What follows belongs to an exercise in optimizing a design on an open flow for small area; a production flow would make more cautious choices. RTL that was checked went through simulation tests only; none was proved equivalent to the original. Some runs may be left out. An edit can pass the tests and still lose a function that they never use. The RTL of run 6 was laid out without a check of its function. The clock port is modelled as an ideal driver; clocking choices that lean on that would not hold on a real chip.

### design/flow/run.sh
#!/bin/bash
# synth_recipe.tcl (not shown) runs the flow's synth.tcl, then flattens the netlist and writes it again
# the make line also repeats each setting of config.mk as NAME=value (left out here)
make -C /OpenROAD-flow-scripts/flow DESIGN_CONFIG=/design/flow/config.mk WORK_HOME=/design/flow/orfs CLKGATE_MAP_FILE= SYNTH_SCRIPT=/design/flow/synth_recipe.tcl finish
### design/flow/config.mk
export PLATFORM = sky130hd
export DESIGN_NAME = DFM
export DESIGN_NICKNAME = DFM
export VERILOG_FILES = /design/flow/design.v
export SDC_FILE = /design/flow/constraint.sdc
export NUM_CORES = 4
export LEC_CHECK = 0
export CAP_MARGIN = 20
export CORE_MARGIN = 2
export CORE_UTILIZATION = 40
export SLEW_MARGIN = 20
### design/flow/constraint.sdc
create_clock -name core_clock -period 10.0 [get_ports {Sys_CLK}]
set_input_delay 2.0000 -clock core_clock [delete_from_list [all_inputs] [get_ports {Sys_CLK}]]
set_output_delay 2.0000 -clock core_clock [all_outputs]
set_load 0.01 [all_outputs]
### design/flow/design.v
`timescale 1ns / 1ps
module PreG(Sys_CLK, Sys_RST, gateout, cnt
    );
input Sys_CLK;
input Sys_RST;
output gateout;
output [27:0] cnt;
reg [27:0] cnt1;
reg gatebuf;
always @(posedge Sys_CLK or negedge Sys_RST)
begin
	if (!Sys_RST)
	begin
	gatebuf <= 1'b0;
	cnt1 <= 28'd0;
	end
	else if (cnt1 == 28'd250)
	begin
	gatebuf <= ~gatebuf;
	cnt1 <= 28'd0;
	end
	else
	begin
	cnt1 <= cnt1 + 28'd1;
	end
end
assign gateout = gatebuf;
assign cnt = cnt1;
endmodule
`timescale 1ns / 1ps
module RealG(clk, rst_n, D_in, pregate, Realgate, d_rise
    );
input clk, rst_n, D_in, pregate;
output Realgate;
output d_rise;
reg Realgate;
reg d_buf, d_buf1;
always @(posedge clk or negedge rst_n)
begin
if (!rst_n)
begin
d_buf <= 1'b0;
d_buf1 <= 1'b0;
end
else
begin
d_buf <= D_in;
d_buf1 <= d_buf;
end
end
assign d_rise = d_buf & ~d_buf1;
always @(posedge clk or negedge rst_n)
begin
if (!rst_n)
Realgate <= 1'b0;
else if (d_rise)
Realgate <= pregate;
end
endmodule
`timescale 1ns / 1ps
module Count(clk, rst_n, ce, gate, cnt_out
    );
input clk, rst_n, ce, gate;
output [19:0] cnt_out;
reg [19:0] cnt, cnt_out;
reg gatebuf;     
always @(posedge clk or negedge rst_n)
begin
if (!rst_n)
gatebuf <= 1'b0;
else if (ce)
gatebuf <= gate;
end
always @(posedge clk or negedge rst_n)
begin
if (!rst_n)
begin
cnt <= 20'd0;
cnt_out <= 20'd0;
end
else if (ce)
begin
if ((gatebuf == 1'b0) && (gate == 1'b1))         
begin
cnt <= 20'd1;
end
else if ((gatebuf == 1'b1) && (gate == 1'b0))    
begin
cnt_out <= cnt;
end
else if (gatebuf == 1'b1)                        
begin
cnt <= cnt + 1'b1;
end
end
end
endmodule
`timescale 1ns / 1ps
module    rate(
        input                clk,
        input                rst_n,
        input                sig_in,
        input                fgate,
        output    reg    [19:0]    cnt_high,
        output    reg    [19:0]    cnt_low,
        output                high_pulse,
        output                low_pulse
);
reg        sig_in_buffer;
reg        sig_in_buffer1;
always @(posedge clk or negedge rst_n)
begin
    if(!rst_n)
    begin
        sig_in_buffer  <= 0;
        sig_in_buffer1 <= 0;
    end
    else
    begin
        sig_in_buffer  <= sig_in;
        sig_in_buffer1 <= sig_in_buffer;
    end
end
assign        high_pulse =  (sig_in_buffer == 1 && sig_in_buffer1 == 0) ? 1 : 0;
assign        low_pulse  =  (sig_in_buffer == 0 && sig_in_buffer1 == 1) ? 1 : 0;
reg        fstart;
reg        fstart_d;
always @(posedge clk or negedge rst_n)
begin
    if(!rst_n)
        fstart <= 0;
    else if(high_pulse)
        fstart <= fgate;
end
always @(posedge clk or negedge rst_n)
begin
    if(!rst_n)
        fstart_d <= 0;
    else
        fstart_d <= fstart;
end
wire       fstart_fall = fstart_d & ~fstart;
reg        [2:0]        state_high;
reg        [2:0]        state_low;
reg        [19:0]        cnt_high_temp;
reg        [19:0]        cnt_low_temp;
always @(posedge clk or negedge rst_n)
begin
    if(!rst_n)
        state_high <= 0;
    else
    case(state_high)
    2'd0 :
    begin
        if(high_pulse)
            state_high <= 2'd1;
        else
            state_high <= 2'd0;
    end
    2'd1 :
    begin
        if(low_pulse)
            state_high <= 2'd0;
        else
            state_high <= 2'd1;
    end
    default : ;
    endcase
end
always @(posedge clk or negedge rst_n)
begin
    if(!rst_n)
        state_low <= 0;
    else
    case(state_low)
    2'd0 :
    begin
        if(low_pulse)
            state_low <= 2'd1;
        else
            state_low <= 2'd0;
    end
    2'd1 :
    begin
        if(high_pulse)
            state_low <= 2'd0;
        else
            state_low <= 2'd1;
    end
    default : ;
    endcase
end
always @(posedge clk or negedge rst_n)
begin
    if(!rst_n)
        cnt_high_temp <= 0;
    else if(fstart)
    begin
        if(state_high == 1)
            cnt_high_temp <= cnt_high_temp + 1;
        else
            cnt_high_temp <= cnt_high_temp;
    end
    else
        cnt_high_temp <= 0;
end
always @(posedge clk or negedge rst_n)
begin
    if(!rst_n)
        cnt_low_temp <= 0;
    else if(fstart)
    begin
        if(state_low == 1)
            cnt_low_temp <= cnt_low_temp + 1;
        else
            cnt_low_temp <= cnt_low_temp;
    end
    else
        cnt_low_temp <= 0;
end
always @(posedge clk or negedge rst_n)
begin
    if(!rst_n)
    begin
        cnt_high <= 0;
        cnt_low <= 0;
    end
    else if(fstart_fall)
    begin
        cnt_high <= cnt_high_temp;
        cnt_low  <= cnt_low_temp;
    end
end
endmodule
`timescale 1ns / 1ps
module uart_clk(clk50, rst_n, tick_p, tick_n);
input clk50;
input rst_n;
output tick_p;
output tick_n;
reg [15:0] cnt;
always @(posedge clk50 or negedge rst_n)
begin
  if (!rst_n)
    cnt <= 16'd0;
  else if (cnt == 16'd3)
    cnt <= 16'd0;
  else
    cnt <= cnt + 16'd1;
end
assign tick_p = (cnt == 16'd1);
assign tick_n = (cnt == 16'd3);
endmodule
`timescale 1ns / 1ps
module uart_rx(clk, rst_n, ce, rx, dataout, rdsig, dataerror, frameerror);
input clk;
input rst_n;
input ce;               
input rx;               
output [7:0] dataout;   
output rdsig;
output dataerror;       
output frameerror;      
reg [7:0] dataout;
reg rdsig, dataerror;
reg frameerror;
reg [7:0] cnt;
reg rxbuf, rxfall, receive;
parameter paritymode = 1'b0;
reg presult, idle;
always @(posedge clk or negedge rst_n)    
begin
  if (!rst_n) begin
    rxbuf <= 1'b1;
    rxfall <= 1'b0;
  end
  else if (ce) begin
    rxbuf <= rx;
    rxfall <= rxbuf & (~rx);
  end
end
always @(posedge clk or negedge rst_n)
begin
  if (!rst_n)
    receive <= 1'b0;
  else if (ce) begin
    if (rxfall && (~idle)) begin
      receive <= 1'b1;
    end
    else if(cnt == 8'd168) begin
      receive <= 1'b0;
    end
  end
end
always @(posedge clk or negedge rst_n)
begin
  if (!rst_n) begin
    cnt <= 8'd0;
    idle <= 1'b0;
    rdsig <= 1'b0;
    dataout <= 8'd0;
    presult <= 1'b0;
    dataerror <= 1'b0;
    frameerror <= 1'b0;
  end
  else if (ce) begin
  if(receive == 1'b1) begin
   case (cnt)
   8'd0:begin
      idle <= 1'b1;
      cnt <= cnt + 8'd1;
      rdsig <= 1'b0;
   end
   8'd24:begin
      idle <= 1'b1;
      dataout[0] <= rx;
      presult <= paritymode^rx;
      cnt <= cnt + 8'd1;
      rdsig <= 1'b0;
   end
   8'd40:begin
      idle <= 1'b1;
      dataout[1] <= rx;
      presult <= presult^rx;
      cnt <= cnt + 8'd1;
      rdsig <= 1'b0;
   end
   8'd56:begin
      idle <= 1'b1;
      dataout[2] <= rx;
      presult <= presult^rx;
      cnt <= cnt + 8'd1;
      rdsig <= 1'b0;
   end
   8'd72:begin
      idle <= 1'b1;
      dataout[3] <= rx;
      presult <= presult^rx;
      cnt <= cnt + 8'd1;
      rdsig <= 1'b0;
   end
   8'd88:begin
      idle <= 1'b1;
      dataout[4] <= rx;
      presult <= presult^rx;
      cnt <= cnt + 8'd1;
      rdsig <= 1'b0;
   end
   8'd104:begin
      idle <= 1'b1;
      dataout[5] <= rx;
      presult <= presult^rx;
      cnt <= cnt + 8'd1;
      rdsig <= 1'b0;
   end
   8'd120:begin
      idle <= 1'b1;
      dataout[6] <= rx;
      presult <= presult^rx;
      cnt <= cnt + 8'd1;
      rdsig <= 1'b0;
   end
   8'd136:begin
      idle <= 1'b1;
      dataout[7] <= rx;
      presult <= presult^rx;
      cnt <= cnt + 8'd1;
      rdsig <= 1'b1;
   end
   8'd152:begin
      idle <= 1'b1;
      if(presult == rx)
        dataerror <= 1'b0;
      else
        dataerror <= 1'b1;
      cnt <= cnt + 8'd1;
      rdsig <= 1'b1;
   end
   8'd168:begin
     idle <= 1'b1;
     if(1'b1 == rx)
       frameerror <= 1'b0;
     else
       frameerror <= 1'b1;
     cnt <= cnt + 8'd1;
     rdsig <= 1'b1;
   end
   default: begin
      cnt <= cnt + 8'd1;
   end
   endcase
  end
  else begin
    cnt <= 8'd0;
    idle <= 1'b0;
    rdsig <= 1'b0;
  end
  end
end
endmodule
`timescale 1ns / 1ps
module uart_tx(clk, rst_n, ce, datain, wrsig, idle, tx);
input clk;
input rst_n;
input ce;                  
input [7:0] datain;        
input wrsig;               
output idle;               
output tx;                 
reg idle, tx;
reg send;
reg wrsigbuf, wrsigrise;
reg presult;
reg [7:0] cnt;
parameter paritymode = 1'b0;
always @(posedge clk or negedge rst_n)
begin
  if (!rst_n) begin
    wrsigbuf <= 1'b0;
    wrsigrise <= 1'b0;
  end
  else if (ce) begin
    wrsigbuf <= wrsig;
    wrsigrise <= (~wrsigbuf) & wrsig;
  end
end
always @(posedge clk or negedge rst_n)
begin
  if (!rst_n)
    send <= 1'b0;
  else if (ce) begin
    if (wrsigrise && (~idle))
    begin
      send <= 1'b1;
    end
    else if(cnt == 8'd168)
    begin
      send <= 1'b0;
    end
  end
end
always @(posedge clk or negedge rst_n)
begin
  if (!rst_n) begin
    tx <= 1'b1;
    cnt <= 8'd0;
    idle <= 1'b0;
    presult <= 1'b0;
  end
  else if (ce) begin
  if(send == 1'b1)  begin
    case(cnt)
    8'd0: begin
         tx <= 1'b0;          
         idle <= 1'b1;
         cnt <= cnt + 8'd1;
    end
    8'd16: begin
         tx <= datain[0];
         presult <= datain[0]^paritymode;
         idle <= 1'b1;
         cnt <= cnt + 8'd1;
    end
    8'd32: begin
         tx <= datain[1];
         presult <= datain[1]^presult;
         idle <= 1'b1;
         cnt <= cnt + 8'd1;
    end
    8'd48: begin
         tx <= datain[2];
         presult <= datain[2]^presult;
         idle <= 1'b1;
         cnt <= cnt + 8'd1;
    end
    8'd64: begin
         tx <= datain[3];
         presult <= datain[3]^presult;
         idle <= 1'b1;
         cnt <= cnt + 8'd1;
    end
    8'd80: begin
         tx <= datain[4];
         presult <= datain[4]^presult;
         idle <= 1'b1;
         cnt <= cnt + 8'd1;
    end
    8'd96: begin
         tx <= datain[5];
         presult <= datain[5]^presult;
         idle <= 1'b1;
         cnt <= cnt + 8'd1;
    end
    8'd112: begin
         tx <= datain[6];
         presult <= datain[6]^presult;
         idle <= 1'b1;
         cnt <= cnt + 8'd1;
    end
    8'd128: begin
         tx <= datain[7];
         presult <= datain[7]^presult;
         idle <= 1'b1;
         cnt <= cnt + 8'd1;
    end
    8'd144: begin
         tx <= presult;       
         presult <= datain[0]^paritymode;
         idle <= 1'b1;
         cnt <= cnt + 8'd1;
    end
    8'd160: begin
         tx <= 1'b1;          
         idle <= 1'b1;
         cnt <= cnt + 8'd1;
    end
    8'd168: begin
         tx <= 1'b1;
         idle <= 1'b0;
         cnt <= cnt + 8'd1;
    end
    default: begin
          cnt <= cnt + 8'd1;
    end
   endcase
  end
  else  begin
    tx <= 1'b1;
    cnt <= 8'd0;
    idle <= 1'b0;
  end
  end
end
endmodule
module uart_ctrl(
      input                   clk,
      input                   rst_n,
      input                   ce_p,                  
      input                   ce_n,                  
      input                   rdsig,                 
      input      [7:0]        rxdata,                
      output                  wrsig,                 
      output     [7:0]        dataout,               
      input      [27:0]       Num_x,
      input      [27:0]       Num_s,
      input      [31:0]       cnt_high,
      input      [31:0]       cnt_low
);
reg [17:0] uart_wait;
reg [15:0] uart_cnt;
reg rx_data_valid;
reg [159:0] store;                              
reg [2:0] uart_stat;
reg [8:0] k;                                    
reg [7:0] dataout_reg;
reg data_sel;
reg wrsig_reg;
assign dataout = data_sel ?  dataout_reg : rxdata ;
assign wrsig = data_sel ?  wrsig_reg : rdsig;
always @(posedge clk or negedge rst_n)
begin
  if (!rst_n)
    store <= 160'd0;
  else if (ce_p) begin
    store[8*0  +: 8] <= 8'h0a;
    store[8*1  +: 8] <= Num_x[7:0];
    store[8*2  +: 8] <= Num_x[15:8];
    store[8*3  +: 8] <= Num_x[23:16];
    store[8*4  +: 8] <= {4'b0, Num_x[27:24]};
    store[8*5  +: 8] <= 8'h0a;
    store[8*6  +: 8] <= Num_s[7:0];
    store[8*7  +: 8] <= Num_s[15:8];
    store[8*8  +: 8] <= Num_s[23:16];
    store[8*9  +: 8] <= {4'b0, Num_s[27:24]};
    store[8*10 +: 8] <= 8'h0a;
    store[8*11 +: 8] <= cnt_high[7:0];
    store[8*12 +: 8] <= cnt_high[15:8];
    store[8*13 +: 8] <= cnt_high[23:16];
    store[8*14 +: 8] <= cnt_high[31:24];
    store[8*15 +: 8] <= cnt_low[7:0];
    store[8*16 +: 8] <= cnt_low[15:8];
    store[8*17 +: 8] <= cnt_low[23:16];
    store[8*18 +: 8] <= cnt_low[31:24];
    store[8*19 +: 8] <= 8'h0a;
  end
end
always @(posedge clk or negedge rst_n)
begin
  if (!rst_n) begin
    uart_wait <= 0;
    rx_data_valid <= 1'b0;
  end
  else if (ce_n) begin
    if(rdsig == 1'b1) begin
      uart_wait <= 0;
      rx_data_valid <=1'b0;
    end
    else begin
      if (uart_wait == 18'h01fff) begin
        uart_wait <= 0;
        rx_data_valid <=1'b1;
      end
      else begin
        uart_wait <= uart_wait+1'b1;
        rx_data_valid <=1'b0;
      end
    end
  end
end
always @(posedge clk or negedge rst_n)
begin
  if (!rst_n) begin
    uart_cnt <= 0;
    uart_stat <= 3'b000;
    data_sel <= 1'b0;
    k <= 0;
    dataout_reg <= 8'd0;
    wrsig_reg <= 1'b0;
  end
  else if (ce_p) begin
  if(rdsig == 1'b1) begin
    uart_cnt <= 0;
    uart_stat <= 3'b000;
    data_sel<=1'b0;
    k<=0;
  end
  else begin
    case(uart_stat)
    3'b000: begin
       if (rx_data_valid == 1'b1) begin
         uart_stat <= 3'b001;
         data_sel<=1'b1;
       end
    end
    3'b001: begin
       if (k == 18 ) begin             
         if(uart_cnt ==0) begin
           dataout_reg <= store[8*18 +: 8];
           uart_cnt <= uart_cnt + 1'b1;
           wrsig_reg <= 1'b1;
         end
         else if(uart_cnt ==254) begin
           uart_cnt <= 0;
           wrsig_reg <= 1'b0;
           uart_stat <= 3'b010;
           k <= 0;
         end
         else begin
           uart_cnt <= uart_cnt + 1'b1;
           wrsig_reg <= 1'b0;
         end
       end
       else begin                      
         if(uart_cnt ==0) begin
           dataout_reg <= store[8*k +: 8];
           uart_cnt <= uart_cnt + 1'b1;
           wrsig_reg <= 1'b1;
         end
         else if(uart_cnt ==254) begin
           uart_cnt <= 0;
           wrsig_reg <= 1'b0;
           k <= k + 1'b1;
         end
         else begin
           uart_cnt <= uart_cnt + 1'b1;
           wrsig_reg <= 1'b0;
         end
       end
    end
    3'b010: begin
       uart_stat <= 3'b000;
       data_sel<=1'b0;
    end
    default:uart_stat <= 3'b000;
    endcase
  end
  end
end
endmodule
`timescale 1ns / 1ps
module uart_top(Sys_CLK, Uart_Rx, Uart_Tx, Sys_RST, Num_x, Num_s, cnt_high, cnt_low);
input Sys_CLK;
input Sys_RST;
input Uart_Rx;
output Uart_Tx;
input [27:0] Num_x, Num_s;
input [31:0] cnt_high, cnt_low;
wire tick_p, tick_n;
wire [7:0] txdata, rxdata;
wire idle;
wire rdsig, wrsig;
wire dataerror;
wire frameerror;
uart_clk u0 (
      .clk50                   (Sys_CLK),
      .rst_n                   (Sys_RST),
      .tick_p                  (tick_p),
      .tick_n                  (tick_n)
 );
uart_rx u1 (
      .clk                     (Sys_CLK),
      .rst_n                   (Sys_RST),
      .ce                      (tick_p),
      .rx                      (Uart_Rx),
      .dataout                 (rxdata),
      .rdsig                   (rdsig),
      .dataerror               (dataerror),
      .frameerror              (frameerror)
);
uart_tx u2 (
      .clk                     (Sys_CLK),
      .rst_n                   (Sys_RST),
      .ce                      (tick_p),
      .datain                  (txdata),
      .wrsig                   (wrsig),
      .idle                    (idle),
      .tx                      (Uart_Tx)
 );
uart_ctrl u3 (
      .clk                     (Sys_CLK),
      .rst_n                   (Sys_RST),
      .ce_p                    (tick_p),
      .ce_n                    (tick_n),
      .rdsig                   (rdsig),
      .rxdata                  (rxdata),
      .wrsig                   (wrsig),
      .dataout                 (txdata),
      .Num_x                   (Num_x),
      .Num_s                   (Num_s),
      .cnt_high                (cnt_high),
      .cnt_low                 (cnt_low)
 );
endmodule
`timescale 1ns / 1ps
module DFM(Sys_CLK, Sys_RST, D8, Uart_Tx);
input Sys_CLK, Sys_RST, D8;    
output Uart_Tx;                
wire Realgate1, pregateout, d8_rise;
wire [19:0] Num_s, Num_x;
wire [19:0] cnt_high, cnt_low;
wire high_pulse, low_pulse;
PreG PreG1 (
    .Sys_CLK(Sys_CLK),
    .Sys_RST(Sys_RST),
    .gateout(pregateout),
    .cnt()
    );
RealG RealG_1 (
    .clk(Sys_CLK),
    .rst_n(Sys_RST),
    .D_in(D8),
    .pregate(pregateout),
    .Realgate(Realgate1),
    .d_rise(d8_rise)
    );
Count Count_fs (
    .clk(Sys_CLK),
    .rst_n(Sys_RST),
    .ce(1'b1),
    .gate(Realgate1),
    .cnt_out(Num_s)
    );
Count Count_fx (
    .clk(Sys_CLK),
    .rst_n(Sys_RST),
    .ce(d8_rise),
    .gate(Realgate1),
    .cnt_out(Num_x)
    );
rate rate1 (
    .clk(Sys_CLK),
    .rst_n(Sys_RST),
    .sig_in(D8),
    .fgate(pregateout),
    .cnt_high(cnt_high),
    .cnt_low(cnt_low),
    .high_pulse(high_pulse),
    .low_pulse(low_pulse)
    );
uart_top uart_top1 (
    .Sys_CLK(Sys_CLK),
    .Uart_Rx(1'b1),
    .Uart_Tx(Uart_Tx),
    .Sys_RST(Sys_RST),
    .Num_x({8'b0, Num_x}),
    .Num_s({8'b0, Num_s}),
    .cnt_high({12'b0, cnt_high}),
    .cnt_low({12'b0, cnt_low})
    );
endmodule
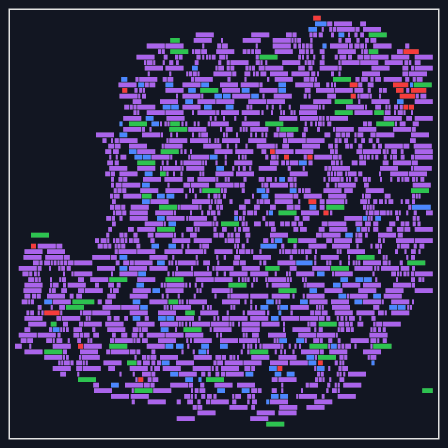
**Above:** run 1 (sizing map).
red -> drive 3 to 4  # cells 22
blue -> drive 2  # cells 114
green -> drive 6 and up  # cells 57
purple -> drive 1 or less  # cells 1480

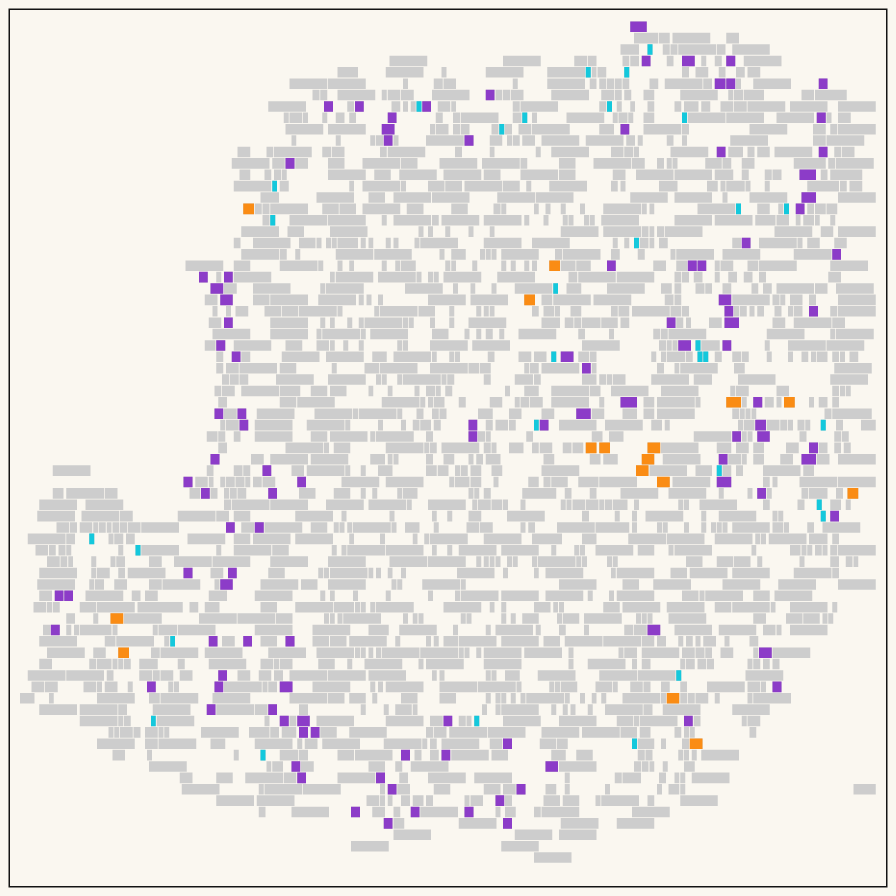
**Above:** run 1 (gate families picked out).
cyan -> inverters  # cells 31, most used inv_1, where widely spread
purple -> AND and OR gates  # cells 109, most used and2_1, where widely spread
orange -> AND-OR and OR-AND gates  # cells 16, most used a22o_1

==> reports/metrics.cfg, run 1 <==
[status]
status=timing/DRC/antenna clean

[critical_path]
crit_path_max_incr_delay_ns=0.53
r2r_end=uart_top1.u3.k[5]
reg2reg_from=uart_top1.u0.cnt[1]
path_delay_family=buffers and inverters
cp_max_fo=2
crit_type=flip-flop to output port
reg2reg_depth=8
reg2reg_slack_ns=6.65
path_depth=1
critPathBufInv=1
worstPathArrival_ns=1.60
slowest_stage=clkdlybuf4s50_1

[cells_and_area]
num-nonclk-inverters=31
largest_class=flip-flops and latches
multi_input_area_um2=7370
nFlopsAndLatches=363
antenna_cells=0
multi_input_area_share_pct=39.4
multi_input_comb_cells=1193
fin_nets=1663
top_regs=uart_top1.u3.store (81), PreG1.cnt1 (28)
final-clk-cell-share_pct=7.11
utilization_pct=44.8
stdcell_area_um2=18700
clkbuf_count=60
bufAreaShareNonClock_pct=0.695
area_growth_pct=10.9

[synth]
yosys.area_share.adder_pct=1.25
synth-xor-area-share_pct=6.01
ys_ff_latch=363
yosys.area.top_type=dfrtp_1
synth.top_cell.area_share_pct=53.7
ys_async_sr_fraction_pct=100
syn-num-nets=1683
synth-edff-count=0
synth_top_family_by_area=simple AND/OR/NAND/NOR gates
syn_area_per_cell_um2=10.1
synthTopCellsByArea=dfrtp_1 (54%), nand2_1 (8.2%), mux2_2 (5.6%), xnor2_1 (3.4%), xor2_1 (2.5%)
synthSimpleGateAreaFrac_pct=21.8
synth.area.mux_share_pct=7.48
ys.warnings.count=8

[place]
place_area_um2=17400
routabilityCongestion=0.815

[min_path]
min_delay_path_depth=1
min_from=uart_top1.u2.wrsigbuf
holdPathEnd=uart_top1.u2.wrsigrise
min-delay-path-class=flip-flop to flip-flop

[timing]
fmax_ghz=0.278
finalCriticalPeriod_ns=3.60
max_slew_margin_pct=29.4
hold_violations=0
fin_crit_sh_pct=36.0
fin_tns_setup_ns=0

[route]
drt-total-wl_mm=34.6
remaining_drc_errors=0
firstDrtPassIters=5
avgViaCountPerCell=5.24

[cts]
cts_resized=0
cts_buffers=41
htreeDepth=2
hold_buffers=0
cts_setup_buffers=0
ctsRootBufferMaster=clkbuf_16

[run]
maxCapViolations=0

[global_route]
grt_pass1_vias=11600
overflow=0
grt_pass1_wl_mm=59.1
antenna_found_initial=0

[die]
coreArea_um2=41800
fp-row-count=75
ios=4
tapCellCount=539

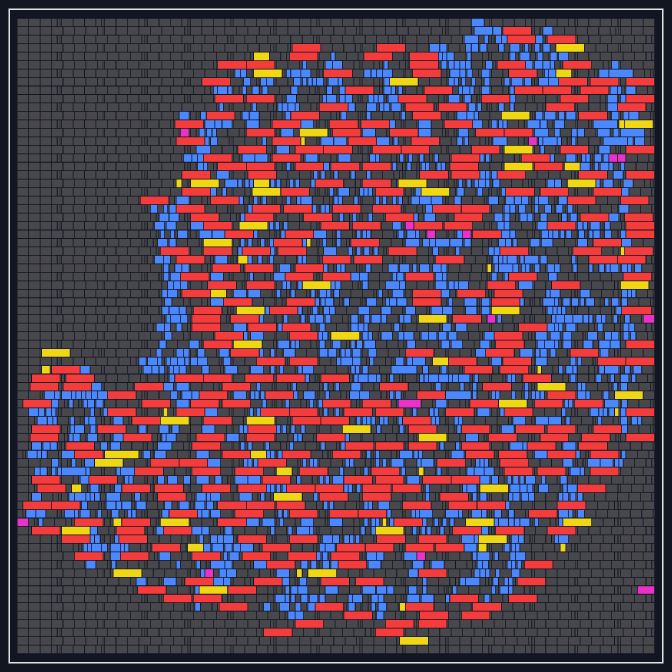
**Above:** run 1 (placement by cell class).
Fill, decap, tap and diode cells in grey.
blue -> all other logic  # cells 1224, share of their area 42%
red -> flip-flops  # cells 363, share of their area 50%
magenta -> other buffers and delay cells  # cells 14, share of their area 0.72%
yellow -> clock drivers and dummy loads  # cells 72, share of their area 7.4%

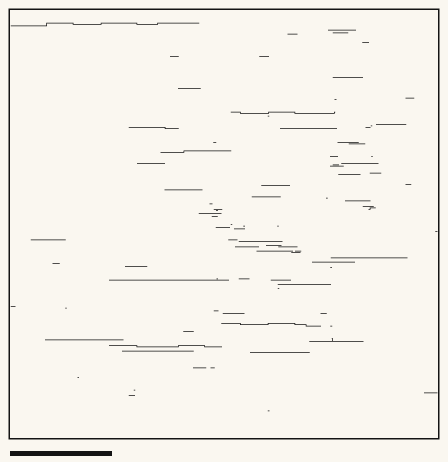
**Above:** run 1 (metal 3).
Scale bar: 50 um.
main direction = horizontal
share of all routed wire = 3.0%

## run 1: metrics by stage
| stage | cells |
|---|---|
| 2_1_floorplan | 1664 |
| 3_3_place_gp | 2140 |
| 3_5_place_dp | 2140 |
| 4_1_cts | 2212 |
| 5_1_grt | 2212 |
| 6_report | 2212 |
## run 1: cells in the final DEF (no fill, tap or decap), types with 20 or more instances in the layout
master       n
nand2_1    367
dfrtp_1    362
nor2_1      85
mux2_2      84
o21ai_0     72
nand3_1     69
xnor2_1     66
xor2_1      48
clkbuf_16   43
nand4_1     38
and2_1      34
inv_1       30
a21oi_1     30
nor3_1      27
mux2i_1     27
and3_1      26
nor4_1      23
o31ai_1     23
or3_1       20
## run 1: per-layer routing
layer	track usage, %	part of all wire (%)	vias to the layer above
met3	2.83	3.0	57
met4	5.17	2.4	0
met2	26.0	46	133
li1	-	-	5685
met1	22.8	49	5722
met5	0	0	-
## run 1: synthesized netlist by cell type, types with 34 or more instances
master and n:
xor2_1 48, nand3_1 69, nand4_1 38, clkbuf_1 48, xnor2_1 66, dfrtp_1 362
and2_1 34, mux2_2 84, nand2_1 367, nor2_1 85, o21ai_0 72
**Run 1: routing congestion map**

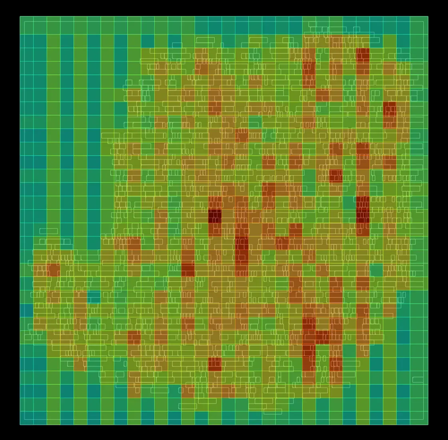

==> run 2, diff against run 1 <==
==> design/flow/design.v (replaced) <==
`timescale 1ns / 1ps
module DFM(Sys_CLK, Sys_RST, D8, Uart_Tx);
input Sys_CLK, Sys_RST, D8;
output Uart_Tx;
reg d_buf, d_buf1;
wire d_rise = d_buf & ~d_buf1;
reg [7:0] pc;       
reg pg;             
reg rg;             
reg rg_d;           
reg gb_x;           
reg [19:0] t_x, t_h, t_l;    
reg [19:0] num_x, c_h, c_l;  
always @(posedge Sys_CLK or negedge Sys_RST)
  if (!Sys_RST) begin
    d_buf <= 1'b0; d_buf1 <= 1'b0;
    pc <= 8'd0; pg <= 1'b0;
    rg <= 1'b0; rg_d <= 1'b0; gb_x <= 1'b0;
    t_x <= 20'd0; t_h <= 20'd0; t_l <= 20'd0;
    num_x <= 20'd0; c_h <= 20'd0; c_l <= 20'd0;
  end else begin
    d_buf <= D8; d_buf1 <= d_buf;
    if (pc == 8'd250) begin pc <= 8'd0; pg <= ~pg; end
    else pc <= pc + 8'd1;
    rg_d <= rg;
    if (d_rise) begin
      rg <= pg;
      gb_x <= rg;
      t_x <= rg ? t_x + 20'd1 : 20'd0;
      if (gb_x & ~rg) num_x <= t_x;
    end
    if (rg) begin
      t_h <= t_h + {19'd0, d_buf1};
      t_l <= t_l + {19'd0, ~d_buf1};
    end else begin
      t_h <= 20'd0;
      t_l <= 20'd0;
    end
    if (rg_d & ~rg) begin
      c_h <= t_h;
      c_l <= t_l;
    end
  end
wire [19:0] num_s = c_h + c_l;
reg [1:0] ph;       
reg [7:0] rr;       
reg [5:0] sl;       
reg armed;          
reg [7:0] snap;     
wire tick = (ph == 2'd1);
reg [7:0] nb;       
always @(*)
  case (sl)
    6'd0:  nb = num_x[7:0];
    6'd1:  nb = num_x[15:8];
    6'd2:  nb = {4'd0, num_x[19:16]};
    6'd5:  nb = num_s[7:0];
    6'd6:  nb = num_s[15:8];
    6'd7:  nb = {4'd0, num_s[19:16]};
    6'd10: nb = c_h[7:0];
    6'd11: nb = c_h[15:8];
    6'd12: nb = {4'd0, c_h[19:16]};
    6'd14: nb = c_l[7:0];
    6'd15: nb = c_l[15:8];
    6'd16: nb = {4'd0, c_l[19:16]};
    6'd3, 6'd8, 6'd13, 6'd17: nb = 8'd0;
    default: nb = 8'h0a;
  endcase
always @(posedge Sys_CLK or negedge Sys_RST)
  if (!Sys_RST) begin
    ph <= 2'd0; rr <= 8'd27; sl <= 6'd33; armed <= 1'b0; snap <= 8'd0;
  end else begin
    ph <= ph + 2'd1;
    if (tick) begin
      if (sl[5] && rr == 8'd28) begin
        sl <= 6'd0; rr <= 8'd252;
        if (!sl[0]) armed <= 1'b1;
      end else begin
        rr <= (rr == 8'd254) ? 8'd0 : rr + 8'd1;
        if (rr == 8'd251) sl <= sl + 6'd1;
      end
      if (rr == 8'd250 || (sl[5] && rr == 8'd27)) snap <= nb;
    end
  end
reg txb;
always @(*)
  case (rr[7:4])
    4'd0: txb = 1'b0;
    4'd1: txb = snap[0];
    4'd2: txb = snap[1];
    4'd3: txb = snap[2];
    4'd4: txb = snap[3];
    4'd5: txb = snap[4];
    4'd6: txb = snap[5];
    4'd7: txb = snap[6];
    4'd8: txb = snap[7];
    4'd9: txb = ^snap;
    default: txb = 1'b1;
  endcase
assign Uart_Tx = (armed && sl <= 6'd18) ? txb : 1'b1;
endmodule
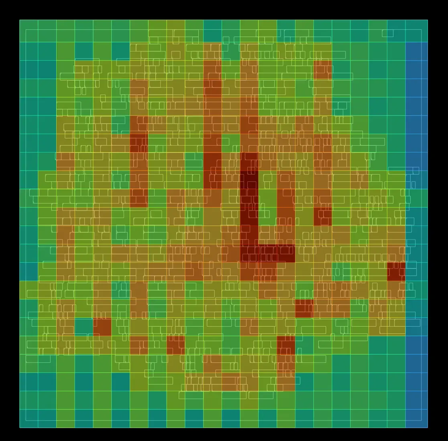
**Above:** run 2 (routing congestion map).
GRT Overall Usage: 18.3%
met1 usage: 26.3%
final design utilization: 44.7%
drt wl/cell: 17.4 um
GRT Max-Usage Layer: met2

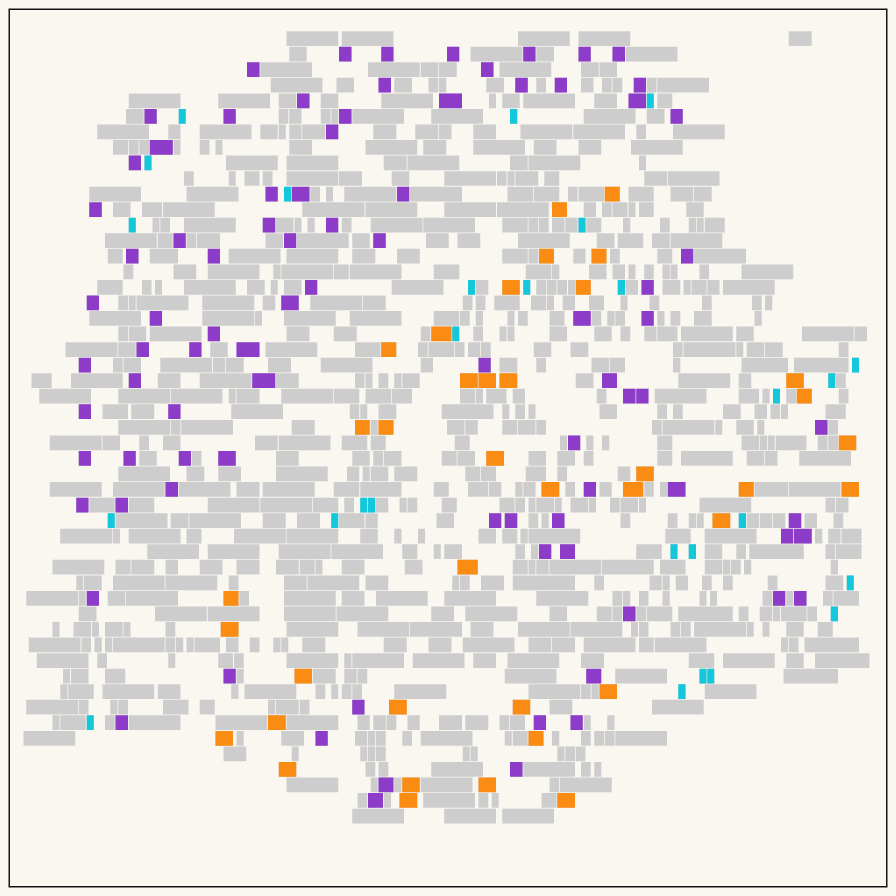
**Above:** run 2 (gate families picked out).
cyan -> inverters  # cells 27, most used inv_1, where widely spread
orange -> AND-OR and OR-AND gates  # cells 38, most used a22o_1
purple -> AND and OR gates  # cells 87, most used and2_1, where widely spread

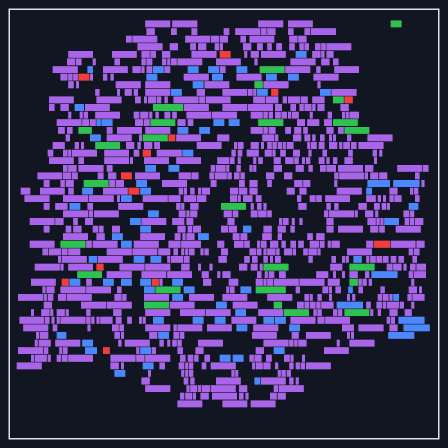
**Above:** run 2 (sizing map).
green -> drive 6 and up  # cells 25
red -> drive 3 to 4  # cells 13
blue -> drive 2  # cells 82
purple -> drive 1 or less  # cells 773

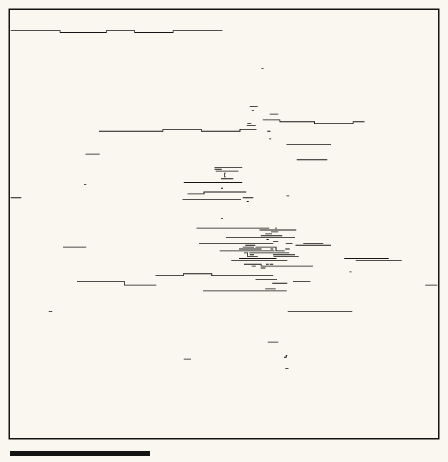
**Above:** run 2 (metal 3).
Scale bar: 50 um.
main direction = horizontal
nets with wire on the layer = 52
longest straight run = 29.7 um

==> run 2 against run 1 <==
  * Via count is 43% lower
  * Non-clock buffer count is 7 lower
  * Critical path depth up 5
  * Final cell count decreased by 47%
  * Worst hold slack lost 0.046 ns
  * Clock-buffer cell count down 40
  * Maximum frequency shrank 21%
  * Clock skew fell by 0.010 ns
  * Largest cell class is now multi-input gates
==> reports/metrics.cfg, run 2 <==
[critical_path]
r2r_end=snap[2]
slowest_stage=dfstp_2
reg2reg_depth=6
reg2reg_from=sl[2]
path_delay_family=flip-flops
crit_path_max_incr_delay_ns=0.63
crit_type=flip-flop to output port

[global_route]
antenna_found_initial=0
grt_pass1_vias=6387
overflow=0
met2_usage_pct=27.5
grt_pass1_wl_mm=34.5

[cells_and_area]
fin_cells=1173
final_cell_mix=dfrtp_1 (153), nand2_1 (85), o21ai_0 (61), mux2_2 (61), nor2_1 (44)
layout_commonest_cell=dfrtp_1
antenna_cells=0
stdcell_area_um2=9750
fin_nets=919

[route]
dr_wl_met3_um=785
remaining_drc_errors=0
dr.max_layer_used=met4
avgViaCountPerCell=5.63
firstDrtPassIters=5
drt-total-wl_mm=20.5
drt_iter0_drc=569
m1WireLength_mm=9.96
wl_met2_mm=9.27

[status]
status=timing/DRC/antenna clean

[die]
start_util_pct=40.8
die_w_um=153
ios=4
fp-row-count=54
coreArea_um2=21800

[timing]
finalCriticalPeriod_ns=4.54
fin_crit_sh_pct=45.4
drv_slew=0
fin_tns_setup_ns=0
fmax_ghz=0.220
max_slew_margin_pct=30.1

[min_path]
min_delay_path_depth=0
min_from=d_buf
holdPathEnd=d_buf1
min-delay-path-class=flip-flop to flip-flop

[synth]
synth_commonest_cells=dfrtp_1 (153), nand2_1 (85), mux2_2 (61), o21ai_0 (61), nor2_1 (44)
synthTopCellsByArea=dfrtp_1 (43%), mux2_2 (7.7%), ha_1 (4.8%), xnor2_1 (3.8%), nand2_1 (3.6%)
ys_async_sr_fraction_pct=100
yosysMostFrequentCell=dfrtp_1
synth-edff-count=0
syn-num-nets=931
yosys.area.top_type=dfrtp_1
syn_area_per_cell_um2=9.98
synth.top_cell.area_share_pct=43.0
ys_ff_latch=159
ys.warnings.count=1

[cts]
cts_resized=0
cts_buffers=17
htreeDepth=4
cts_setup_buffers=0

[place]
routabilityCongestion=0.952
place_area_um2=9170
dp.cells=1142

[run]
maxCapViolations=0

[run 2: layout make-up]
| class | count | area [um^2] | share of cell area [%] |
|---|---|---|---|
| Multi-Input combinational cell | 669 | 4670 | 47.9 |
| Sequential cell | 159 | 3990 | 40.9 |
| Clock buffer | 20 | 447 | 4.58 |
| Tap cell | 280 | 350 | 3.59 |
| Clock inverter | 11 | 131 | 1.35 |
| Inverter | 27 | 101 | 1.04 |
| Timing Repair Buffer | 7 | 61.3 | 0.629 |
[run 2: worst max-delay path by stage]
stage,endpoint,from
after floorplan,Uart_Tx,rr[4]
after detailed placement,Uart_Tx,rr[4]
after global placement,Uart_Tx,rr[4]
after global routing,Uart_Tx,rr[4]
final,Uart_Tx,rr[4]
after CTS,Uart_Tx,rr[4]
[run 2: cell families after synthesis]
logic type | synth area share, %
simple gates | 18.0
buf+inv | 2.87
compound gates | 15.2
flops | 44.7
mux | 8.41
fa+ha+maj | 5.00
xor+xnor | 5.70
**Run 2: placement by cell class**

Fill, decap, tap and diode cells in grey.
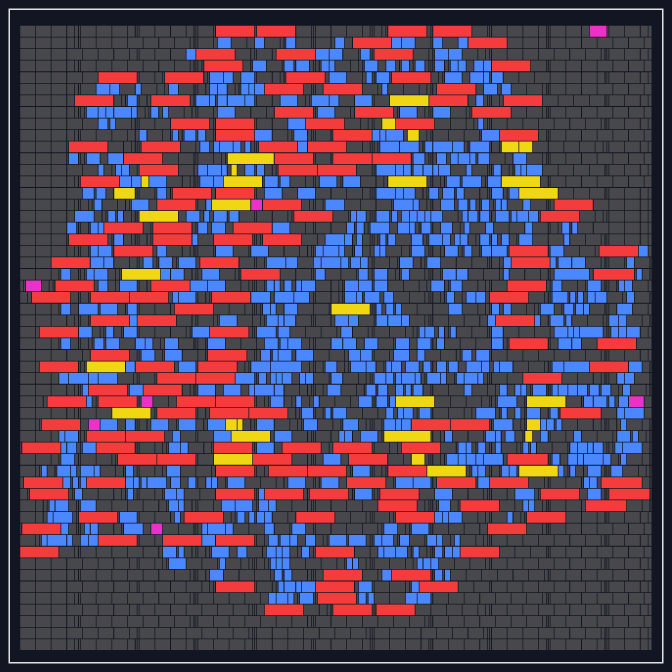

==> run 3, diff against run 2 <==
--- a/design/flow/design.v
+++ b/design/flow/design.v
@@ -4,2 +4,15 @@
 output Uart_Tx;
+function [19:0] inc20;
+  input [19:0] t;
+  input ci, clr;
+  integer i;
+  reg c;
+  begin
+    c = ci;
+    for (i = 0; i < 20; i = i + 1) begin
+      inc20[i] = ~clr & (t[i] ^ c);
+      c = c & t[i];
+    end
+  end
+endfunction
 reg d_buf, d_buf1;
@@ -13,2 +26,13 @@
 reg [19:0] num_x, c_h, c_l;  
+reg [7:0] pc_n;
+reg pcc;
+integer j;
+always @(*) begin
+  pcc = 1'b1;
+  for (j = 0; j < 8; j = j + 1) begin
+    pc_n[j] = pc[j] ^ pcc;
+    pcc = pcc & pc[j];
+  end
+end
+reg z_a, z_b;
 always @(posedge Sys_CLK or negedge Sys_RST)
@@ -18,4 +42,3 @@
     rg <= 1'b0; rg_d <= 1'b0; gb_x <= 1'b0;
-    t_x <= 20'd0; t_h <= 20'd0; t_l <= 20'd0;
-    num_x <= 20'd0; c_h <= 20'd0; c_l <= 20'd0;
+    z_a <= 1'b1; z_b <= 1'b1;
   end else begin
@@ -23,3 +46,3 @@
     if (pc == 8'd250) begin pc <= 8'd0; pg <= ~pg; end
-    else pc <= pc + 8'd1;
+    else pc <= pc_n;
     rg_d <= rg;
@@ -28,18 +51,25 @@
       gb_x <= rg;
-      t_x <= rg ? t_x + 20'd1 : 20'd0;
-      if (gb_x & ~rg) num_x <= t_x;
     end
-    if (rg) begin
-      t_h <= t_h + {19'd0, d_buf1};
-      t_l <= t_l + {19'd0, ~d_buf1};
-    end else begin
-      t_h <= 20'd0;
-      t_l <= 20'd0;
-    end
-    if (rg_d & ~rg) begin
-      c_h <= t_h;
-      c_l <= t_l;
-    end
+    z_a <= 1'b0;
+    z_b <= z_a;
   end
-wire [19:0] num_s = c_h + c_l;
+always @(posedge Sys_CLK) begin
+  t_x <= inc20(t_x, d_rise & rg, ~rg & (d_rise | ~gb_x));
+  if ((d_rise & gb_x & ~rg) | z_b) num_x <= t_x;
+  t_h <= inc20(t_h, rg & d_buf1, ~rg);
+  t_l <= inc20(t_l, rg & ~d_buf1, ~rg);
+  if ((rg_d & ~rg) | z_b) begin
+    c_h <= t_h;
+    c_l <= t_l;
+  end
+end
+reg [19:0] num_s;
+reg sc;
+always @(*) begin
+  sc = 1'b0;
+  for (j = 0; j < 20; j = j + 1) begin
+    num_s[j] = c_h[j] ^ c_l[j] ^ sc;
+    sc = (c_h[j] & c_l[j]) | (sc & (c_h[j] | c_l[j]));
+  end
+end
 reg [1:0] ph;       
@@ -49,3 +79,18 @@
 reg [7:0] snap;     
-wire tick = (ph == 2'd1);
+wire tick = ~ph[1] & ph[0];
+reg [7:0] rr_n;
+reg [5:0] sl_n;
+reg rc;
+always @(*) begin
+  rc = 1'b1;
+  for (j = 0; j < 8; j = j + 1) begin
+    rr_n[j] = rr[j] ^ rc;
+    rc = rc & rr[j];
+  end
+  rc = 1'b1;
+  for (j = 0; j < 6; j = j + 1) begin
+    sl_n[j] = sl[j] ^ rc;
+    rc = rc & sl[j];
+  end
+end
 reg [7:0] nb;       
@@ -70,5 +115,5 @@
   if (!Sys_RST) begin
-    ph <= 2'd0; rr <= 8'd27; sl <= 6'd33; armed <= 1'b0; snap <= 8'd0;
+    ph <= 2'd0; rr <= 8'd27; sl <= 6'd33; armed <= 1'b0;
   end else begin
-    ph <= ph + 2'd1;
+    ph <= {ph[1] ^ ph[0], ~ph[0]};
     if (tick) begin
@@ -78,8 +123,9 @@
       end else begin
-        rr <= (rr == 8'd254) ? 8'd0 : rr + 8'd1;
-        if (rr == 8'd251) sl <= sl + 6'd1;
+        rr <= (rr == 8'd254) ? 8'd0 : rr_n;
+        if (rr == 8'd251) sl <= sl_n;
       end
-      if (rr == 8'd250 || (sl[5] && rr == 8'd27)) snap <= nb;
     end
   end
+always @(posedge Sys_CLK)
+  if (tick && (rr == 8'd250 || (sl[5] && rr == 8'd27))) snap <= nb;
 reg txb;
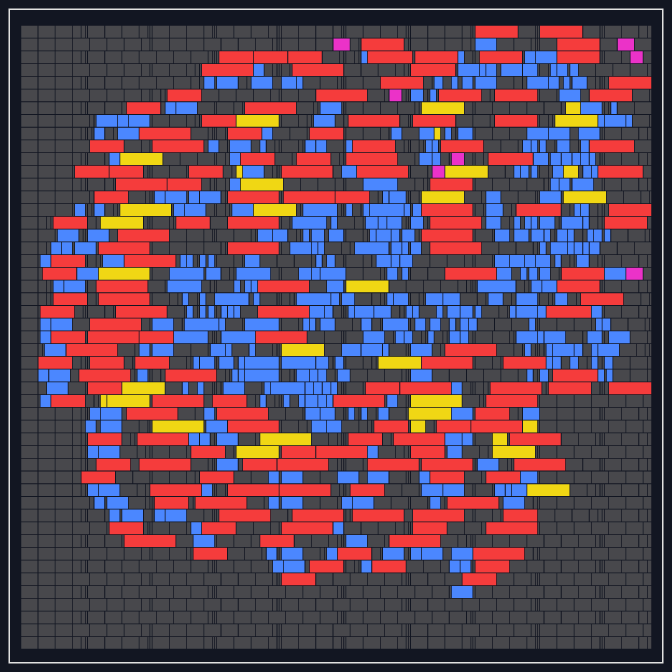
**Above:** run 3 (placement by cell class).
Fill, decap, tap and diode cells in grey.
red -> flip-flops  # cells 161, share of their area 51%
yellow -> clock drivers and dummy loads  # cells 32, share of their area 8.5%
blue -> all other logic  # cells 401, share of their area 40%
magenta -> other buffers and delay cells  # cells 7, share of their area 0.75%

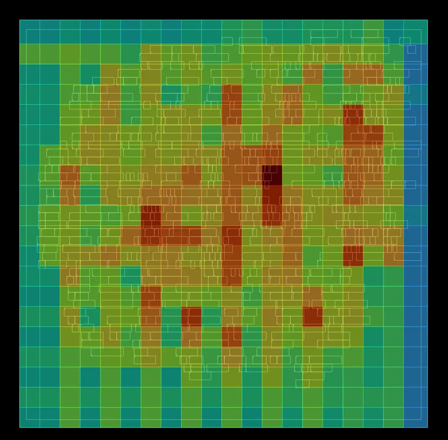
**Above:** run 3 (routing congestion map).
drt wl/cell: 16.4 um
GRT Overall Usage: 15.4%
M3 GR Usage: 3.65%
grt met2 use: 25.0%
final design utilization: 46.0%

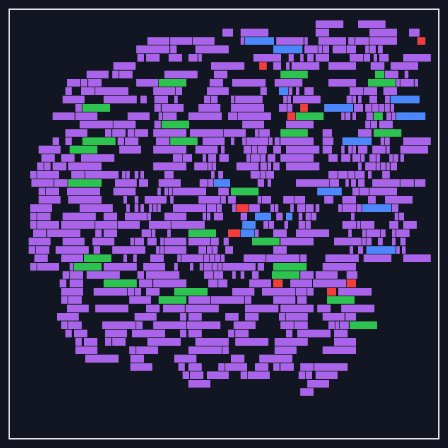
**Above:** run 3 (sizing map).
green -> drive 6 and up  # cells 26
red -> drive 3 to 4  # cells 9
purple -> drive 1 or less  # cells 551
blue -> drive 2  # cells 15

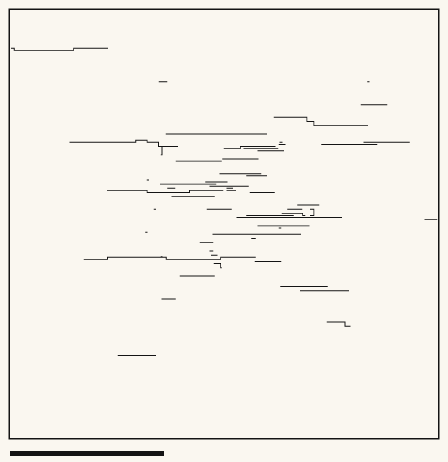
**Above:** run 3 (metal 3).
Scale bar: 50 um.
wire length on this layer = 648 um
longest straight run = 34.0 um

==> run 3 against run 2 <==
  * Core utilization is 1.4 points higher
  * Synthesized cell count is 35% lower
  * Maximum frequency is 46% lower
  * Register-to-register slack worse by 5.8 ns
  * Final cell count is 29% lower
  * Sequential cell count is 2 higher
  * Cell area is 15% lower
  * Via count is 36% lower
  * Routed wire length is 33% lower
==> reports/metrics.cfg, run 3 <==
[place]
place_area_um2=7590
routabilityCongestion=0.889
dp.cells=798

[global_route]
grt_pass1_vias=4371
met1_usage_pct=20.1
grt_pass1_wl_mm=23.1
busiest_layer=met2

[cells_and_area]
area_growth_pct=13.0
num-nonclk-inverters=51
clkbuf_count=22
ff_latch_area_um2=4080
buffers=7
multi_input_area_share_pct=35.9
final_cell_mix=ha_1 (81), edfxtp_1 (68), dfxtp_1 (60), inv_1 (51), and2_1 (41)
multi_input_area_um2=2970
multi_input_comb_cells=350
fin_cells=830
bufAreaShareNonClock_pct=0.726
nFlopsAndLatches=161
final-clk-cell-share_pct=8.23
largest_class=flip-flops and latches

[timing]
max_slew_margin_pct=24.5
fin_tns_setup_ns=0
drv_slew=0
hold_violations=0
fmax_ghz=0.118
finalCriticalPeriod_ns=8.46

[cts]
ctsRootBufferMaster=clkbuf_16
cts_buffers=17
htreeDepth=4

[critical_path]
crit_type=flip-flop to flip-flop
critPathBufInv=6
cp_max_fo=2
r2r_end=snap[3]
slowest_stage=or4_1
path_delay_family=adder cells
crit_path_max_incr_delay_ns=0.49

[min_path]
min-delay-path-class=flip-flop to flip-flop
holdPathEnd=z_b
min_from=z_a

[synth]
syn_area_per_cell_um2=12.7
ys_async_sr_fraction_pct=20.5
synth_commonest_cells=ha_1 (81), edfxtp_1 (68), dfxtp_1 (60)
synth.top_cell.area_share_pct=27.9
yosys.area.top_type=edfxtp_1
syn-num-nets=680
ys_ff_latch=161

[route]
drt-total-wl_mm=13.6
drt_iter0_drc=308
avgViaCountPerCell=5.11
firstDrtPassIters=5

[die]
die_w_um=139
tapCellCount=229
coreArea_um2=18000
start_util_pct=40.8
fp-row-count=49

[run]
maxCapViolations=0

[status]
status=timing/DRC/antenna clean

## run 3: changes by cell type after synthesis, sizes merged, moves of 24 or more
cell | previous run | this run
inv | 27 | 51
edfxtp | 0 | 68
a21oi | 36 | 8
o21ai | 62 | 15
dfxtp | 0 | 60
xnor2 | 39 | 12
mux2 | 61 | 0
dfrtp | 153 | 25
nand2 | 85 | 28
ha | 34 | 81
## run 3: per-layer routing
layer	share of wire [%]	vias up
met5	0	-
met4	1.9	0
met3	4.8	20
met2	48	104
met1	46	2063
li1	-	2057
## run 3: how the worst max path moves through the flow
stage	cells after the start	from	to	slack [ns]
global placement	29	c_h[0]	snap[3]	1.80
finish	29	c_h[0]	snap[3]	1.54
CTS	29	c_h[0]	snap[3]	1.63
global route	29	c_h[0]	snap[3]	1.23
floorplan	29	c_h[0]	snap[3]	2.09
detailed placement	29	c_h[0]	snap[3]	1.65
## run 3: cell families after synthesis
family                   share of synthesized area, %
AND/OR/NAND/NOR                                  12.6
buffers and inverters                            3.67
XOR/XNOR                                         1.67
flip-flops                                       55.7
adder cells (fa/ha/maj)                          18.8
multiplexers                                    0.581
AO/OA/AOI/OAI                                    6.89
other                                          0.0512
**Run 3: gate families picked out**

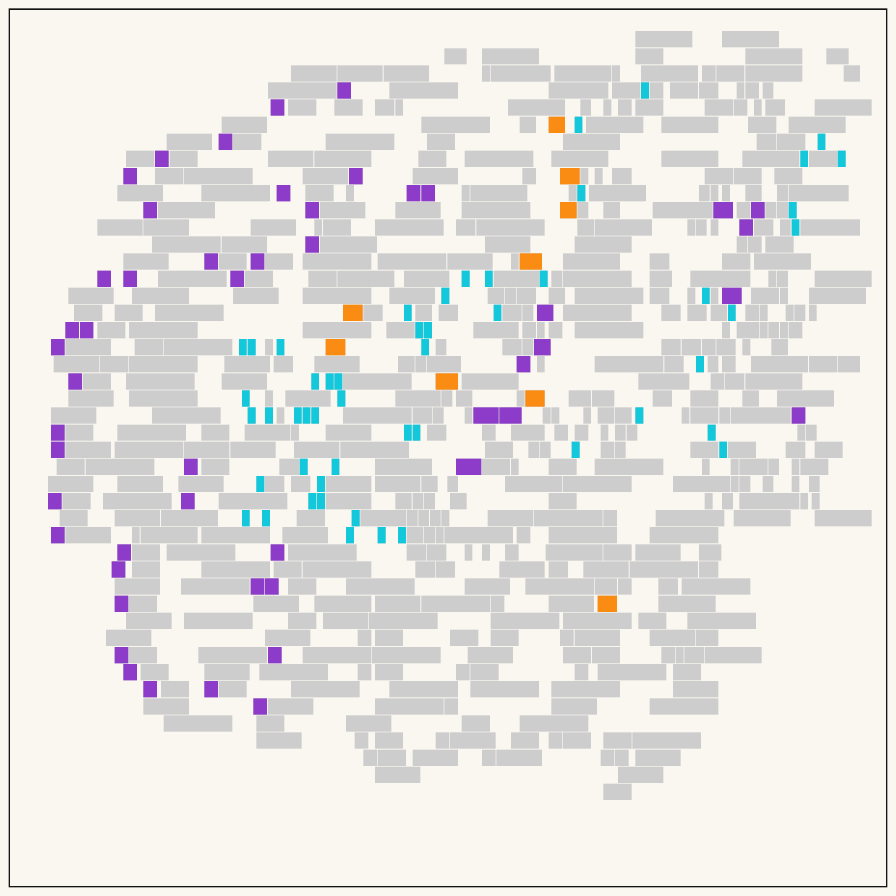

==> run 4, diff against run 3 <==
==> design/flow/design.v (replaced) <==
`timescale 1ns / 1ps
module DFM(Sys_CLK, Sys_RST, D8, Uart_Tx);
input Sys_CLK, Sys_RST, D8;
output Uart_Tx;
function [19:0] inc20;
  input [19:0] t;
  input ci, clr;
  integer i;
  reg c;
  begin
    c = ci;
    for (i = 0; i < 20; i = i + 1) begin
      inc20[i] = ~clr & (t[i] ^ c);
      c = c & t[i];
    end
  end
endfunction
integer j;
reg [1:0] q;        
reg [7:0] rr;       
reg [5:0] sl;       
reg armed;          
wire tick = q[1] & q[0];
wire z = sl[5] & sl[0];      
wire sl_end = sl[5] & (rr == 8'd28);
wire rr_wrap = (rr == 8'd254);
wire rr_251 = (rr == 8'd251);
reg [7:0] rr_n;
reg [5:0] sl_n;
reg rc;
always @(*) begin
  rc = tick;
  for (j = 0; j < 8; j = j + 1) begin
    rr_n[j] = rr[j] ^ rc;
    rc = rc & rr[j];
  end
  rc = tick & rr_251;
  for (j = 0; j < 6; j = j + 1) begin
    sl_n[j] = sl[j] ^ rc;
    rc = rc & sl[j];
  end
end
always @(posedge Sys_CLK or negedge Sys_RST)
  if (!Sys_RST) begin
    q <= 2'd2; rr <= 8'd27; sl <= 6'd33; armed <= 1'b0;
  end else begin
    q <= {q[1] ^ q[0], ~q[0]};
    if (tick & sl_end) begin
      rr <= 8'd252;
      sl <= 6'd0;
    end else begin
      rr <= (tick & rr_wrap) ? 8'd0 : rr_n;
      sl <= sl_n;
    end
    if (tick & sl_end & ~sl[0]) armed <= 1'b1;
  end
reg d_buf, d_buf1;
wire d_rise = d_buf & ~d_buf1;
reg [7:0] pc;       
reg pg;             
reg rg;             
reg rg_d;           
reg gb_x;           
reg [19:0] t_x, t_h, t_l;    
reg [19:0] num_x, c_h, c_l;  
wire pc_end = (pc[6:0] == 7'd0);
wire [7:0] pc_n = {pc[6:2], pc[1] | pc_end, pc[0], ~(pc[7] ^ pc[1] ^ pc[0])};
always @(posedge Sys_CLK or negedge Sys_RST)
  if (!Sys_RST) begin
    d_buf <= 1'b0; d_buf1 <= 1'b0;
    pc <= 8'h04; pg <= 1'b0;
    rg <= 1'b0; rg_d <= 1'b0; gb_x <= 1'b0;
  end else begin
    d_buf <= D8; d_buf1 <= d_buf;
    pc <= pc_n;
    if (pc_end) pg <= ~pg;
    rg_d <= rg;
    if (d_rise) begin
      rg <= pg;
      gb_x <= rg;
    end
  end
always @(posedge Sys_CLK) begin
  t_x <= inc20(t_x, d_rise & rg, ~rg & (d_rise | ~gb_x));
  if ((d_rise & gb_x & ~rg) | z) num_x <= t_x;
  t_h <= inc20(t_h, rg & d_buf1, ~rg);
  t_l <= inc20(t_l, rg & ~d_buf1, ~rg);
  if ((rg_d & ~rg) | z) begin
    c_h <= t_h;
    c_l <= t_l;
  end
end
reg [19:0] num_s;
reg sc;
always @(*) begin
  sc = 1'b0;
  for (j = 0; j < 20; j = j + 1) begin
    num_s[j] = c_h[j] ^ c_l[j] ^ sc;
    sc = (c_h[j] & c_l[j]) | (sc & (c_h[j] | c_l[j]));
  end
end
reg [7:0] nb;       
always @(*)
  case (sl)
    6'd0:  nb = num_x[7:0];
    6'd1:  nb = num_x[15:8];
    6'd2:  nb = {4'd0, num_x[19:16]};
    6'd5:  nb = num_s[7:0];
    6'd6:  nb = num_s[15:8];
    6'd7:  nb = {4'd0, num_s[19:16]};
    6'd10: nb = c_h[7:0];
    6'd11: nb = c_h[15:8];
    6'd12: nb = {4'd0, c_h[19:16]};
    6'd14: nb = c_l[7:0];
    6'd15: nb = c_l[15:8];
    6'd16: nb = {4'd0, c_l[19:16]};
    6'd3, 6'd8, 6'd13, 6'd17: nb = 8'd0;
    default: nb = 8'h0a;
  endcase
reg [7:0] snap;     
always @(posedge Sys_CLK)
  if (tick & ((rr == 8'd250) | (sl[5] & (rr == 8'd27)))) snap <= nb;
reg txb;
always @(*)
  case (rr[7:4])
    4'd0: txb = 1'b0;
    4'd1: txb = snap[0];
    4'd2: txb = snap[1];
    4'd3: txb = snap[2];
    4'd4: txb = snap[3];
    4'd5: txb = snap[4];
    4'd6: txb = snap[5];
    4'd7: txb = snap[6];
    4'd8: txb = snap[7];
    4'd9: txb = ^snap;
    default: txb = 1'b1;
  endcase
assign Uart_Tx = (armed && sl <= 6'd18) ? txb : 1'b1;
endmodule
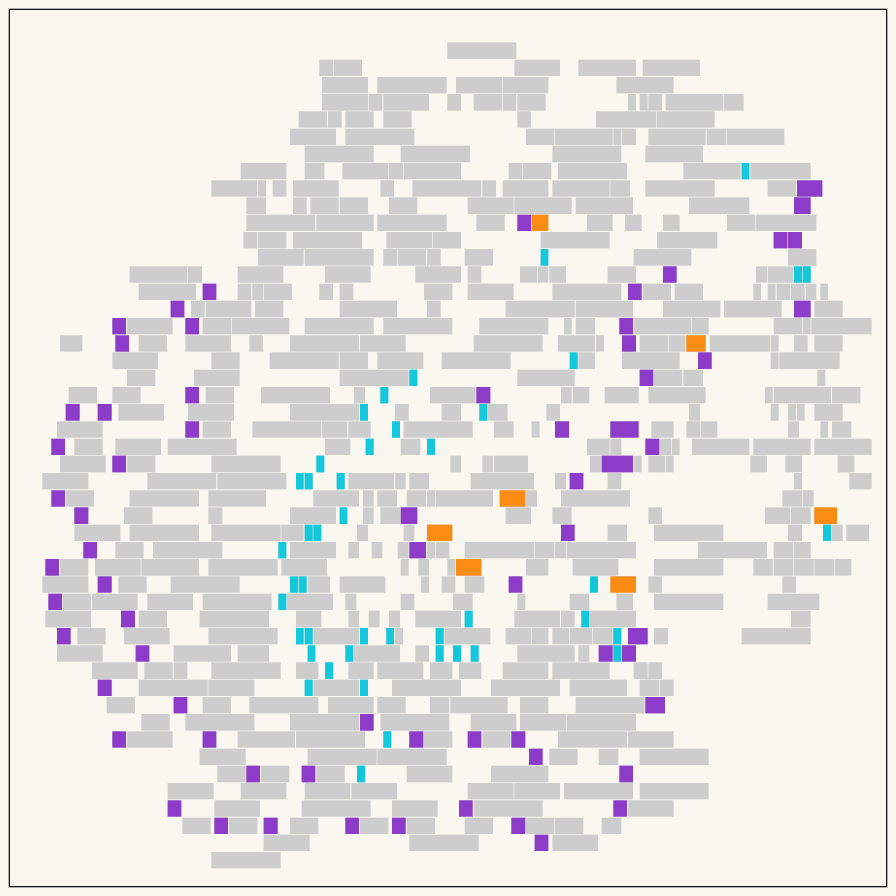
**Above:** run 4 (gate families picked out).
cyan -> inverters  # cells 44, most used inv_1
orange -> AND-OR and OR-AND gates  # cells 7
purple -> AND and OR gates  # cells 67, most used and2_1

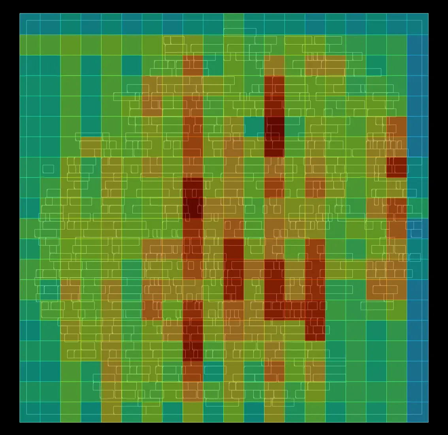
**Above:** run 4 (routing congestion map).
final design utilization: 45.5%
GRT Overall Usage: 14.9%
grt met2 use: 23.3%
M3 GR Usage: 3.88%
met1 usage: 19.2%

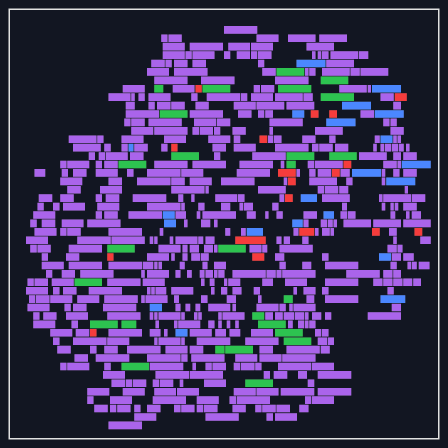
**Above:** run 4 (sizing map).
red -> drive 3 to 4  # cells 18
purple -> drive 1 or less  # cells 511
blue -> drive 2  # cells 21
green -> drive 6 and up  # cells 26

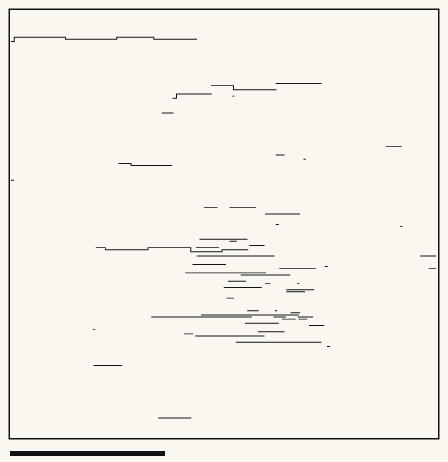
**Above:** run 4 (metal 3).
Scale bar: 50 um.
share of all routed wire = 4.2%
longest straight run = 32.2 um

==> run 4 against run 3 <==
  * Final cell count down 3.0%
  * Maximum frequency up 4.3%
  * Sequential share of layout area up 0.36 points
  * Critical path depth down 1
  * Critical endpoint is now snap[2]
  * Core utilization down 0.59 points
  * Worst setup slack better by 0.35 ns
  * Global-route usage down 0.49 points
  * Still clean on timing, DRC and antenna
  * Routed wire length down 1.9%
==> reports/metrics.cfg, run 4 <==
[run]
maxCapViolations=0

[synth]
synth.area.mux_share_pct=2.24
synth.top_cell.area_share_pct=28.3
synth-edff-count=68
ys_async_sr_fraction_pct=19.5
yosys.area.top_type=edfxtp_1
yosys.area_share.adder_pct=17.3
synthSimpleGateAreaFrac_pct=13.9
yosysMostFrequentCell=ha_1
synthTopCellsByArea=edfxtp_1 (28%), dfxtp_1 (17%), ha_1 (12%), dfrtp_1 (8.0%), fa_1 (5.0%)
synth-xor-area-share_pct=2.06
syn-num-nets=647
ys.warnings.count=1
yosysSeqAreaShare_pct=55.8
ys_ff_latch=159
syn_area_per_cell_um2=13.0
synth_commonest_cells=ha_1 (71), edfxtp_1 (68), dfxtp_1 (60)
synth_compound_area_share_pct=4.89
synth_top_family_by_area=adder cells

[global_route]
grt_pass1_vias=4128
overflow=0
busiest_layer=met2
antenna_found_initial=0

[cts]
htreeDepth=4
ctsRootBufferMaster=clkbuf_16
cts_setup_buffers=0
cts_resized=0
cts_buffers=17
hold_buffers=0

[critical_path]
critPathBufInv=6
worstPathArrival_ns=8.27
cp_max_fo=2
path_depth=28
reg2reg_from=c_h[0]
slowest_stage=fa_1
cp-startpoint=c_h[0]
path_delay_family=adder cells
required_ns=10.16
crit_path_max_incr_delay_ns=0.42
crit_end=snap[2]
reg2reg_slack_ns=1.89
reg2reg_depth=28
r2r_end=snap[2]
crit_type=flip-flop to flip-flop

[timing]
drv_slew=0
fmax_ghz=0.123
hold_violations=0
fin_tns_setup_ns=0
max_slew_margin_pct=42.2
finalCriticalPeriod_ns=8.11
fin_crit_sh_pct=81.1

[min_path]
holdPathEnd=d_buf1
min-delay-path-class=flip-flop to flip-flop
min_from=d_buf
min_delay_path_depth=0

[status]
status=timing/DRC/antenna clean

[route]
dr_wl_met3_um=561
remaining_drc_errors=0
drt-total-wl_mm=13.4
m1WireLength_mm=6.12
avgViaCountPerCell=5.00
wl_met2_mm=6.27
drt_iter0_drc=227
dr.max_layer_used=met4
wl_per_cell_um=16.6
firstDrtPassIters=7

[cells_and_area]
fin_cells=805
antenna_cells=0
area_growth_pct=12.3
final_cell_mix=ha_1 (71), edfxtp_1 (68), dfxtp_1 (60), and2_1 (49), inv_1 (44)
layout_commonest_cell=ha_1
fin_nets=655

[place]
dp.cells=773
routabilityCongestion=0.907

[die]
die_w_um=138
fp-row-count=49
die_y_um=138
start_util_pct=40.5
coreArea_um2=17800

==> run 4: final cells by class <==
| cell class | count | area, um^2 | share of cell area [%] |
|---|---|---|---|
| timing repair buffer | 11 | 90.1 | 1.11 |
| clock inverter | 13 | 144 | 1.77 |
| clock buffer | 19 | 464 | 5.72 |
| sequential | 159 | 4030 | 49.7 |
| multi-input combinational | 330 | 2930 | 36.1 |
| tap | 229 | 287 | 3.53 |
| inverter | 44 | 165 | 2.04 |
==> run 4: per-stage QoR <==
step                setup slack (ns)  utilization [%]  hold WS [ns]  area, um^2
finish                          1.89             45.5         0.371        8110
floorplan                       2.37                -         0.347        7220
global placement                2.08             42.0         0.355        7500
global route                    1.54             45.5         0.385        8110
CTS                             1.92             45.5         0.374        8110
detailed placement              1.96             42.0         0.360        7500
==> run 4: kinds of logic after synthesis <==
group | count (synthesis)
AO/OA/AOI/OAI | 42
AND/OR/NAND/NOR | 168
flip-flops | 159
XOR/XNOR | 17
adder cells (fa/ha/maj) | 89
multiplexers | 14
buffers and inverters | 66
**Run 4: placement by cell class**

Fill, decap, tap and diode cells in grey.
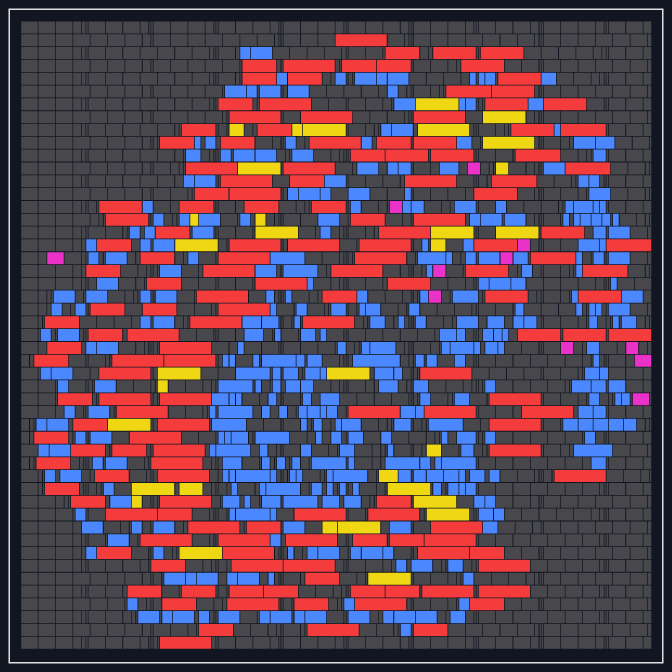

==> run 5, diff against run 4 <==
==> design/flow/flow/run.sh (new file) <==
#!/bin/bash
export CTS_ARGS="-sink_clustering_enable -repair_clock_nets -dont_use_dummy_load -buf_list sky130_fd_sc_hd__clkbuf_8"
bash standard.sh > standard.log 2>&1
==> design/flow/standard.sh (new file) <==
#!/bin/bash
# synth_recipe.tcl (not shown) runs the flow's synth.tcl, then flattens the netlist and writes it again
# the make line also repeats each setting of config.mk as NAME=value (left out here)
make -C /OpenROAD-flow-scripts/flow DESIGN_CONFIG=/design/flow/config.mk WORK_HOME=/design/flow/orfs CLKGATE_MAP_FILE= SYNTH_SCRIPT=/design/flow/synth_recipe.tcl "${@:-finish}"
removed: design/flow/run.sh
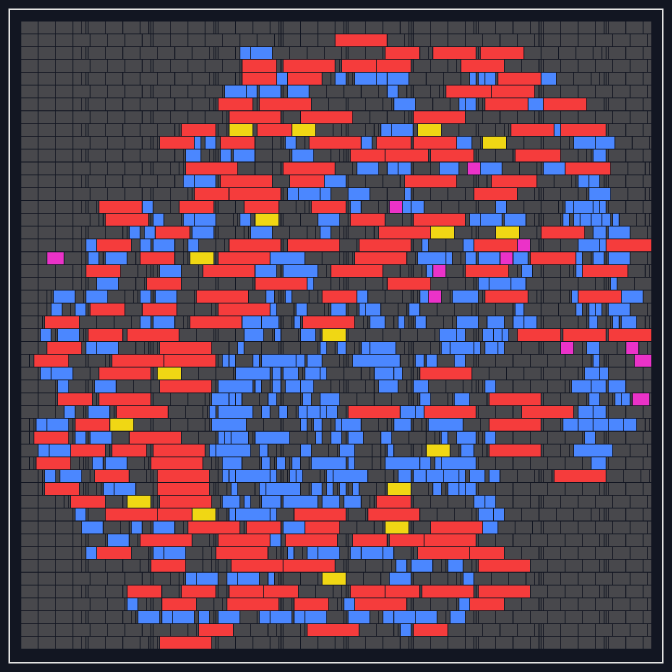
**Above:** run 5 (placement by cell class).
Fill, decap, tap and diode cells in grey.
blue -> all other logic  # cells 374, share of their area 42%
red -> flip-flops  # cells 159, share of their area 54%
magenta -> other buffers and delay cells  # cells 11, share of their area 1.2%
yellow -> cells driving clock nets  # cells 17, share of their area 3.1%

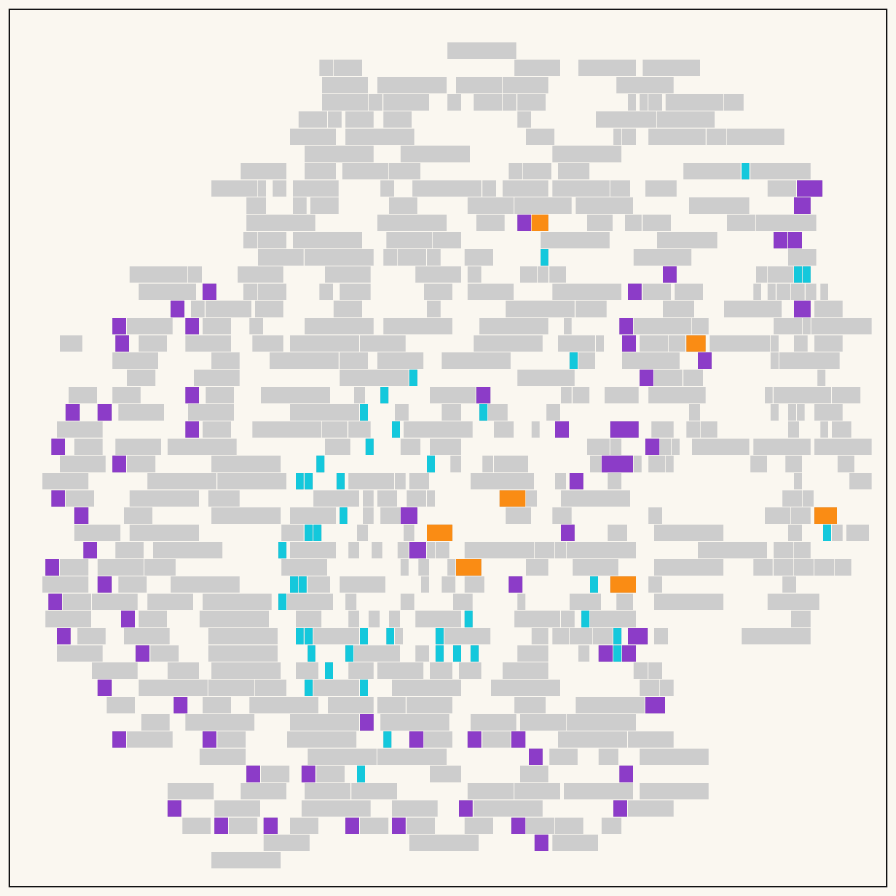
**Above:** run 5 (gate families picked out).
orange -> AND-OR and OR-AND gates  # cells 7
cyan -> inverters  # cells 44, most used inv_1
purple -> AND and OR gates  # cells 67, most used and2_1

==> run 5 against run 4 <==
  * Still clean
  * Core utilization is 2.1 points lower
  * Synthesized cell count unchanged
  * Maximum frequency decreased by 0.21%
  * Cell area fell by 4.6%
  * Worst setup slack got worse by 0.017 ns
  * First-iteration DRC count fell by 17%
  * Critical endpoint unchanged
==> reports/metrics.cfg, run 5 <==
[status]
status=timing/DRC/antenna clean

[place]
place_area_um2=7500
pre_cts_slack_ns=1.96
dp.cells=773
dp_hpwl_mm=9.70
routabilityCongestion=0.907

[synth]
yosys.area_share.adder_pct=17.3
synth-edff-count=68
synthSimpleGateAreaFrac_pct=13.9
ys_ff_latch=159
synth_top_family_by_area=adder cells
ys.warnings.count=1
yosysMostFrequentCell=ha_1
syn_area_per_cell_um2=13.0
synth.area.mux_share_pct=2.24
synthTopCellsByArea=edfxtp_1 (28%), dfxtp_1 (17%), ha_1 (12%), dfrtp_1 (8.0%), fa_1 (5.0%)
ys_types=57
syn-num-nets=647
synth.top_cell.area_share_pct=28.3
yosysSeqAreaShare_pct=55.8
synth_compound_area_share_pct=4.89
yosys.area.top_type=edfxtp_1
ys_async_sr_fraction_pct=19.5
synth_commonest_cells=ha_1 (71), edfxtp_1 (68), dfxtp_1 (60)
syn_area_um2=7220
synth-xor-area-share_pct=2.06

[critical_path]
crit_type=flip-flop to flip-flop
crit_path_max_incr_delay_ns=0.42
slowest_stage=fa_1
critPathBufInv=6
crit_path_end_kind=flip-flop
cp_max_fo=2
worstPathArrival_ns=8.30
cp_common_cell=fa_1
required_ns=10.17
path_delay_family=adder cells

[timing]
timing.hold.ws_ns=0.375
drv_slew=0
max_slew_margin_pct=42.7
fin_tns_setup_ns=0
worstMarginPinSlew_ns=0.858
hold_violations=0
fin_worst_skew_ns=0.0265
worst_slack_ns=1.87
fin_crit_sh_pct=81.3
fmax_ghz=0.123
setup_viol=0
finalCriticalPeriod_ns=8.13

[cts]
cts_resized=0
clk_path_buf_depth=2
numClockSinks=159
ctsRootBufferMaster=clkbuf_8
cts_buffers=17
hold_buffers=0
clk_pin_slew_worst_paths_ns=0.08
htreeDepth=4
cts_setup_buffers=0

[route]
wl_met2_mm=6.34
m1WireLength_mm=6.11
dr.max_layer_used=met4
drt-total-wl_mm=13.2
firstDrtPassIters=9
vias=3934
drt_iter0_drc=188
postRouteAntennaNets=0
avgViaCountPerCell=4.98
dr_wl_met3_um=475
remaining_drc_errors=0

[cells_and_area]
final_cell_mix=ha_1 (71), edfxtp_1 (68), dfxtp_1 (60), and2_1 (49), inv_1 (44)
drive_gt1_share_pct=8.91
utilization_pct=43.4
stdcell_area_um2=7730
area_growth_pct=7.16
fin_nets=655
layout_commonest_cell=ha_1
antenna_cells=0
fin_cells=790

[die]
fp-row-count=49
ios=4
die_w_um=138
die-area_um2=19100
start_util_pct=40.5
coreArea_um2=17800
die_y_um=138

[global_route]
grt_pass1_vias=4056
overflow=0
grt_max_degree=49
grt_pass1_wl_mm=21.9
met1_usage_pct=19.5
busiest_layer=met2
track_usage_pct=14.9
met2_usage_pct=23.3
antenna_found_initial=0

[min_path]
min-delay-path-class=flip-flop to flip-flop

[run]
maxCapViolations=0

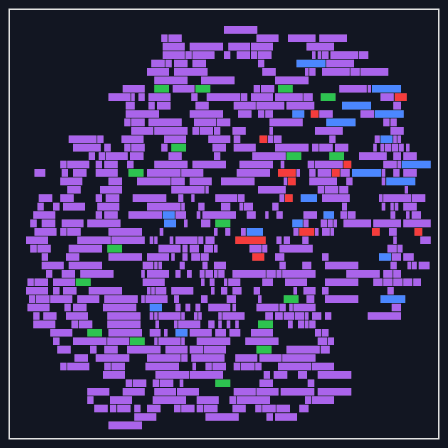
**Above:** run 5 (sizing map).
red -> drive 3 to 4  # cells 13
purple -> drive 1 or less  # cells 511
blue -> drive 2  # cells 20
green -> drive 6 and up  # cells 17

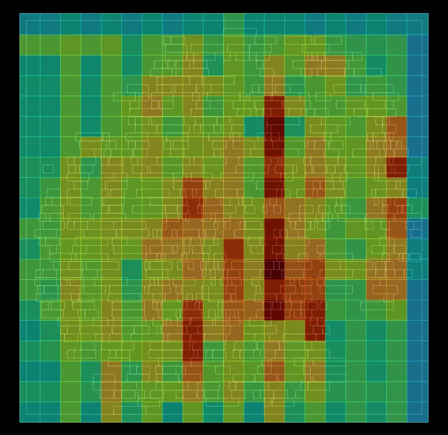
**Above:** run 5 (routing congestion map).
drt wl/cell: 16.7 um
M3 GR Usage: 3.91%

[run 5: changes by cell type in the layout (fill, tap and decap cells not counted), sizes merged]
cell      delta
inv          -9
clkinvlp     -1
clkinv       -1
clkbuf       -2
bufinv       -2
[run 5: path summary, 6_finish.rpt]
path | startpoint | end | slack (ns) | cells after the start
worst max-delay path | c_h[0] | snap[2] | 1.87 | 28
worst min-delay path | d_buf | d_buf1 | 0.37 | 0
worst max register to register | c_h[0] | snap[2] | 1.87 | 28
worst min register to register | d_buf | d_buf1 | 0.37 | 0
max in group asynchronous | Sys_RST | pc[2] | 7.71 | 2
min in group asynchronous | Sys_RST | rr[7] | 1.96 | 2
[run 5: layout make-up]
| class | count | area (um^2) |
|---|---|---|
| inverter | 44 | 165 |
| clock buffer | 17 | 234 |
| tap | 229 | 287 |
| multi-input combinational | 330 | 2930 |
| sequential | 159 | 4030 |
| fill | 1634 | 10100 |
| timing repair buffer | 11 | 90.1 |
**Run 5: metal 3**

Scale bar: 50 um.
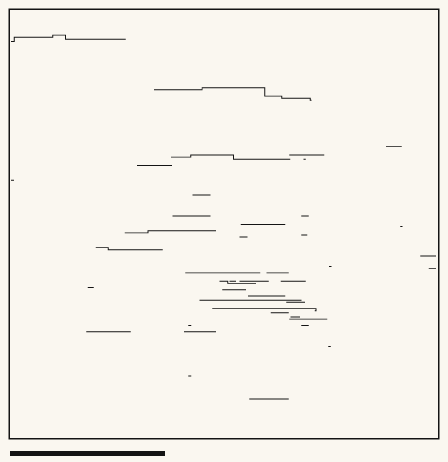

==> run 6, diff against run 5 <==
--- a/design/flow/design.v
+++ b/design/flow/design.v
@@ -92,29 +92,39 @@
 end
-reg [19:0] num_s;
-reg sc;
+reg c8, c16, sc;
 always @(*) begin
   sc = 1'b0;
-  for (j = 0; j < 20; j = j + 1) begin
-    num_s[j] = c_h[j] ^ c_l[j] ^ sc;
+  c8 = 1'b0;
+  for (j = 0; j < 16; j = j + 1) begin
     sc = (c_h[j] & c_l[j]) | (sc & (c_h[j] | c_l[j]));
+    if (j == 7) c8 = sc;
+  end
+  c16 = sc;
+end
+wire gx = (sl <= 6'd2);
+wire gs = (sl >= 6'd5) & (sl <= 6'd7);
+wire gh = (sl >= 6'd10) & (sl <= 6'd12);
+wire gl = (sl >= 6'd14) & (sl <= 6'd16);
+reg [1:0] bj;
+always @(*)
+  case (sl)
+    6'd0, 6'd5, 6'd10, 6'd14: bj = 2'd0;
+    6'd1, 6'd6, 6'd11, 6'd15: bj = 2'd1;
+    default: bj = 2'd2;
+  endcase
+wire [7:0] xj = bj[1] ? {4'd0, num_x[19:16]} : bj[0] ? num_x[15:8] : num_x[7:0];
+wire [7:0] hj = bj[1] ? {4'd0, c_h[19:16]} : bj[0] ? c_h[15:8] : c_h[7:0];
+wire [7:0] lj = bj[1] ? {4'd0, c_l[19:16]} : bj[0] ? c_l[15:8] : c_l[7:0];
+wire [7:0] p = ({8{gx}} & xj) | ({8{gh | gs}} & hj);
+wire [7:0] qq = {8{gl | gs}} & lj;
+wire ci = gs & (bj[1] ? c16 : bj[0] ? c8 : 1'b0);
+reg [7:0] sm;
+always @(*) begin
+  sc = ci;
+  for (j = 0; j < 8; j = j + 1) begin
+    sm[j] = p[j] ^ qq[j] ^ sc;
+    sc = (p[j] & qq[j]) | (sc & (p[j] | qq[j]));
   end
 end
-reg [7:0] nb;       
-always @(*)
-  case (sl)
-    6'd0:  nb = num_x[7:0];
-    6'd1:  nb = num_x[15:8];
-    6'd2:  nb = {4'd0, num_x[19:16]};
-    6'd5:  nb = num_s[7:0];
-    6'd6:  nb = num_s[15:8];
-    6'd7:  nb = {4'd0, num_s[19:16]};
-    6'd10: nb = c_h[7:0];
-    6'd11: nb = c_h[15:8];
-    6'd12: nb = {4'd0, c_h[19:16]};
-    6'd14: nb = c_l[7:0];
-    6'd15: nb = c_l[15:8];
-    6'd16: nb = {4'd0, c_l[19:16]};
-    6'd3, 6'd8, 6'd13, 6'd17: nb = 8'd0;
-    default: nb = 8'h0a;
-  endcase
+wire hdr = ~(gx | gs | gh | gl) & (sl != 6'd3) & (sl != 6'd8) & (sl != 6'd13) & (sl != 6'd17);
+wire [7:0] nb = {sm[7:5], sm[4] & ~(gs & bj[1]), sm[3] | hdr, sm[2], sm[1] | hdr, sm[0]};
 reg [7:0] snap;     
==> design/flow/flow/run.sh (replaced) <==
#!/bin/bash
export CTS_ARGS="-sink_clustering_enable -repair_clock_nets -dont_use_dummy_load -root_buf sky130_fd_sc_hd__clkbuf_8 -buf_list \"sky130_fd_sc_hd__clkbuf_4 sky130_fd_sc_hd__clkbuf_8\""
bash standard.sh > standard.log 2>&1
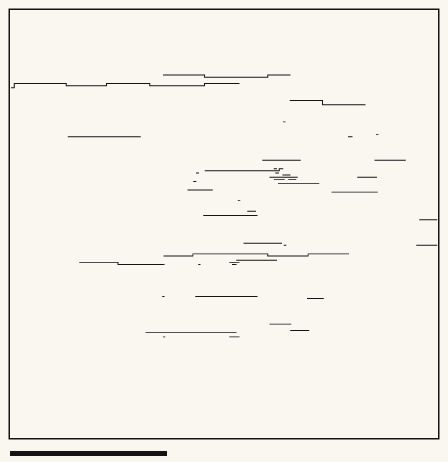
**Above:** run 6 (metal 3).
Scale bar: 50 um.
main direction = horizontal
nets with wire on the layer = 25

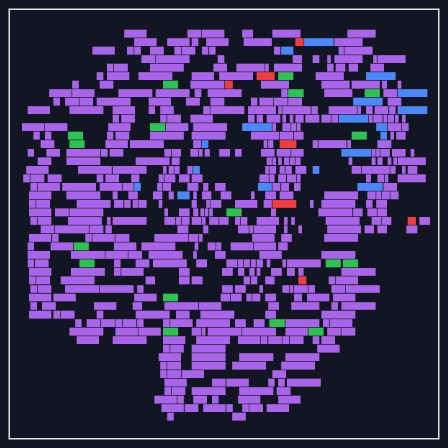
**Above:** run 6 (sizing map).
green -> drive 6 and up  # cells 17
blue -> drive 2  # cells 18
red -> drive 3 to 4  # cells 7
purple -> drive 1 or less  # cells 506

==> run 6 against run 5 <==
  * Final cell count decreased by 2.2%
  * Via count is essentially flat
  * Global-route usage down 0.064 points
  * Core utilization grew 0.55 points
  * Sequential share of layout area grew 1.2 points
  * Synthesized cell count fell by 2.7%
  * Critical path type unchanged
==> reports/metrics.cfg, run 6 <==
[synth]
ys.warnings.count=3
syn_area_um2=7050
synthSimpleGateAreaFrac_pct=12.1
ys_async_sr_fraction_pct=19.5
synth_top_family_by_area=adder cells
yosys.area_share.adder_pct=15.6
syn-num-nets=624
yosysSeqAreaShare_pct=57.2

[critical_path]
reg2reg_slack_ns=4.26
cp_max_fo=25
crit_end=snap[6]
required_ns=10.15
slowest_stage=o211ai_4

[cts]
numClockSinks=159
clk_path_buf_depth=2
cts_resized=0
clk_pin_slew_worst_paths_ns=0.06
hold_buffers=0

[place]
place_area_um2=7330
routabilityCongestion=0.964
dp.cells=756

[route]
drt_iter0_drc=185
avgViaCountPerCell=5.09
vias=3933
firstDrtPassIters=5
postRouteAntennaNets=0

[cells_and_area]
antenna_cells=0
drive_gt1_share_pct=7.66
area_growth_pct=7.41

[timing]
setup_viol=0
hold_violations=0
fin_crit_sh_pct=57.4
max_slew_margin_pct=34.3
worstMarginPinSlew_ns=0.981
fin_tns_setup_ns=0

[die]
fp-row-count=48
die_y_um=137
coreArea_um2=17200
die-area_um2=18700

[global_route]
track_usage_pct=14.8
grt_pass1_wl_mm=20.7
antenna_found_initial=0

[run]
maxCapViolations=0

[status]
status=timing/DRC/antenna clean

[min_path]
min-delay-path-class=flip-flop to flip-flop

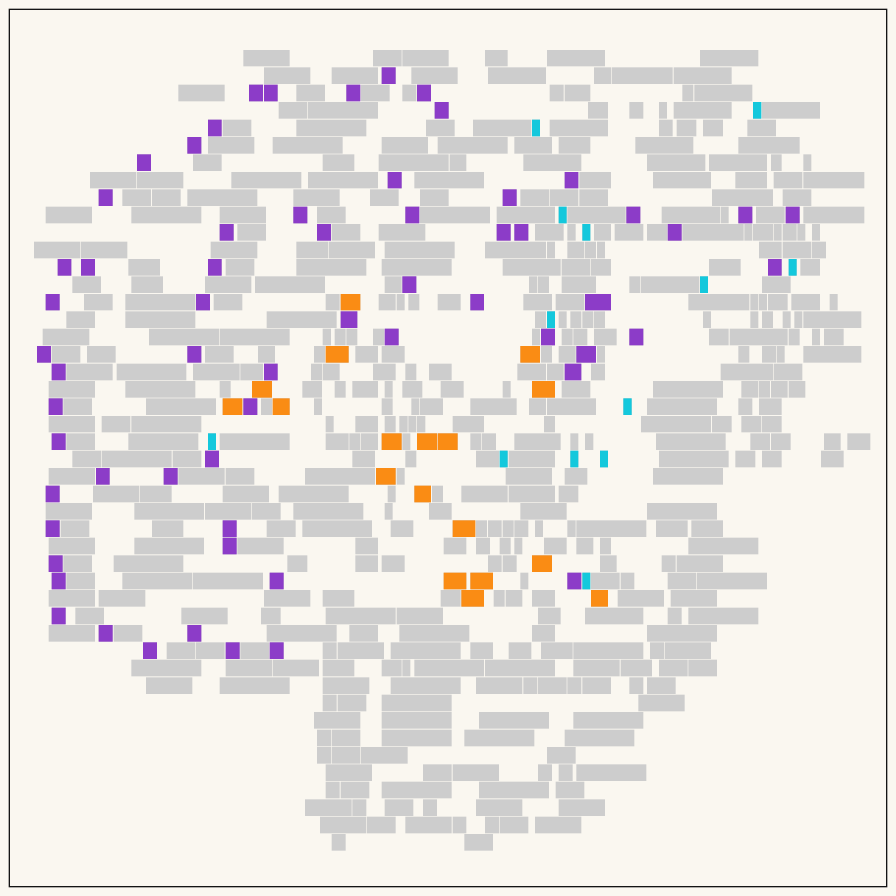
**Above:** run 6 (gate families picked out).
orange -> AND-OR and OR-AND gates  # cells 18, most used a211o_1, where centre
purple -> AND and OR gates  # cells 62, most used and2_1
cyan -> inverters  # cells 13, most used inv_1

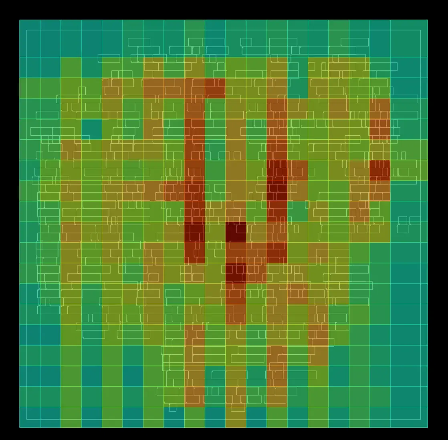
**Above:** run 6 (routing congestion map).
M3 GR Usage: 4.56%
final design utilization: 43.9%
met1 usage: 19.3%

==> run 6: cell count changes after synthesis, sizes merged, moves of 5 or more <==
cell     delta
inv        -31
mux2i      +17
nand3      -16
o21ai      +12
fa         -11
nand2      +11
a21oi       +7
nand4       -7
o2bb2ai     -7
a211o       +6
buf         -6
or2         +5
==> run 6: final cells by class <==
type | count | area, um^2 | share of cell area (%)
clock buffer | 17 | 234 | 3.09
inverter | 13 | 48.8 | 0.645
multi-input combinational | 352 | 2910 | 38.5
sequential | 159 | 4030 | 53.2
tap | 225 | 282 | 3.72
timing repair buffer | 7 | 60.1 | 0.794
==> run 6: metal layers <==
| layer | share of wire, % | vias to the layer above | GRT usage (%) |
|---|---|---|---|
| met5 | 0 | - | 0 |
| li1 | - | 1955 | - |
| met3 | 4.0 | 28 | 4.56 |
| met2 | 46 | 64 | 22.9 |
| met4 | 2.8 | 0 | 6.25 |
| met1 | 47 | 1886 | 19.3 |
==> run 6: per-stage QoR <==
stage	setup slack, ns
floorplan	5.00
global placement	4.51
detailed placement	4.33
CTS	4.30
global route	4.07
finish	4.26
**Run 6: placement by cell class**

Fill, decap, tap and diode cells in grey.
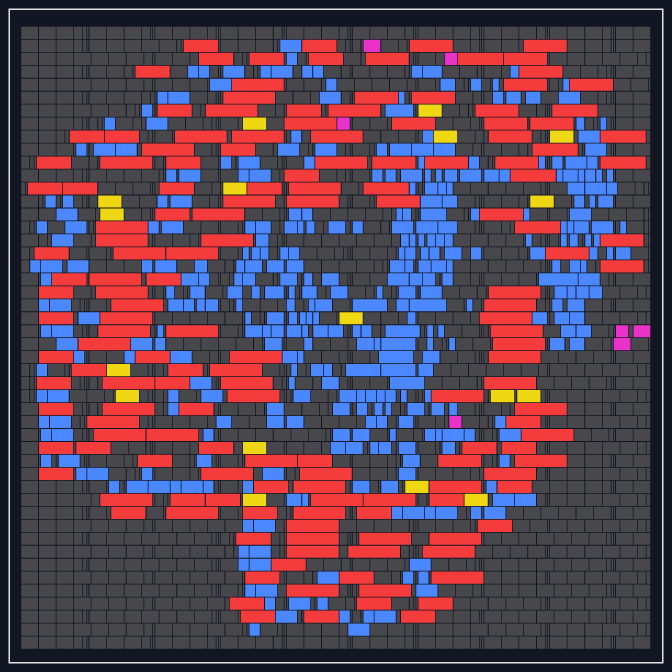

==> run 7, diff against run 6 <==
--- a/design/flow/design.v
+++ b/design/flow/design.v
@@ -92,11 +92,12 @@
 end
-reg c8, c16, sc;
+reg c8, c16, cc;
+integer k;
 always @(*) begin
-  sc = 1'b0;
+  cc = 1'b0;
   c8 = 1'b0;
-  for (j = 0; j < 16; j = j + 1) begin
-    sc = (c_h[j] & c_l[j]) | (sc & (c_h[j] | c_l[j]));
-    if (j == 7) c8 = sc;
+  for (k = 0; k < 16; k = k + 1) begin
+    cc = (c_h[k] & c_l[k]) | (cc & (c_h[k] | c_l[k]));
+    if (k == 7) c8 = cc;
   end
-  c16 = sc;
+  c16 = cc;
 end
@@ -120,7 +121,9 @@
 reg [7:0] sm;
+reg sc;
+integer m;
 always @(*) begin
   sc = ci;
-  for (j = 0; j < 8; j = j + 1) begin
-    sm[j] = p[j] ^ qq[j] ^ sc;
-    sc = (p[j] & qq[j]) | (sc & (p[j] | qq[j]));
+  for (m = 0; m < 8; m = m + 1) begin
+    sm[m] = p[m] ^ qq[m] ^ sc;
+    sc = (p[m] & qq[m]) | (sc & (p[m] | qq[m]));
   end
==> design/flow/flow/run.sh (replaced) <==
#!/bin/bash
# Standard layout, with clock tree synthesis using clkbuf_8 buffers and no
# dummy loads (the default tree is built from clkbuf_16 plus balancing loads).
export CTS_ARGS="-sink_clustering_enable -repair_clock_nets -dont_use_dummy_load -root_buf sky130_fd_sc_hd__clkbuf_8 -buf_list sky130_fd_sc_hd__clkbuf_8"
bash standard.sh > standard.log 2>&1
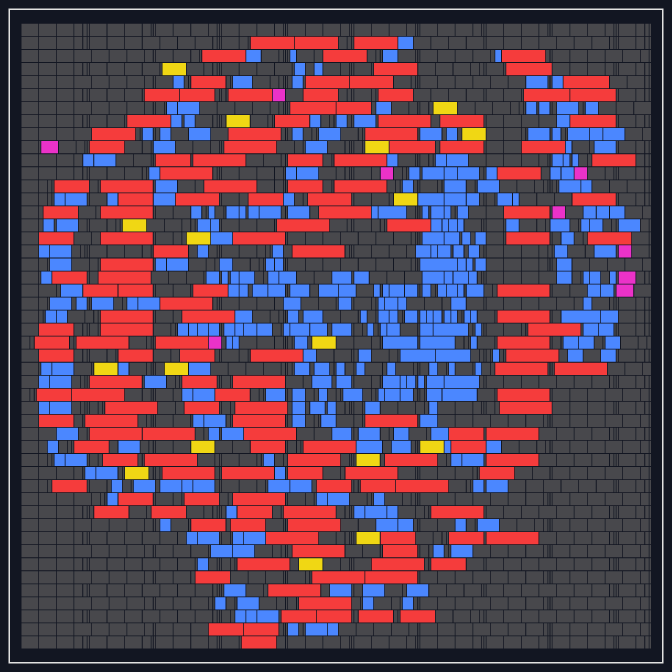
**Above:** run 7 (placement by cell class).
Fill, decap, tap and diode cells in grey.
red -> flip-flops  # cells 159, share of their area 56%
blue -> all other logic  # cells 346, share of their area 40%
yellow -> cells driving clock nets  # cells 17, share of their area 3.2%
magenta -> other buffers and delay cells  # cells 9, share of their area 1.0%

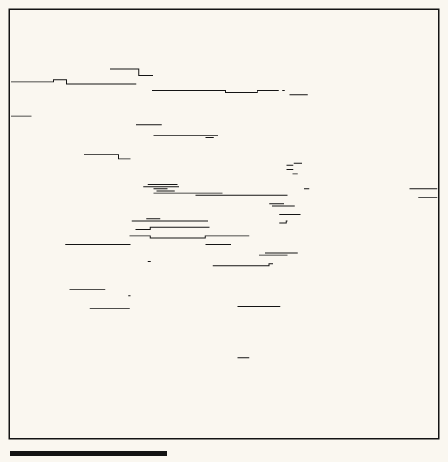
**Above:** run 7 (metal 3).
Scale bar: 50 um.
longest straight run = 29.0 um
nets with wire on the layer = 30
wire length on this layer = 480 um
main direction = horizontal

==> run 7 against run 6 <==
  * Still clean
  * Sequential share of layout area grew 0.40 points
  * Register-to-register slack gained 0.23 ns
  * Sequential cell count is the same
  * Critical endpoint unchanged
==> reports/metrics.cfg, run 7 <==
[critical_path]
reg2reg_depth=15
cp_max_fo=25
reg2reg_from=sl[0]
crit_type=flip-flop to flip-flop
r2r_end=snap[6]
crit_end=snap[6]
required_ns=10.19
path_depth=15
cp_common_cell=fa_1
worstPathArrival_ns=5.70
critPathBufInv=2
reg2reg_slack_ns=4.49
slowest_stage=o211ai_4
crit_path_end_kind=flip-flop
crit_path_max_incr_delay_ns=0.63
cp-startpoint=sl[0]
path_delay_family=adder cells

[cells_and_area]
fin_cells=756
area_growth_pct=7.64
final_cell_mix=ha_1 (74), edfxtp_1 (68), dfxtp_1 (60), and2_1 (45), nor2b_1 (30)
fin_nets=617
stdcell_area_um2=7510
layout_commonest_cell=ha_1
antenna_cells=0

[timing]
drv_slew=0
timing.hold.ws_ns=0.366
fin_tns_setup_ns=0
finalCriticalPeriod_ns=5.51
max_slew_margin_pct=42.8
hold_violations=0
fin_crit_sh_pct=55.1
worstMarginPinSlew_ns=0.856
worst_slack_ns=4.49
fin_worst_skew_ns=0.0387
setup_viol=0
fmax_ghz=0.181

[cts]
cts_setup_buffers=0
htreeDepth=4
numClockSinks=159
cts_buffers=17
clk_path_buf_depth=2
clk_pin_slew_worst_paths_ns=0.08
cts_resized=0
hold_buffers=0
ctsRootBufferMaster=clkbuf_8

[synth]
ys.warnings.count=1
synth-edff-count=68
syn_area_per_cell_um2=13.4
ys_async_sr_fraction_pct=19.5
synth_commonest_cells=ha_1 (74), edfxtp_1 (68), dfxtp_1 (60)
ys_types=56
synth.top_cell.area_share_pct=29.3
yosysMostFrequentCell=ha_1
syn-num-nets=606
ys_ff_latch=159
syn_area_um2=6980
yosys.area.top_type=edfxtp_1
yosysSeqAreaShare_pct=57.7

[route]
m1WireLength_mm=5.51
drt-total-wl_mm=11.7
drt_iter0_drc=226
remaining_drc_errors=0
dr_wl_met3_um=479
wl_met2_mm=5.50
dr.max_layer_used=met4
firstDrtPassIters=4
avgViaCountPerCell=5.08
vias=3838

[global_route]
grt_pass1_wl_mm=19.7
overflow=0
busiest_layer=met2
grt_max_degree=49
met2_usage_pct=22.5
grt_pass1_vias=3873
track_usage_pct=14.1
antenna_found_initial=0

[die]
fp-row-count=48
coreArea_um2=17200
ios=4
die-area_um2=18500
die_y_um=136
die_w_um=136
start_util_pct=40.6

[min_path]
min_delay_path_depth=0
min-delay-path-class=flip-flop to flip-flop
min_from=pc[3]
holdPathEnd=pc[4]

[place]
place_area_um2=7280
pre_cts_slack_ns=4.55
dp_hpwl_mm=8.54
dp.cells=739
routabilityCongestion=0.900

[run]
maxCapViolations=0

[status]
status=timing/DRC/antenna clean

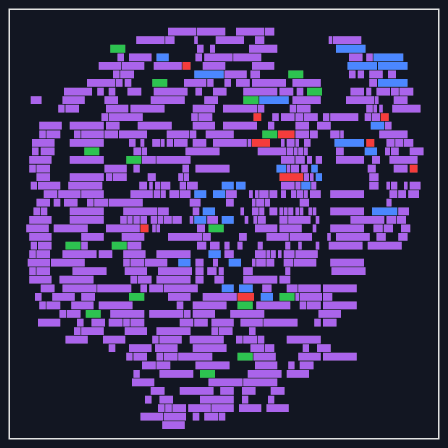
**Above:** run 7 (sizing map).
green -> drive 6 and up  # cells 17
blue -> drive 2  # cells 29
red -> drive 3 to 4  # cells 10
purple -> drive 1 or less  # cells 475

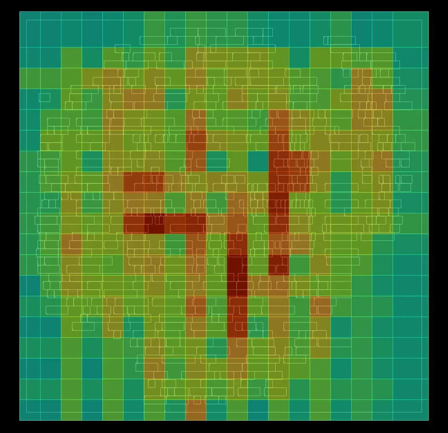
**Above:** run 7 (routing congestion map).
M3 GR Usage: 4.36%
met1 usage: 17.8%
final design utilization: 43.7%
drt wl/cell: 15.5 um

==> run 7: cell types whose count changed after synthesis, sizes merged, moves of 4 or more <==
cell / before / now
and2: 50 / 45
mux2i: 23 / 7
nor2b: 23 / 30
a221oi: 1 / 6
a21o: 1 / 9
a22oi: 4 / 9
o22ai: 6 / 2
nand2: 31 / 20
o21ai: 15 / 10
a211o: 7 / 1
o211ai: 3 / 7
mux2: 3 / 12
==> run 7: logic make-up after synthesis <==
group / share of synthesized area (%)
xor+xnor: 2.13
buf+inv: 1.67
mux: 3.37
compound gates: 7.76
simple gates: 11.4
fa+ha+maj: 15.9
flops: 57.7
==> run 7: worst register-to-register path: cells and delay by family (launching register included) <==
family                     cells  cell delay (ns)
DFF                            1             0.61
buffers and inverters          2             0.19
muxes                          1             0.28
adders and majority gates      8             3.09
AOI/OAI and AO/OA              4             1.07
==> run 7: area by class of cell <==
type / instances / area (um^2)
multi-input combinational: 335 / 2850
tap: 225 / 282
inverter: 11 / 41.3
timing repair buffer: 9 / 75.1
fill: 1592 / 9670
sequential: 159 / 4030
clock buffer: 17 / 234
**Run 7: gate families picked out**

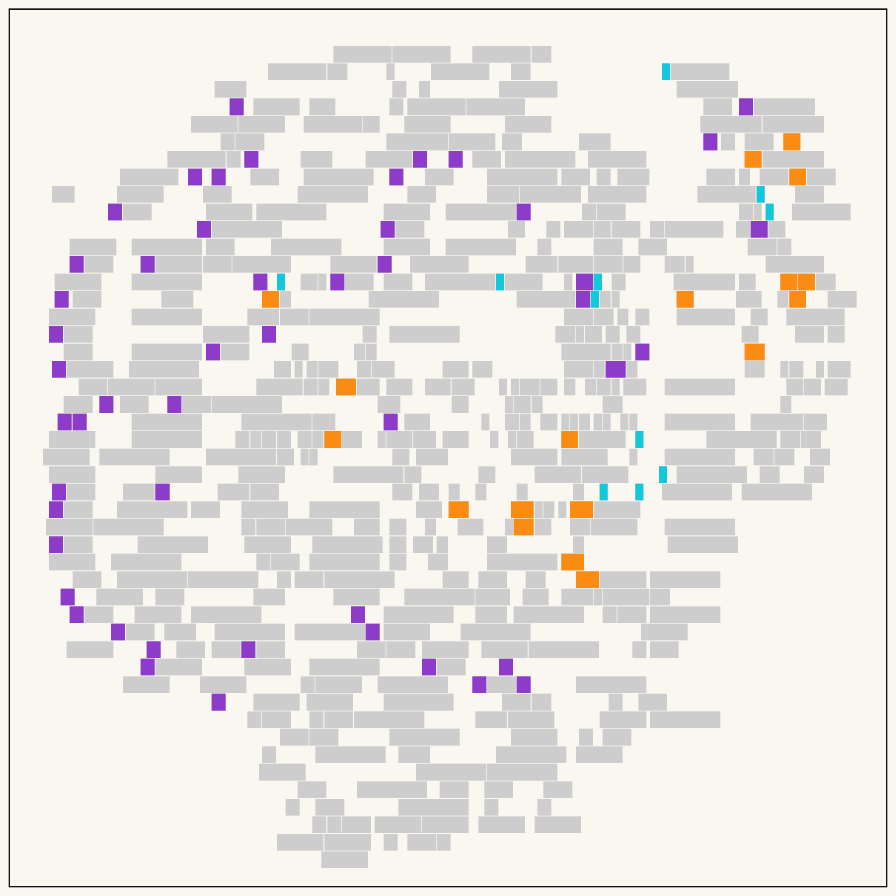

==> run 8, diff against run 7 <==
==> design/flow/flow/run.sh (replaced) <==
#!/bin/bash
# Standard layout, except for the clock tree: clkbuf_8 root, clkbuf_4 leaf
# buffers and no dummy loads; leaf buffers whose clock-pin slew would come out
# high are swapped for clkbuf_8 before routing.
set -e
export CTS_ARGS="-sink_clustering_enable -repair_clock_nets -dont_use_dummy_load -root_buf sky130_fd_sc_hd__clkbuf_8 -buf_list sky130_fd_sc_hd__clkbuf_4"
bash standard.sh cts > standard_cts.log 2>&1
openroad -no_init -exit flow/clkfix.tcl > clkfix.log 2>&1
bash standard.sh > standard_finish.log 2>&1
==> design/flow/flow/clkfix.tcl (new file) <==
# Swap clock leaf buffers (clkbuf_4) for clkbuf_8 where the estimated slew at
# a flip-flop clock pin they drive is over the limit below.
set limit_ps 95
set res orfs/results/sky130hd/DFM/base
set plat $::env(FLOW_HOME)/platforms/sky130hd
read_db $res/4_cts.odb
read_liberty $plat/lib/sky130_fd_sc_hd__tt_025C_1v80.lib
read_sdc $res/4_cts.sdc
source $plat/setRC.tcl
set_propagated_clock [all_clocks]
estimate_parasitics -placement
set block [ord::get_db_block]
set big [[ord::get_db] findMaster sky130_fd_sc_hd__clkbuf_8]
set changed 0
foreach inst [$block getInsts] {
  if {[[$inst getMaster] getName] ne "sky130_fd_sc_hd__clkbuf_4"} { continue }
  set net [[$inst findITerm X] getNet]
  if {$net eq "NULL"} { continue }
  set worst 0
  foreach pin [get_pins -of_objects [get_nets [$net getName]] -filter "direction == input"] {
    foreach p {slew_max_rise slew_max_fall} {
      set s [expr {[sta::time_sta_ui [get_property $pin $p]]}]
      set worst [expr {max($worst, $s)}]
    }
  }
  puts "[$inst getName] [$net getName] worst slew $worst"
  if {$worst * 1000.0 > $limit_ps} {
    $inst swapMaster $big
    incr changed
  }
}
puts "upsized $changed"
if {$changed} {
  detailed_placement
  check_placement
}
write_db $res/4_cts.odb
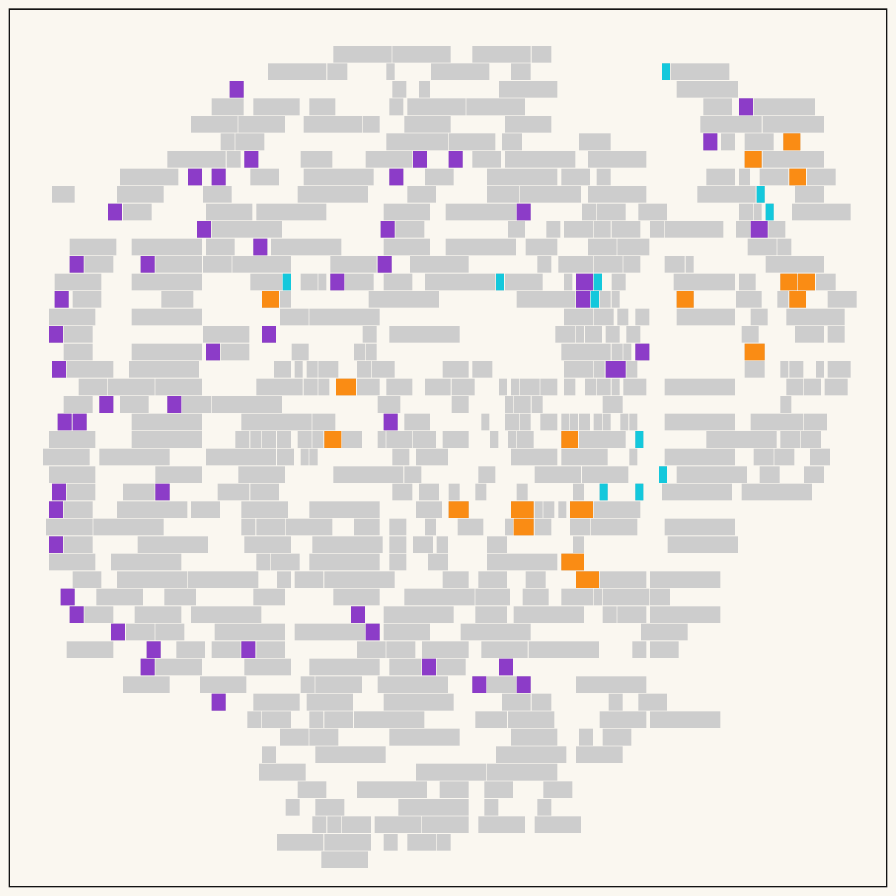
**Above:** run 8 (gate families picked out).
cyan -> inverters  # cells 11, most used inv_1
orange -> AND-OR and OR-AND gates  # cells 18, most used a21o_1
purple -> AND and OR gates  # cells 50, most used and2_1

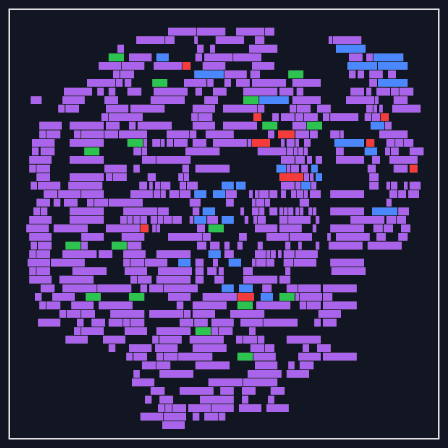
**Above:** run 8 (sizing map).
green -> drive 6 and up  # cells 17
red -> drive 3 to 4  # cells 10
blue -> drive 2  # cells 29
purple -> drive 1 or less  # cells 475

==> run 8 against run 7 <==
  * Still clean
  * Sequential share of layout area did not move
  * Synthesized cell count unchanged
  * Synthesized area unchanged
  * Via count fell by 0.31%
  * Critical path type unchanged
==> reports/metrics.cfg, run 8 <==
[status]
status=timing/DRC/antenna clean

[cts]
htreeDepth=4
cts_setup_buffers=0
clk_pin_slew_worst_paths_ns=0.08
clk_path_buf_depth=2
cts_resized=0

[critical_path]
slowest_stage=o211ai_4
reg2reg_slack_ns=4.47
worstPathArrival_ns=5.71
r2r_end=snap[6]
cp_max_fo=25
crit_type=flip-flop to flip-flop
reg2reg_depth=15
crit_path_max_incr_delay_ns=0.63
reg2reg_from=sl[0]

[timing]
finalCriticalPeriod_ns=5.53
fin_worst_skew_ns=0.0376
hold_violations=0
setup_viol=0
fmax_ghz=0.181
fin_tns_setup_ns=0
drv_slew=0

[route]
drt-total-wl_mm=11.7
dr.max_layer_used=met4
vias=3826
dr_wl_met3_um=372
drt_iter0_drc=206

[synth]
synth_commonest_cells=ha_1 (74), edfxtp_1 (68), dfxtp_1 (60)
yosys.area.top_type=edfxtp_1
syn_area_um2=6980
syn_area_per_cell_um2=13.4
ys_ff_latch=159
ys.warnings.count=1

[global_route]
overflow=0
grt_max_degree=49
antenna_found_initial=0
grt_pass1_wl_mm=19.7

[min_path]
min_from=pc[3]
holdPathEnd=pc[4]
min_delay_path_depth=0

[cells_and_area]
area_growth_pct=7.64
stdcell_area_um2=7510
final_cell_mix=ha_1 (74), edfxtp_1 (68), dfxtp_1 (60), and2_1 (45), nor2b_1 (30)
fillCellCount=1587
antenna_cells=0

[die]
die-area_um2=18500
fp-row-count=48

[place]
place_area_um2=7280

[run]
maxCapViolations=0

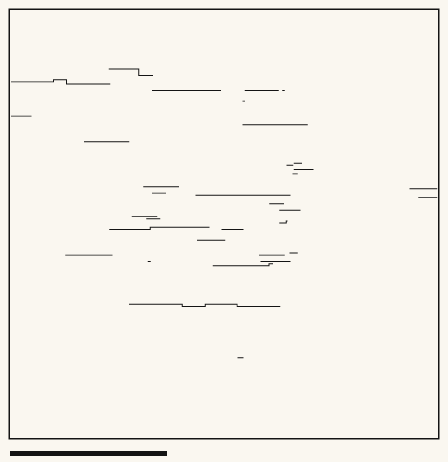
**Above:** run 8 (metal 3).
Scale bar: 50 um.
nets with wire on the layer = 20
share of all routed wire = 3.2%
longest straight run = 29.9 um
main direction = horizontal
wire length on this layer = 372 um

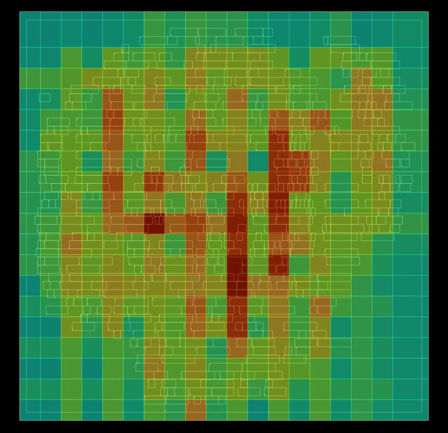
**Above:** run 8 (routing congestion map).
met1 usage: 17.9%
GRT Overall Usage: 14.1%
drt wl/cell: 15.5 um
grt met2 use: 22.5%

## run 8: cell counts in the layout (fill, tap and decap cells not counted)
Identical to the previous run, type by type.
## run 8: layout make-up
cell class / instances / area [um^2] / share of cell area [%]
inverter: 11 / 41.3 / 0.550
multi-input combinational: 335 / 2850 / 37.9
sequential: 159 / 4030 / 53.6
timing repair buffer: 9 / 75.1 / 1.00
clock buffer: 17 / 234 / 3.12
tap: 225 / 282 / 3.75
## run 8: cells by family (layout without fill, tap and decap cells)
family                   after synthesis  in the layout  synth area share, %
adder cells (fa/ha/maj)               85             85                 15.9
multiplexers                          20             20                 3.37
AO/OA/AOI/OAI                         74             74                 7.76
buffers and inverters                 28             37                 1.67
XOR/XNOR                              17             17                 2.13
flip-flops                           159            159                 57.7
AND/OR/NAND/NOR                      139            139                 11.4
## run 8: through the flow
stage,cells,utilization [%]
CTS,756,43.1
finish,756,43.7
global placement,739,42.4
global route,756,43.7
detailed placement,739,42.4
floorplan,522,-
**Run 8: placement by cell class**

Fill, decap, tap and diode cells in grey.
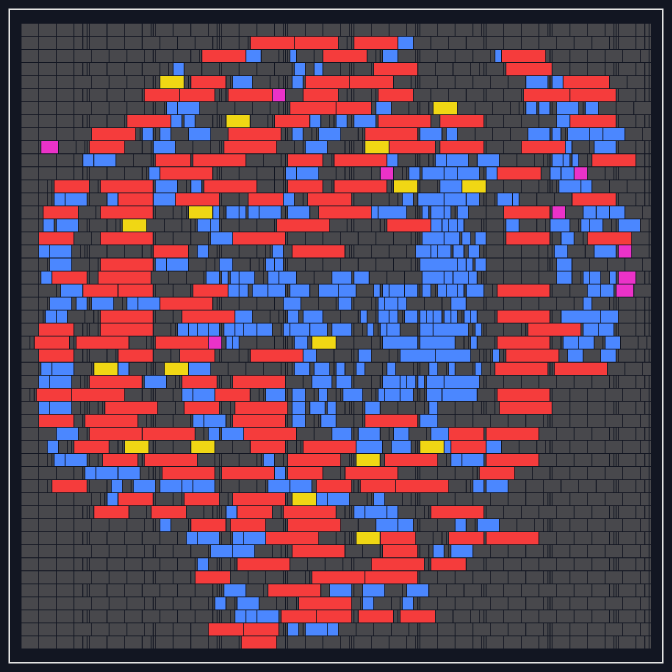

==> run 9, diff against run 8 <==
--- a/design/flow/flow/clkfix.tcl
+++ b/design/flow/flow/clkfix.tcl
@@ -21,3 +21,3 @@
     foreach p {slew_max_rise slew_max_fall} {
-      set s [expr {[sta::time_sta_ui [get_property $pin $p]]}]
+      set s [get_property $pin $p]
       set worst [expr {max($worst, $s)}]
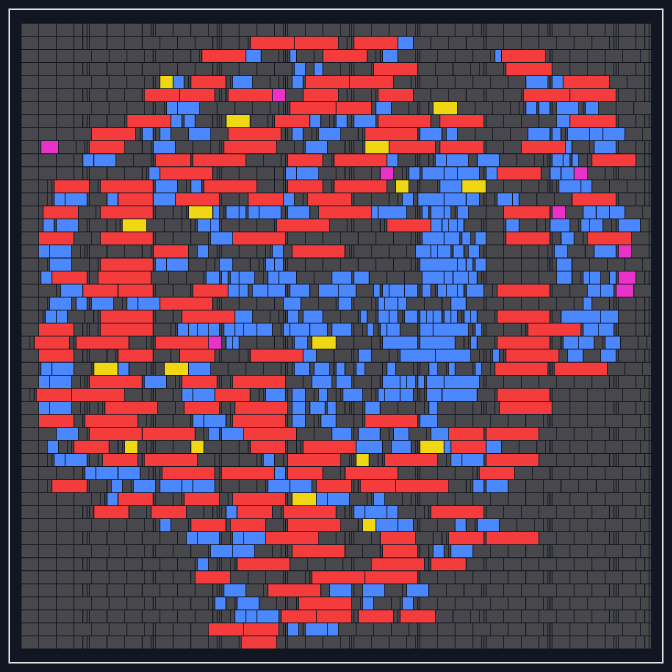
**Above:** run 9 (placement by cell class).
Fill, decap, tap and diode cells in grey.
yellow -> cells driving clock nets  # cells 17, share of their area 2.7%
blue -> all other logic  # cells 346, share of their area 40%
magenta -> other buffers and delay cells  # cells 9, share of their area 1.0%
red -> flip-flops  # cells 159, share of their area 56%

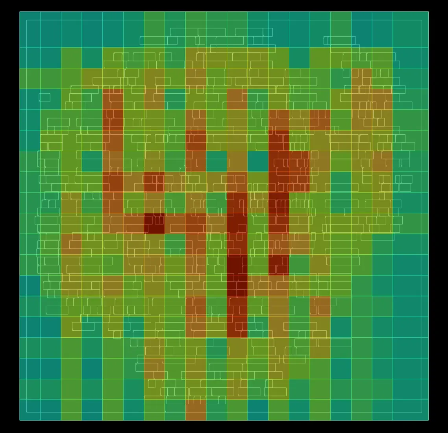
**Above:** run 9 (routing congestion map).
final design utilization: 43.5%
met1 usage: 17.8%

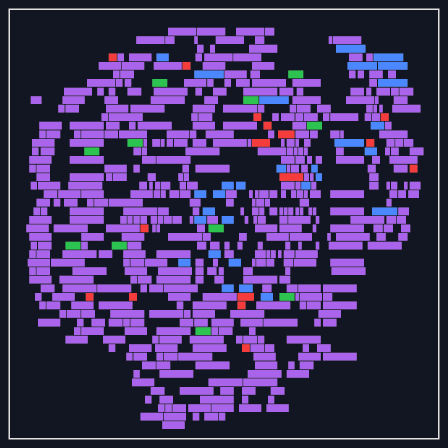
**Above:** run 9 (sizing map).
green -> drive 6 and up  # cells 11
blue -> drive 2  # cells 29
red -> drive 3 to 4  # cells 16
purple -> drive 1 or less  # cells 475

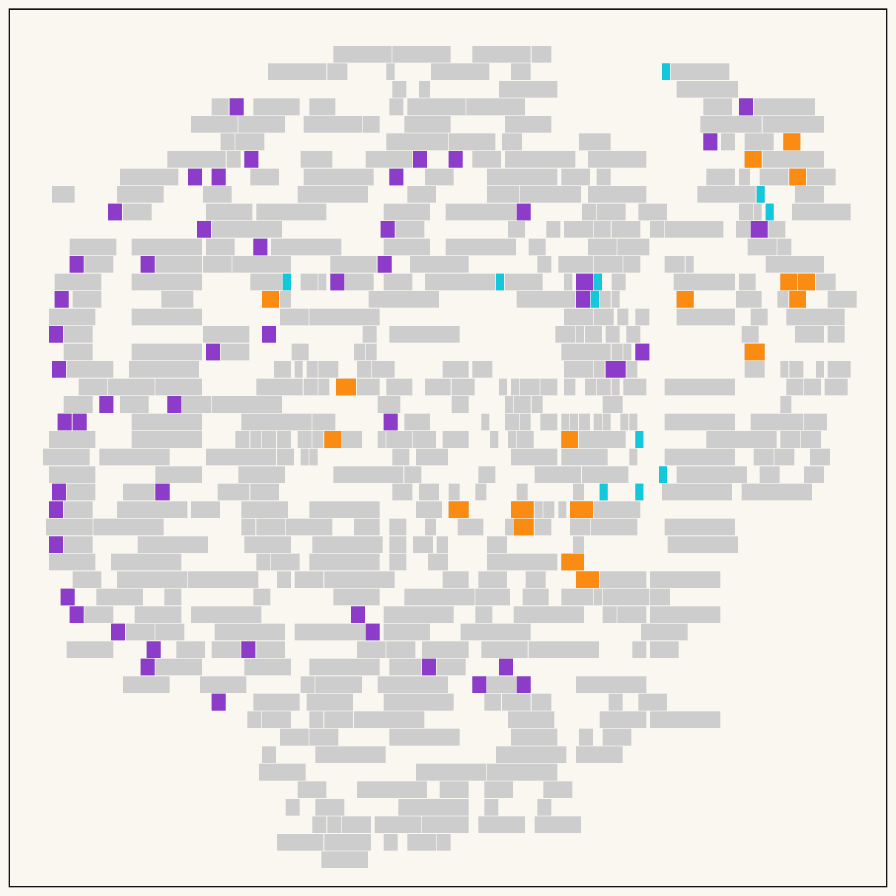
**Above:** run 9 (gate families picked out).
cyan -> inverters  # cells 11, most used inv_1
orange -> AND-OR and OR-AND gates  # cells 18, most used a21o_1
purple -> AND and OR gates  # cells 50, most used and2_1

==> run 9 against run 8 <==
  * Register-to-register slack about the same
  * Via count shrank 0.21%
  * Largest cell class unchanged
  * Clock-buffer cell count is the same
  * Worst hold slack about the same
  * Still clean on timing, DRC and antenna
==> reports/metrics.cfg, run 9 <==
[global_route]
grt_pass1_vias=3882
track_usage_pct=14.1
grt_pass1_wl_mm=19.7

[critical_path]
crit_end=snap[6]
crit_path_max_incr_delay_ns=0.63
cp-startpoint=sl[0]
reg2reg_slack_ns=4.46
required_ns=10.16
reg2reg_from=sl[0]
crit_type=flip-flop to flip-flop
worstPathArrival_ns=5.70

[timing]
fmax_ghz=0.181
timing.hold.ws_ns=0.367
worstMarginPinSlew_ns=0.861
hold_violations=0
fin_tns_setup_ns=0
drv_slew=0
fin_worst_skew_ns=0.0257

[route]
drt_iter0_drc=181
wl_per_cell_um=15.5
firstDrtPassIters=4
postRouteAntennaNets=0
avgViaCountPerCell=5.05
drt-total-wl_mm=11.7
vias=3818

[cells_and_area]
fin_cells=756
fin_nets=617
final_cell_mix=ha_1 (74), edfxtp_1 (68), dfxtp_1 (60), and2_1 (45), nor2b_1 (30)
stdcell_area_um2=7470
antenna_cells=0
layout_commonest_cell=ha_1

[cts]
hold_buffers=0
cts_buffers=17
ctsRootBufferMaster=clkbuf_8
htreeDepth=4

[die]
die_w_um=136
start_util_pct=40.6
coreArea_um2=17200
die_y_um=136
ios=4

[run]
maxCapViolations=0

[place]
dp.cells=739
place_area_um2=7280
pre_cts_slack_ns=4.55
dp_hpwl_mm=8.54

[synth]
yosysSeqAreaShare_pct=57.7
yosysMostFrequentCell=ha_1
syn_area_per_cell_um2=13.4
synth_commonest_cells=ha_1 (74), edfxtp_1 (68), dfxtp_1 (60)
ys_async_sr_fraction_pct=19.5
synthTopCellsByArea=edfxtp_1 (29%), dfxtp_1 (17%), ha_1 (13%), dfrtp_1 (8.2%), and2_1 (4.0%)
synth-edff-count=68

[min_path]
min_delay_path_depth=0
min-delay-path-class=flip-flop to flip-flop

[status]
status=timing/DRC/antenna clean

==> run 9: cell counts after synthesis <==
Identical to the previous run, type by type.
==> run 9: logic make-up after synthesis <==
group                      Yosys count  synth area share, %
and+or+nand+nor                    139                 11.4
xor gates and xnor gates            17                 2.13
DFF                                159                 57.7
adders and majority gates           85                 15.9
AOI/OAI and AO/OA                   74                 7.76
buffers and inverters               28                 1.67
muxes                               20                 3.37
==> run 9: area by class of cell <==
cell class / instances / area, um^2
fill: 1595 / 9700
sequential: 159 / 4030
multi-input combinational: 335 / 2850
tap: 225 / 282
clock buffer: 17 / 196
timing repair buffer: 9 / 75.1
inverter: 11 / 41.3
==> run 9: routing by layer <==
layer | vias up | part of all wire, % | global-route usage (%)
met5 | - | 0 | 0
met4 | 0 | 1.8 | 5.90
met3 | 14 | 2.9 | 3.91
met2 | 54 | 48 | 22.6
met1 | 1852 | 48 | 17.8
li1 | 1898 | - | -
**Run 9: metal 3**

Scale bar: 50 um.
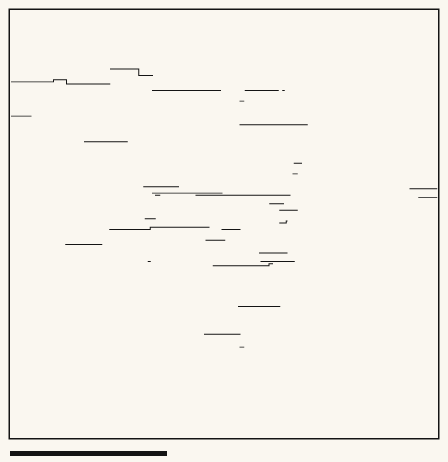

## Run 10: large edit since run 9, in outline
design/flow/design.v: 152 -> 220 lines; modules unchanged: 0
  DFM: edited, 151 -> 219 lines
==> design/flow/flow/run.sh (replaced) <==
#!/bin/bash
# Standard layout, except:
#  * ports are buffered with buf_1 instead of the default buffer cell;
#  * the clock tree uses a clkbuf_8 root and clkbuf_4 leaf buffers, without
#    dummy loads; leaf buffers whose clock-pin slew would come out high are
#    swapped for clkbuf_8 before routing (flow/clkfix.tcl).
set -e
export BUFFER_PORTS_ARGS="-buffer_cell sky130_fd_sc_hd__buf_1"
export CTS_ARGS="-sink_clustering_enable -repair_clock_nets -dont_use_dummy_load -root_buf sky130_fd_sc_hd__clkbuf_8 -buf_list sky130_fd_sc_hd__clkbuf_4"
bash standard.sh cts > standard_cts.log 2>&1
openroad -no_init -exit flow/clkfix.tcl > clkfix.log 2>&1
bash standard.sh > standard_finish.log 2>&1
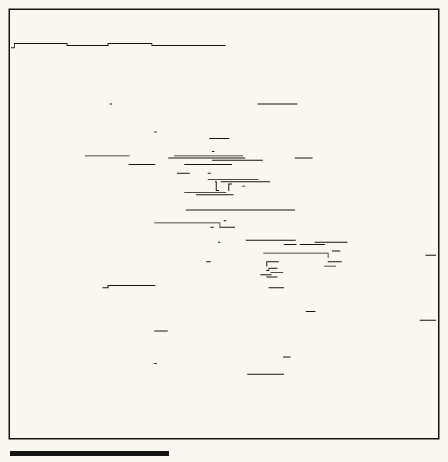
**Above:** run 10 (metal 3).
Scale bar: 50 um.
main direction = horizontal
wire length on this layer = 459 um
nets with wire on the layer = 28
longest straight run = 34.0 um

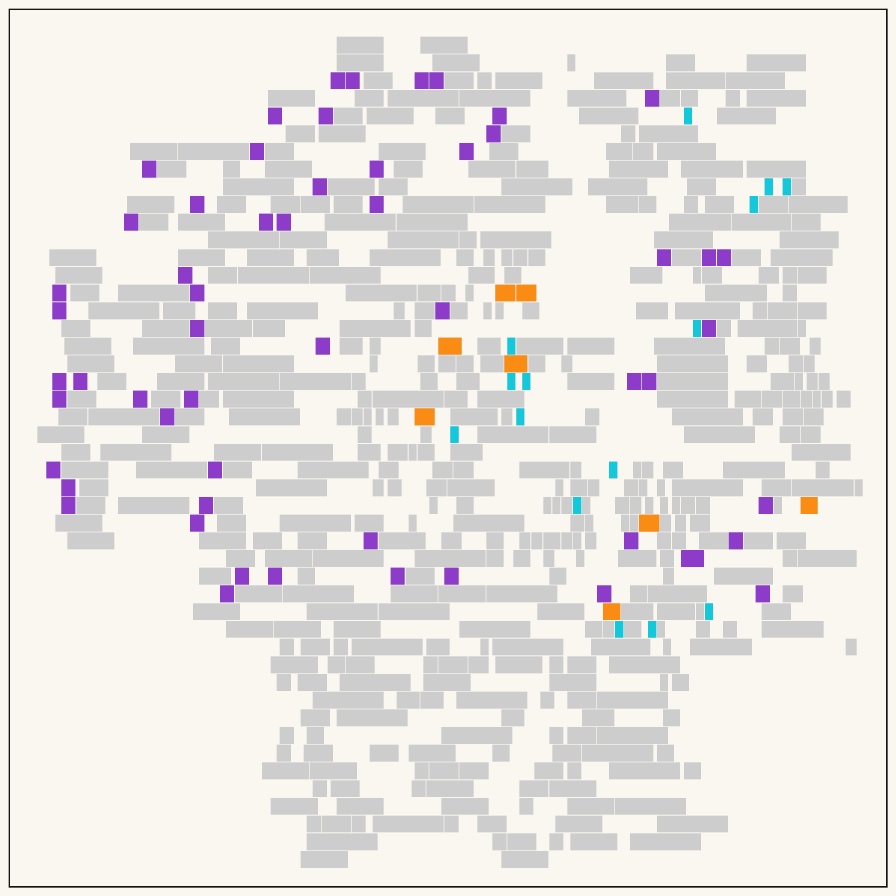
**Above:** run 10 (gate families picked out).
orange -> AND-OR and OR-AND gates  # cells 8, most used a21o_1, where centre
cyan -> inverters  # cells 15, most used inv_1
purple -> AND and OR gates  # cells 56, most used and2_1

==> run 10 against run 9 <==
  * Final cell count decreased by 1.6%
  * First-iteration DRC count grew 62%
  * Core utilization up 0.32 points
  * Global-route usage grew 0.34 points
  * Critical path depth is the same
==> reports/metrics.cfg, run 10 <==
[critical_path]
reg2reg_slack_ns=4.78
worstPathArrival_ns=5.39
slowest_stage=fa_1
cp_common_cell=fa_1
crit_path_end_kind=flip-flop
path_depth=15
crit_type=flip-flop to flip-flop
reg2reg_from=c_l[4]
path_delay_family=adder cells

[cts]
ctsRootBufferMaster=clkbuf_8
htreeDepth=4
hold_buffers=0
numClockSinks=159

[cells_and_area]
final_cell_mix=ha_1 (72), edfxtp_1 (68), dfxtp_1 (60), and2_1 (43), nor2b_1 (32)
ff_latch_area_um2=4030
layout_commonest_cell=ha_1
nFlopsAndLatches=159
multi_input_comb_cells=327
stdcell_area_um2=7290
buffers=6
clkbuf_count=17

[die]
coreArea_um2=16600
fp-row-count=47
die_y_um=135
ios=4
die_w_um=135

[place]
routabilityCongestion=0.907
place_area_um2=7090
dp.cells=727

[synth]
synthTopCellsByArea=edfxtp_1 (30%), dfxtp_1 (18%), ha_1 (13%), dfrtp_1 (8.4%), and2_1 (3.9%)
syn_area_um2=6820
ys_async_sr_fraction_pct=19.5
yosysSeqAreaShare_pct=59.0
yosysMostFrequentCell=ha_1
ys_ff_latch=159

[timing]
finalCriticalPeriod_ns=5.22
hold_violations=0
timing.hold.ws_ns=0.378

[route]
vias=3826
avgViaCountPerCell=5.14
postRouteAntennaNets=0
drt_iter0_drc=293

[min_path]
min_delay_path_depth=0
min_from=pc[0]

[global_route]
grt_max_degree=49
grt_pass1_vias=3816

[status]
status=timing/DRC/antenna clean

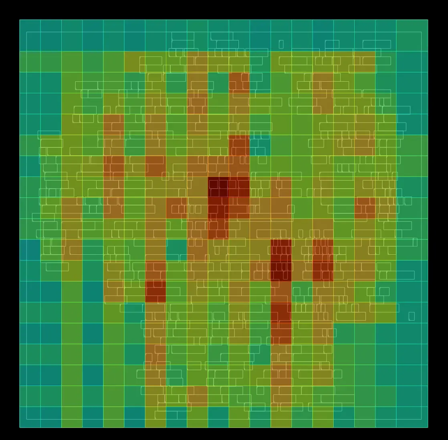
**Above:** run 10 (routing congestion map).
M3 GR Usage: 3.08%
GRT Overall Usage: 14.4%
final design utilization: 43.8%
met1 usage: 19.4%

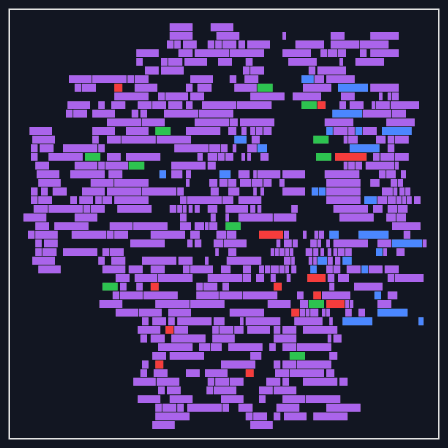
**Above:** run 10 (sizing map).
blue -> drive 2  # cells 26
green -> drive 6 and up  # cells 11
red -> drive 3 to 4  # cells 13
purple -> drive 1 or less  # cells 474

run 10: cell types whose count changed after synthesis, sizes merged, moves of 4 or more:
cell,previous run,this run
a21o,9,3
a21oi,13,9
a222oi,0,5
a22oi,9,18
inv,11,15
mux2,12,2
nand2,20,13
nand4,0,4
nor2,13,21
nor4,5,1
o211ai,7,0
or2,2,9
run 10: cells by family (layout without fill, tap and decap cells):
kind of cell	after synthesis	count (layout)	synth area share, %
AOI/OAI and AO/OA	74	74	7.92
DFF	159	159	59.0
adders and majority gates	81	81	15.5
xor gates and xnor gates	15	15	1.93
buffers and inverters	29	38	1.80
and+or+nand+nor	150	150	12.7
muxes	7	7	1.06
run 10: layer usage:
metal / track usage [%] / wire (um)
met1: 19.4 / 5560
met2: 22.3 / 5450
met3: 3.08 / 458
met4: 6.90 / 329
met5: 0 / 0

[static timing again, ports no longer ideal]
In the flow no input, the clock included, has a driving cell. The finished layouts below were timed again as built, in two steps.
Step 1: set_driving_cell puts a clkbuf_16 on Sys_CLK and a buf_2 on each other input, an assumption about the parent block.
Step 2 times the ports against the registers' clock, not the clock port: input delays grow and output delays shrink by t, the midpoint of the rising clock arrivals with the driver on.
Slacks: no drivers / after step 1 / after step 2; pairs: no drivers / after step 1.
run | t, ns | setup slack, ns | slew at the worst register clock pin (ns) | worst slew at a driven data input, ns
run 1 | 0.597 | 6.399 / 6.346 / 5.916 | 0.06 / 0.06 | 0.05
run 2 | 0.480 | 5.457 / 5.411 / 5.891 | 0.07 / 0.07 | 0.04
run 3 | 0.467 | 1.538 / 1.538 / 1.538 | 0.07 / 0.07 | 0.03
run 4 | 0.466 | 1.888 / 1.888 / 1.888 | 0.07 / 0.07 | 0.03
run 5 | 0.482 | 1.871 / 1.871 / 1.871 | 0.09 / 0.09 | 0.03
run 6 | 0.476 | 4.260 / 4.260 / 4.260 | 0.10 / 0.10 | 0.03
run 7 | 0.471 | 4.489 / 4.489 / 4.489 | 0.09 / 0.09 | 0.03
run 8 | 0.471 | 4.472 / 4.472 / 4.472 | 0.09 / 0.09 | 0.03
run 9 | 0.457 | 4.463 / 4.463 / 4.463 | 0.09 / 0.09 | 0.03
run 10 | 0.465 | 4.779 / 4.779 / 4.779 | 0.09 / 0.09 | 0.03
After both steps every run listed still meets setup and hold. The setup slack of run 1, which loses most, moves by -0.053 ns with the drivers and by -0.483 ns with both steps. The worst setup slack also covers recovery checks on asynchronous resets.
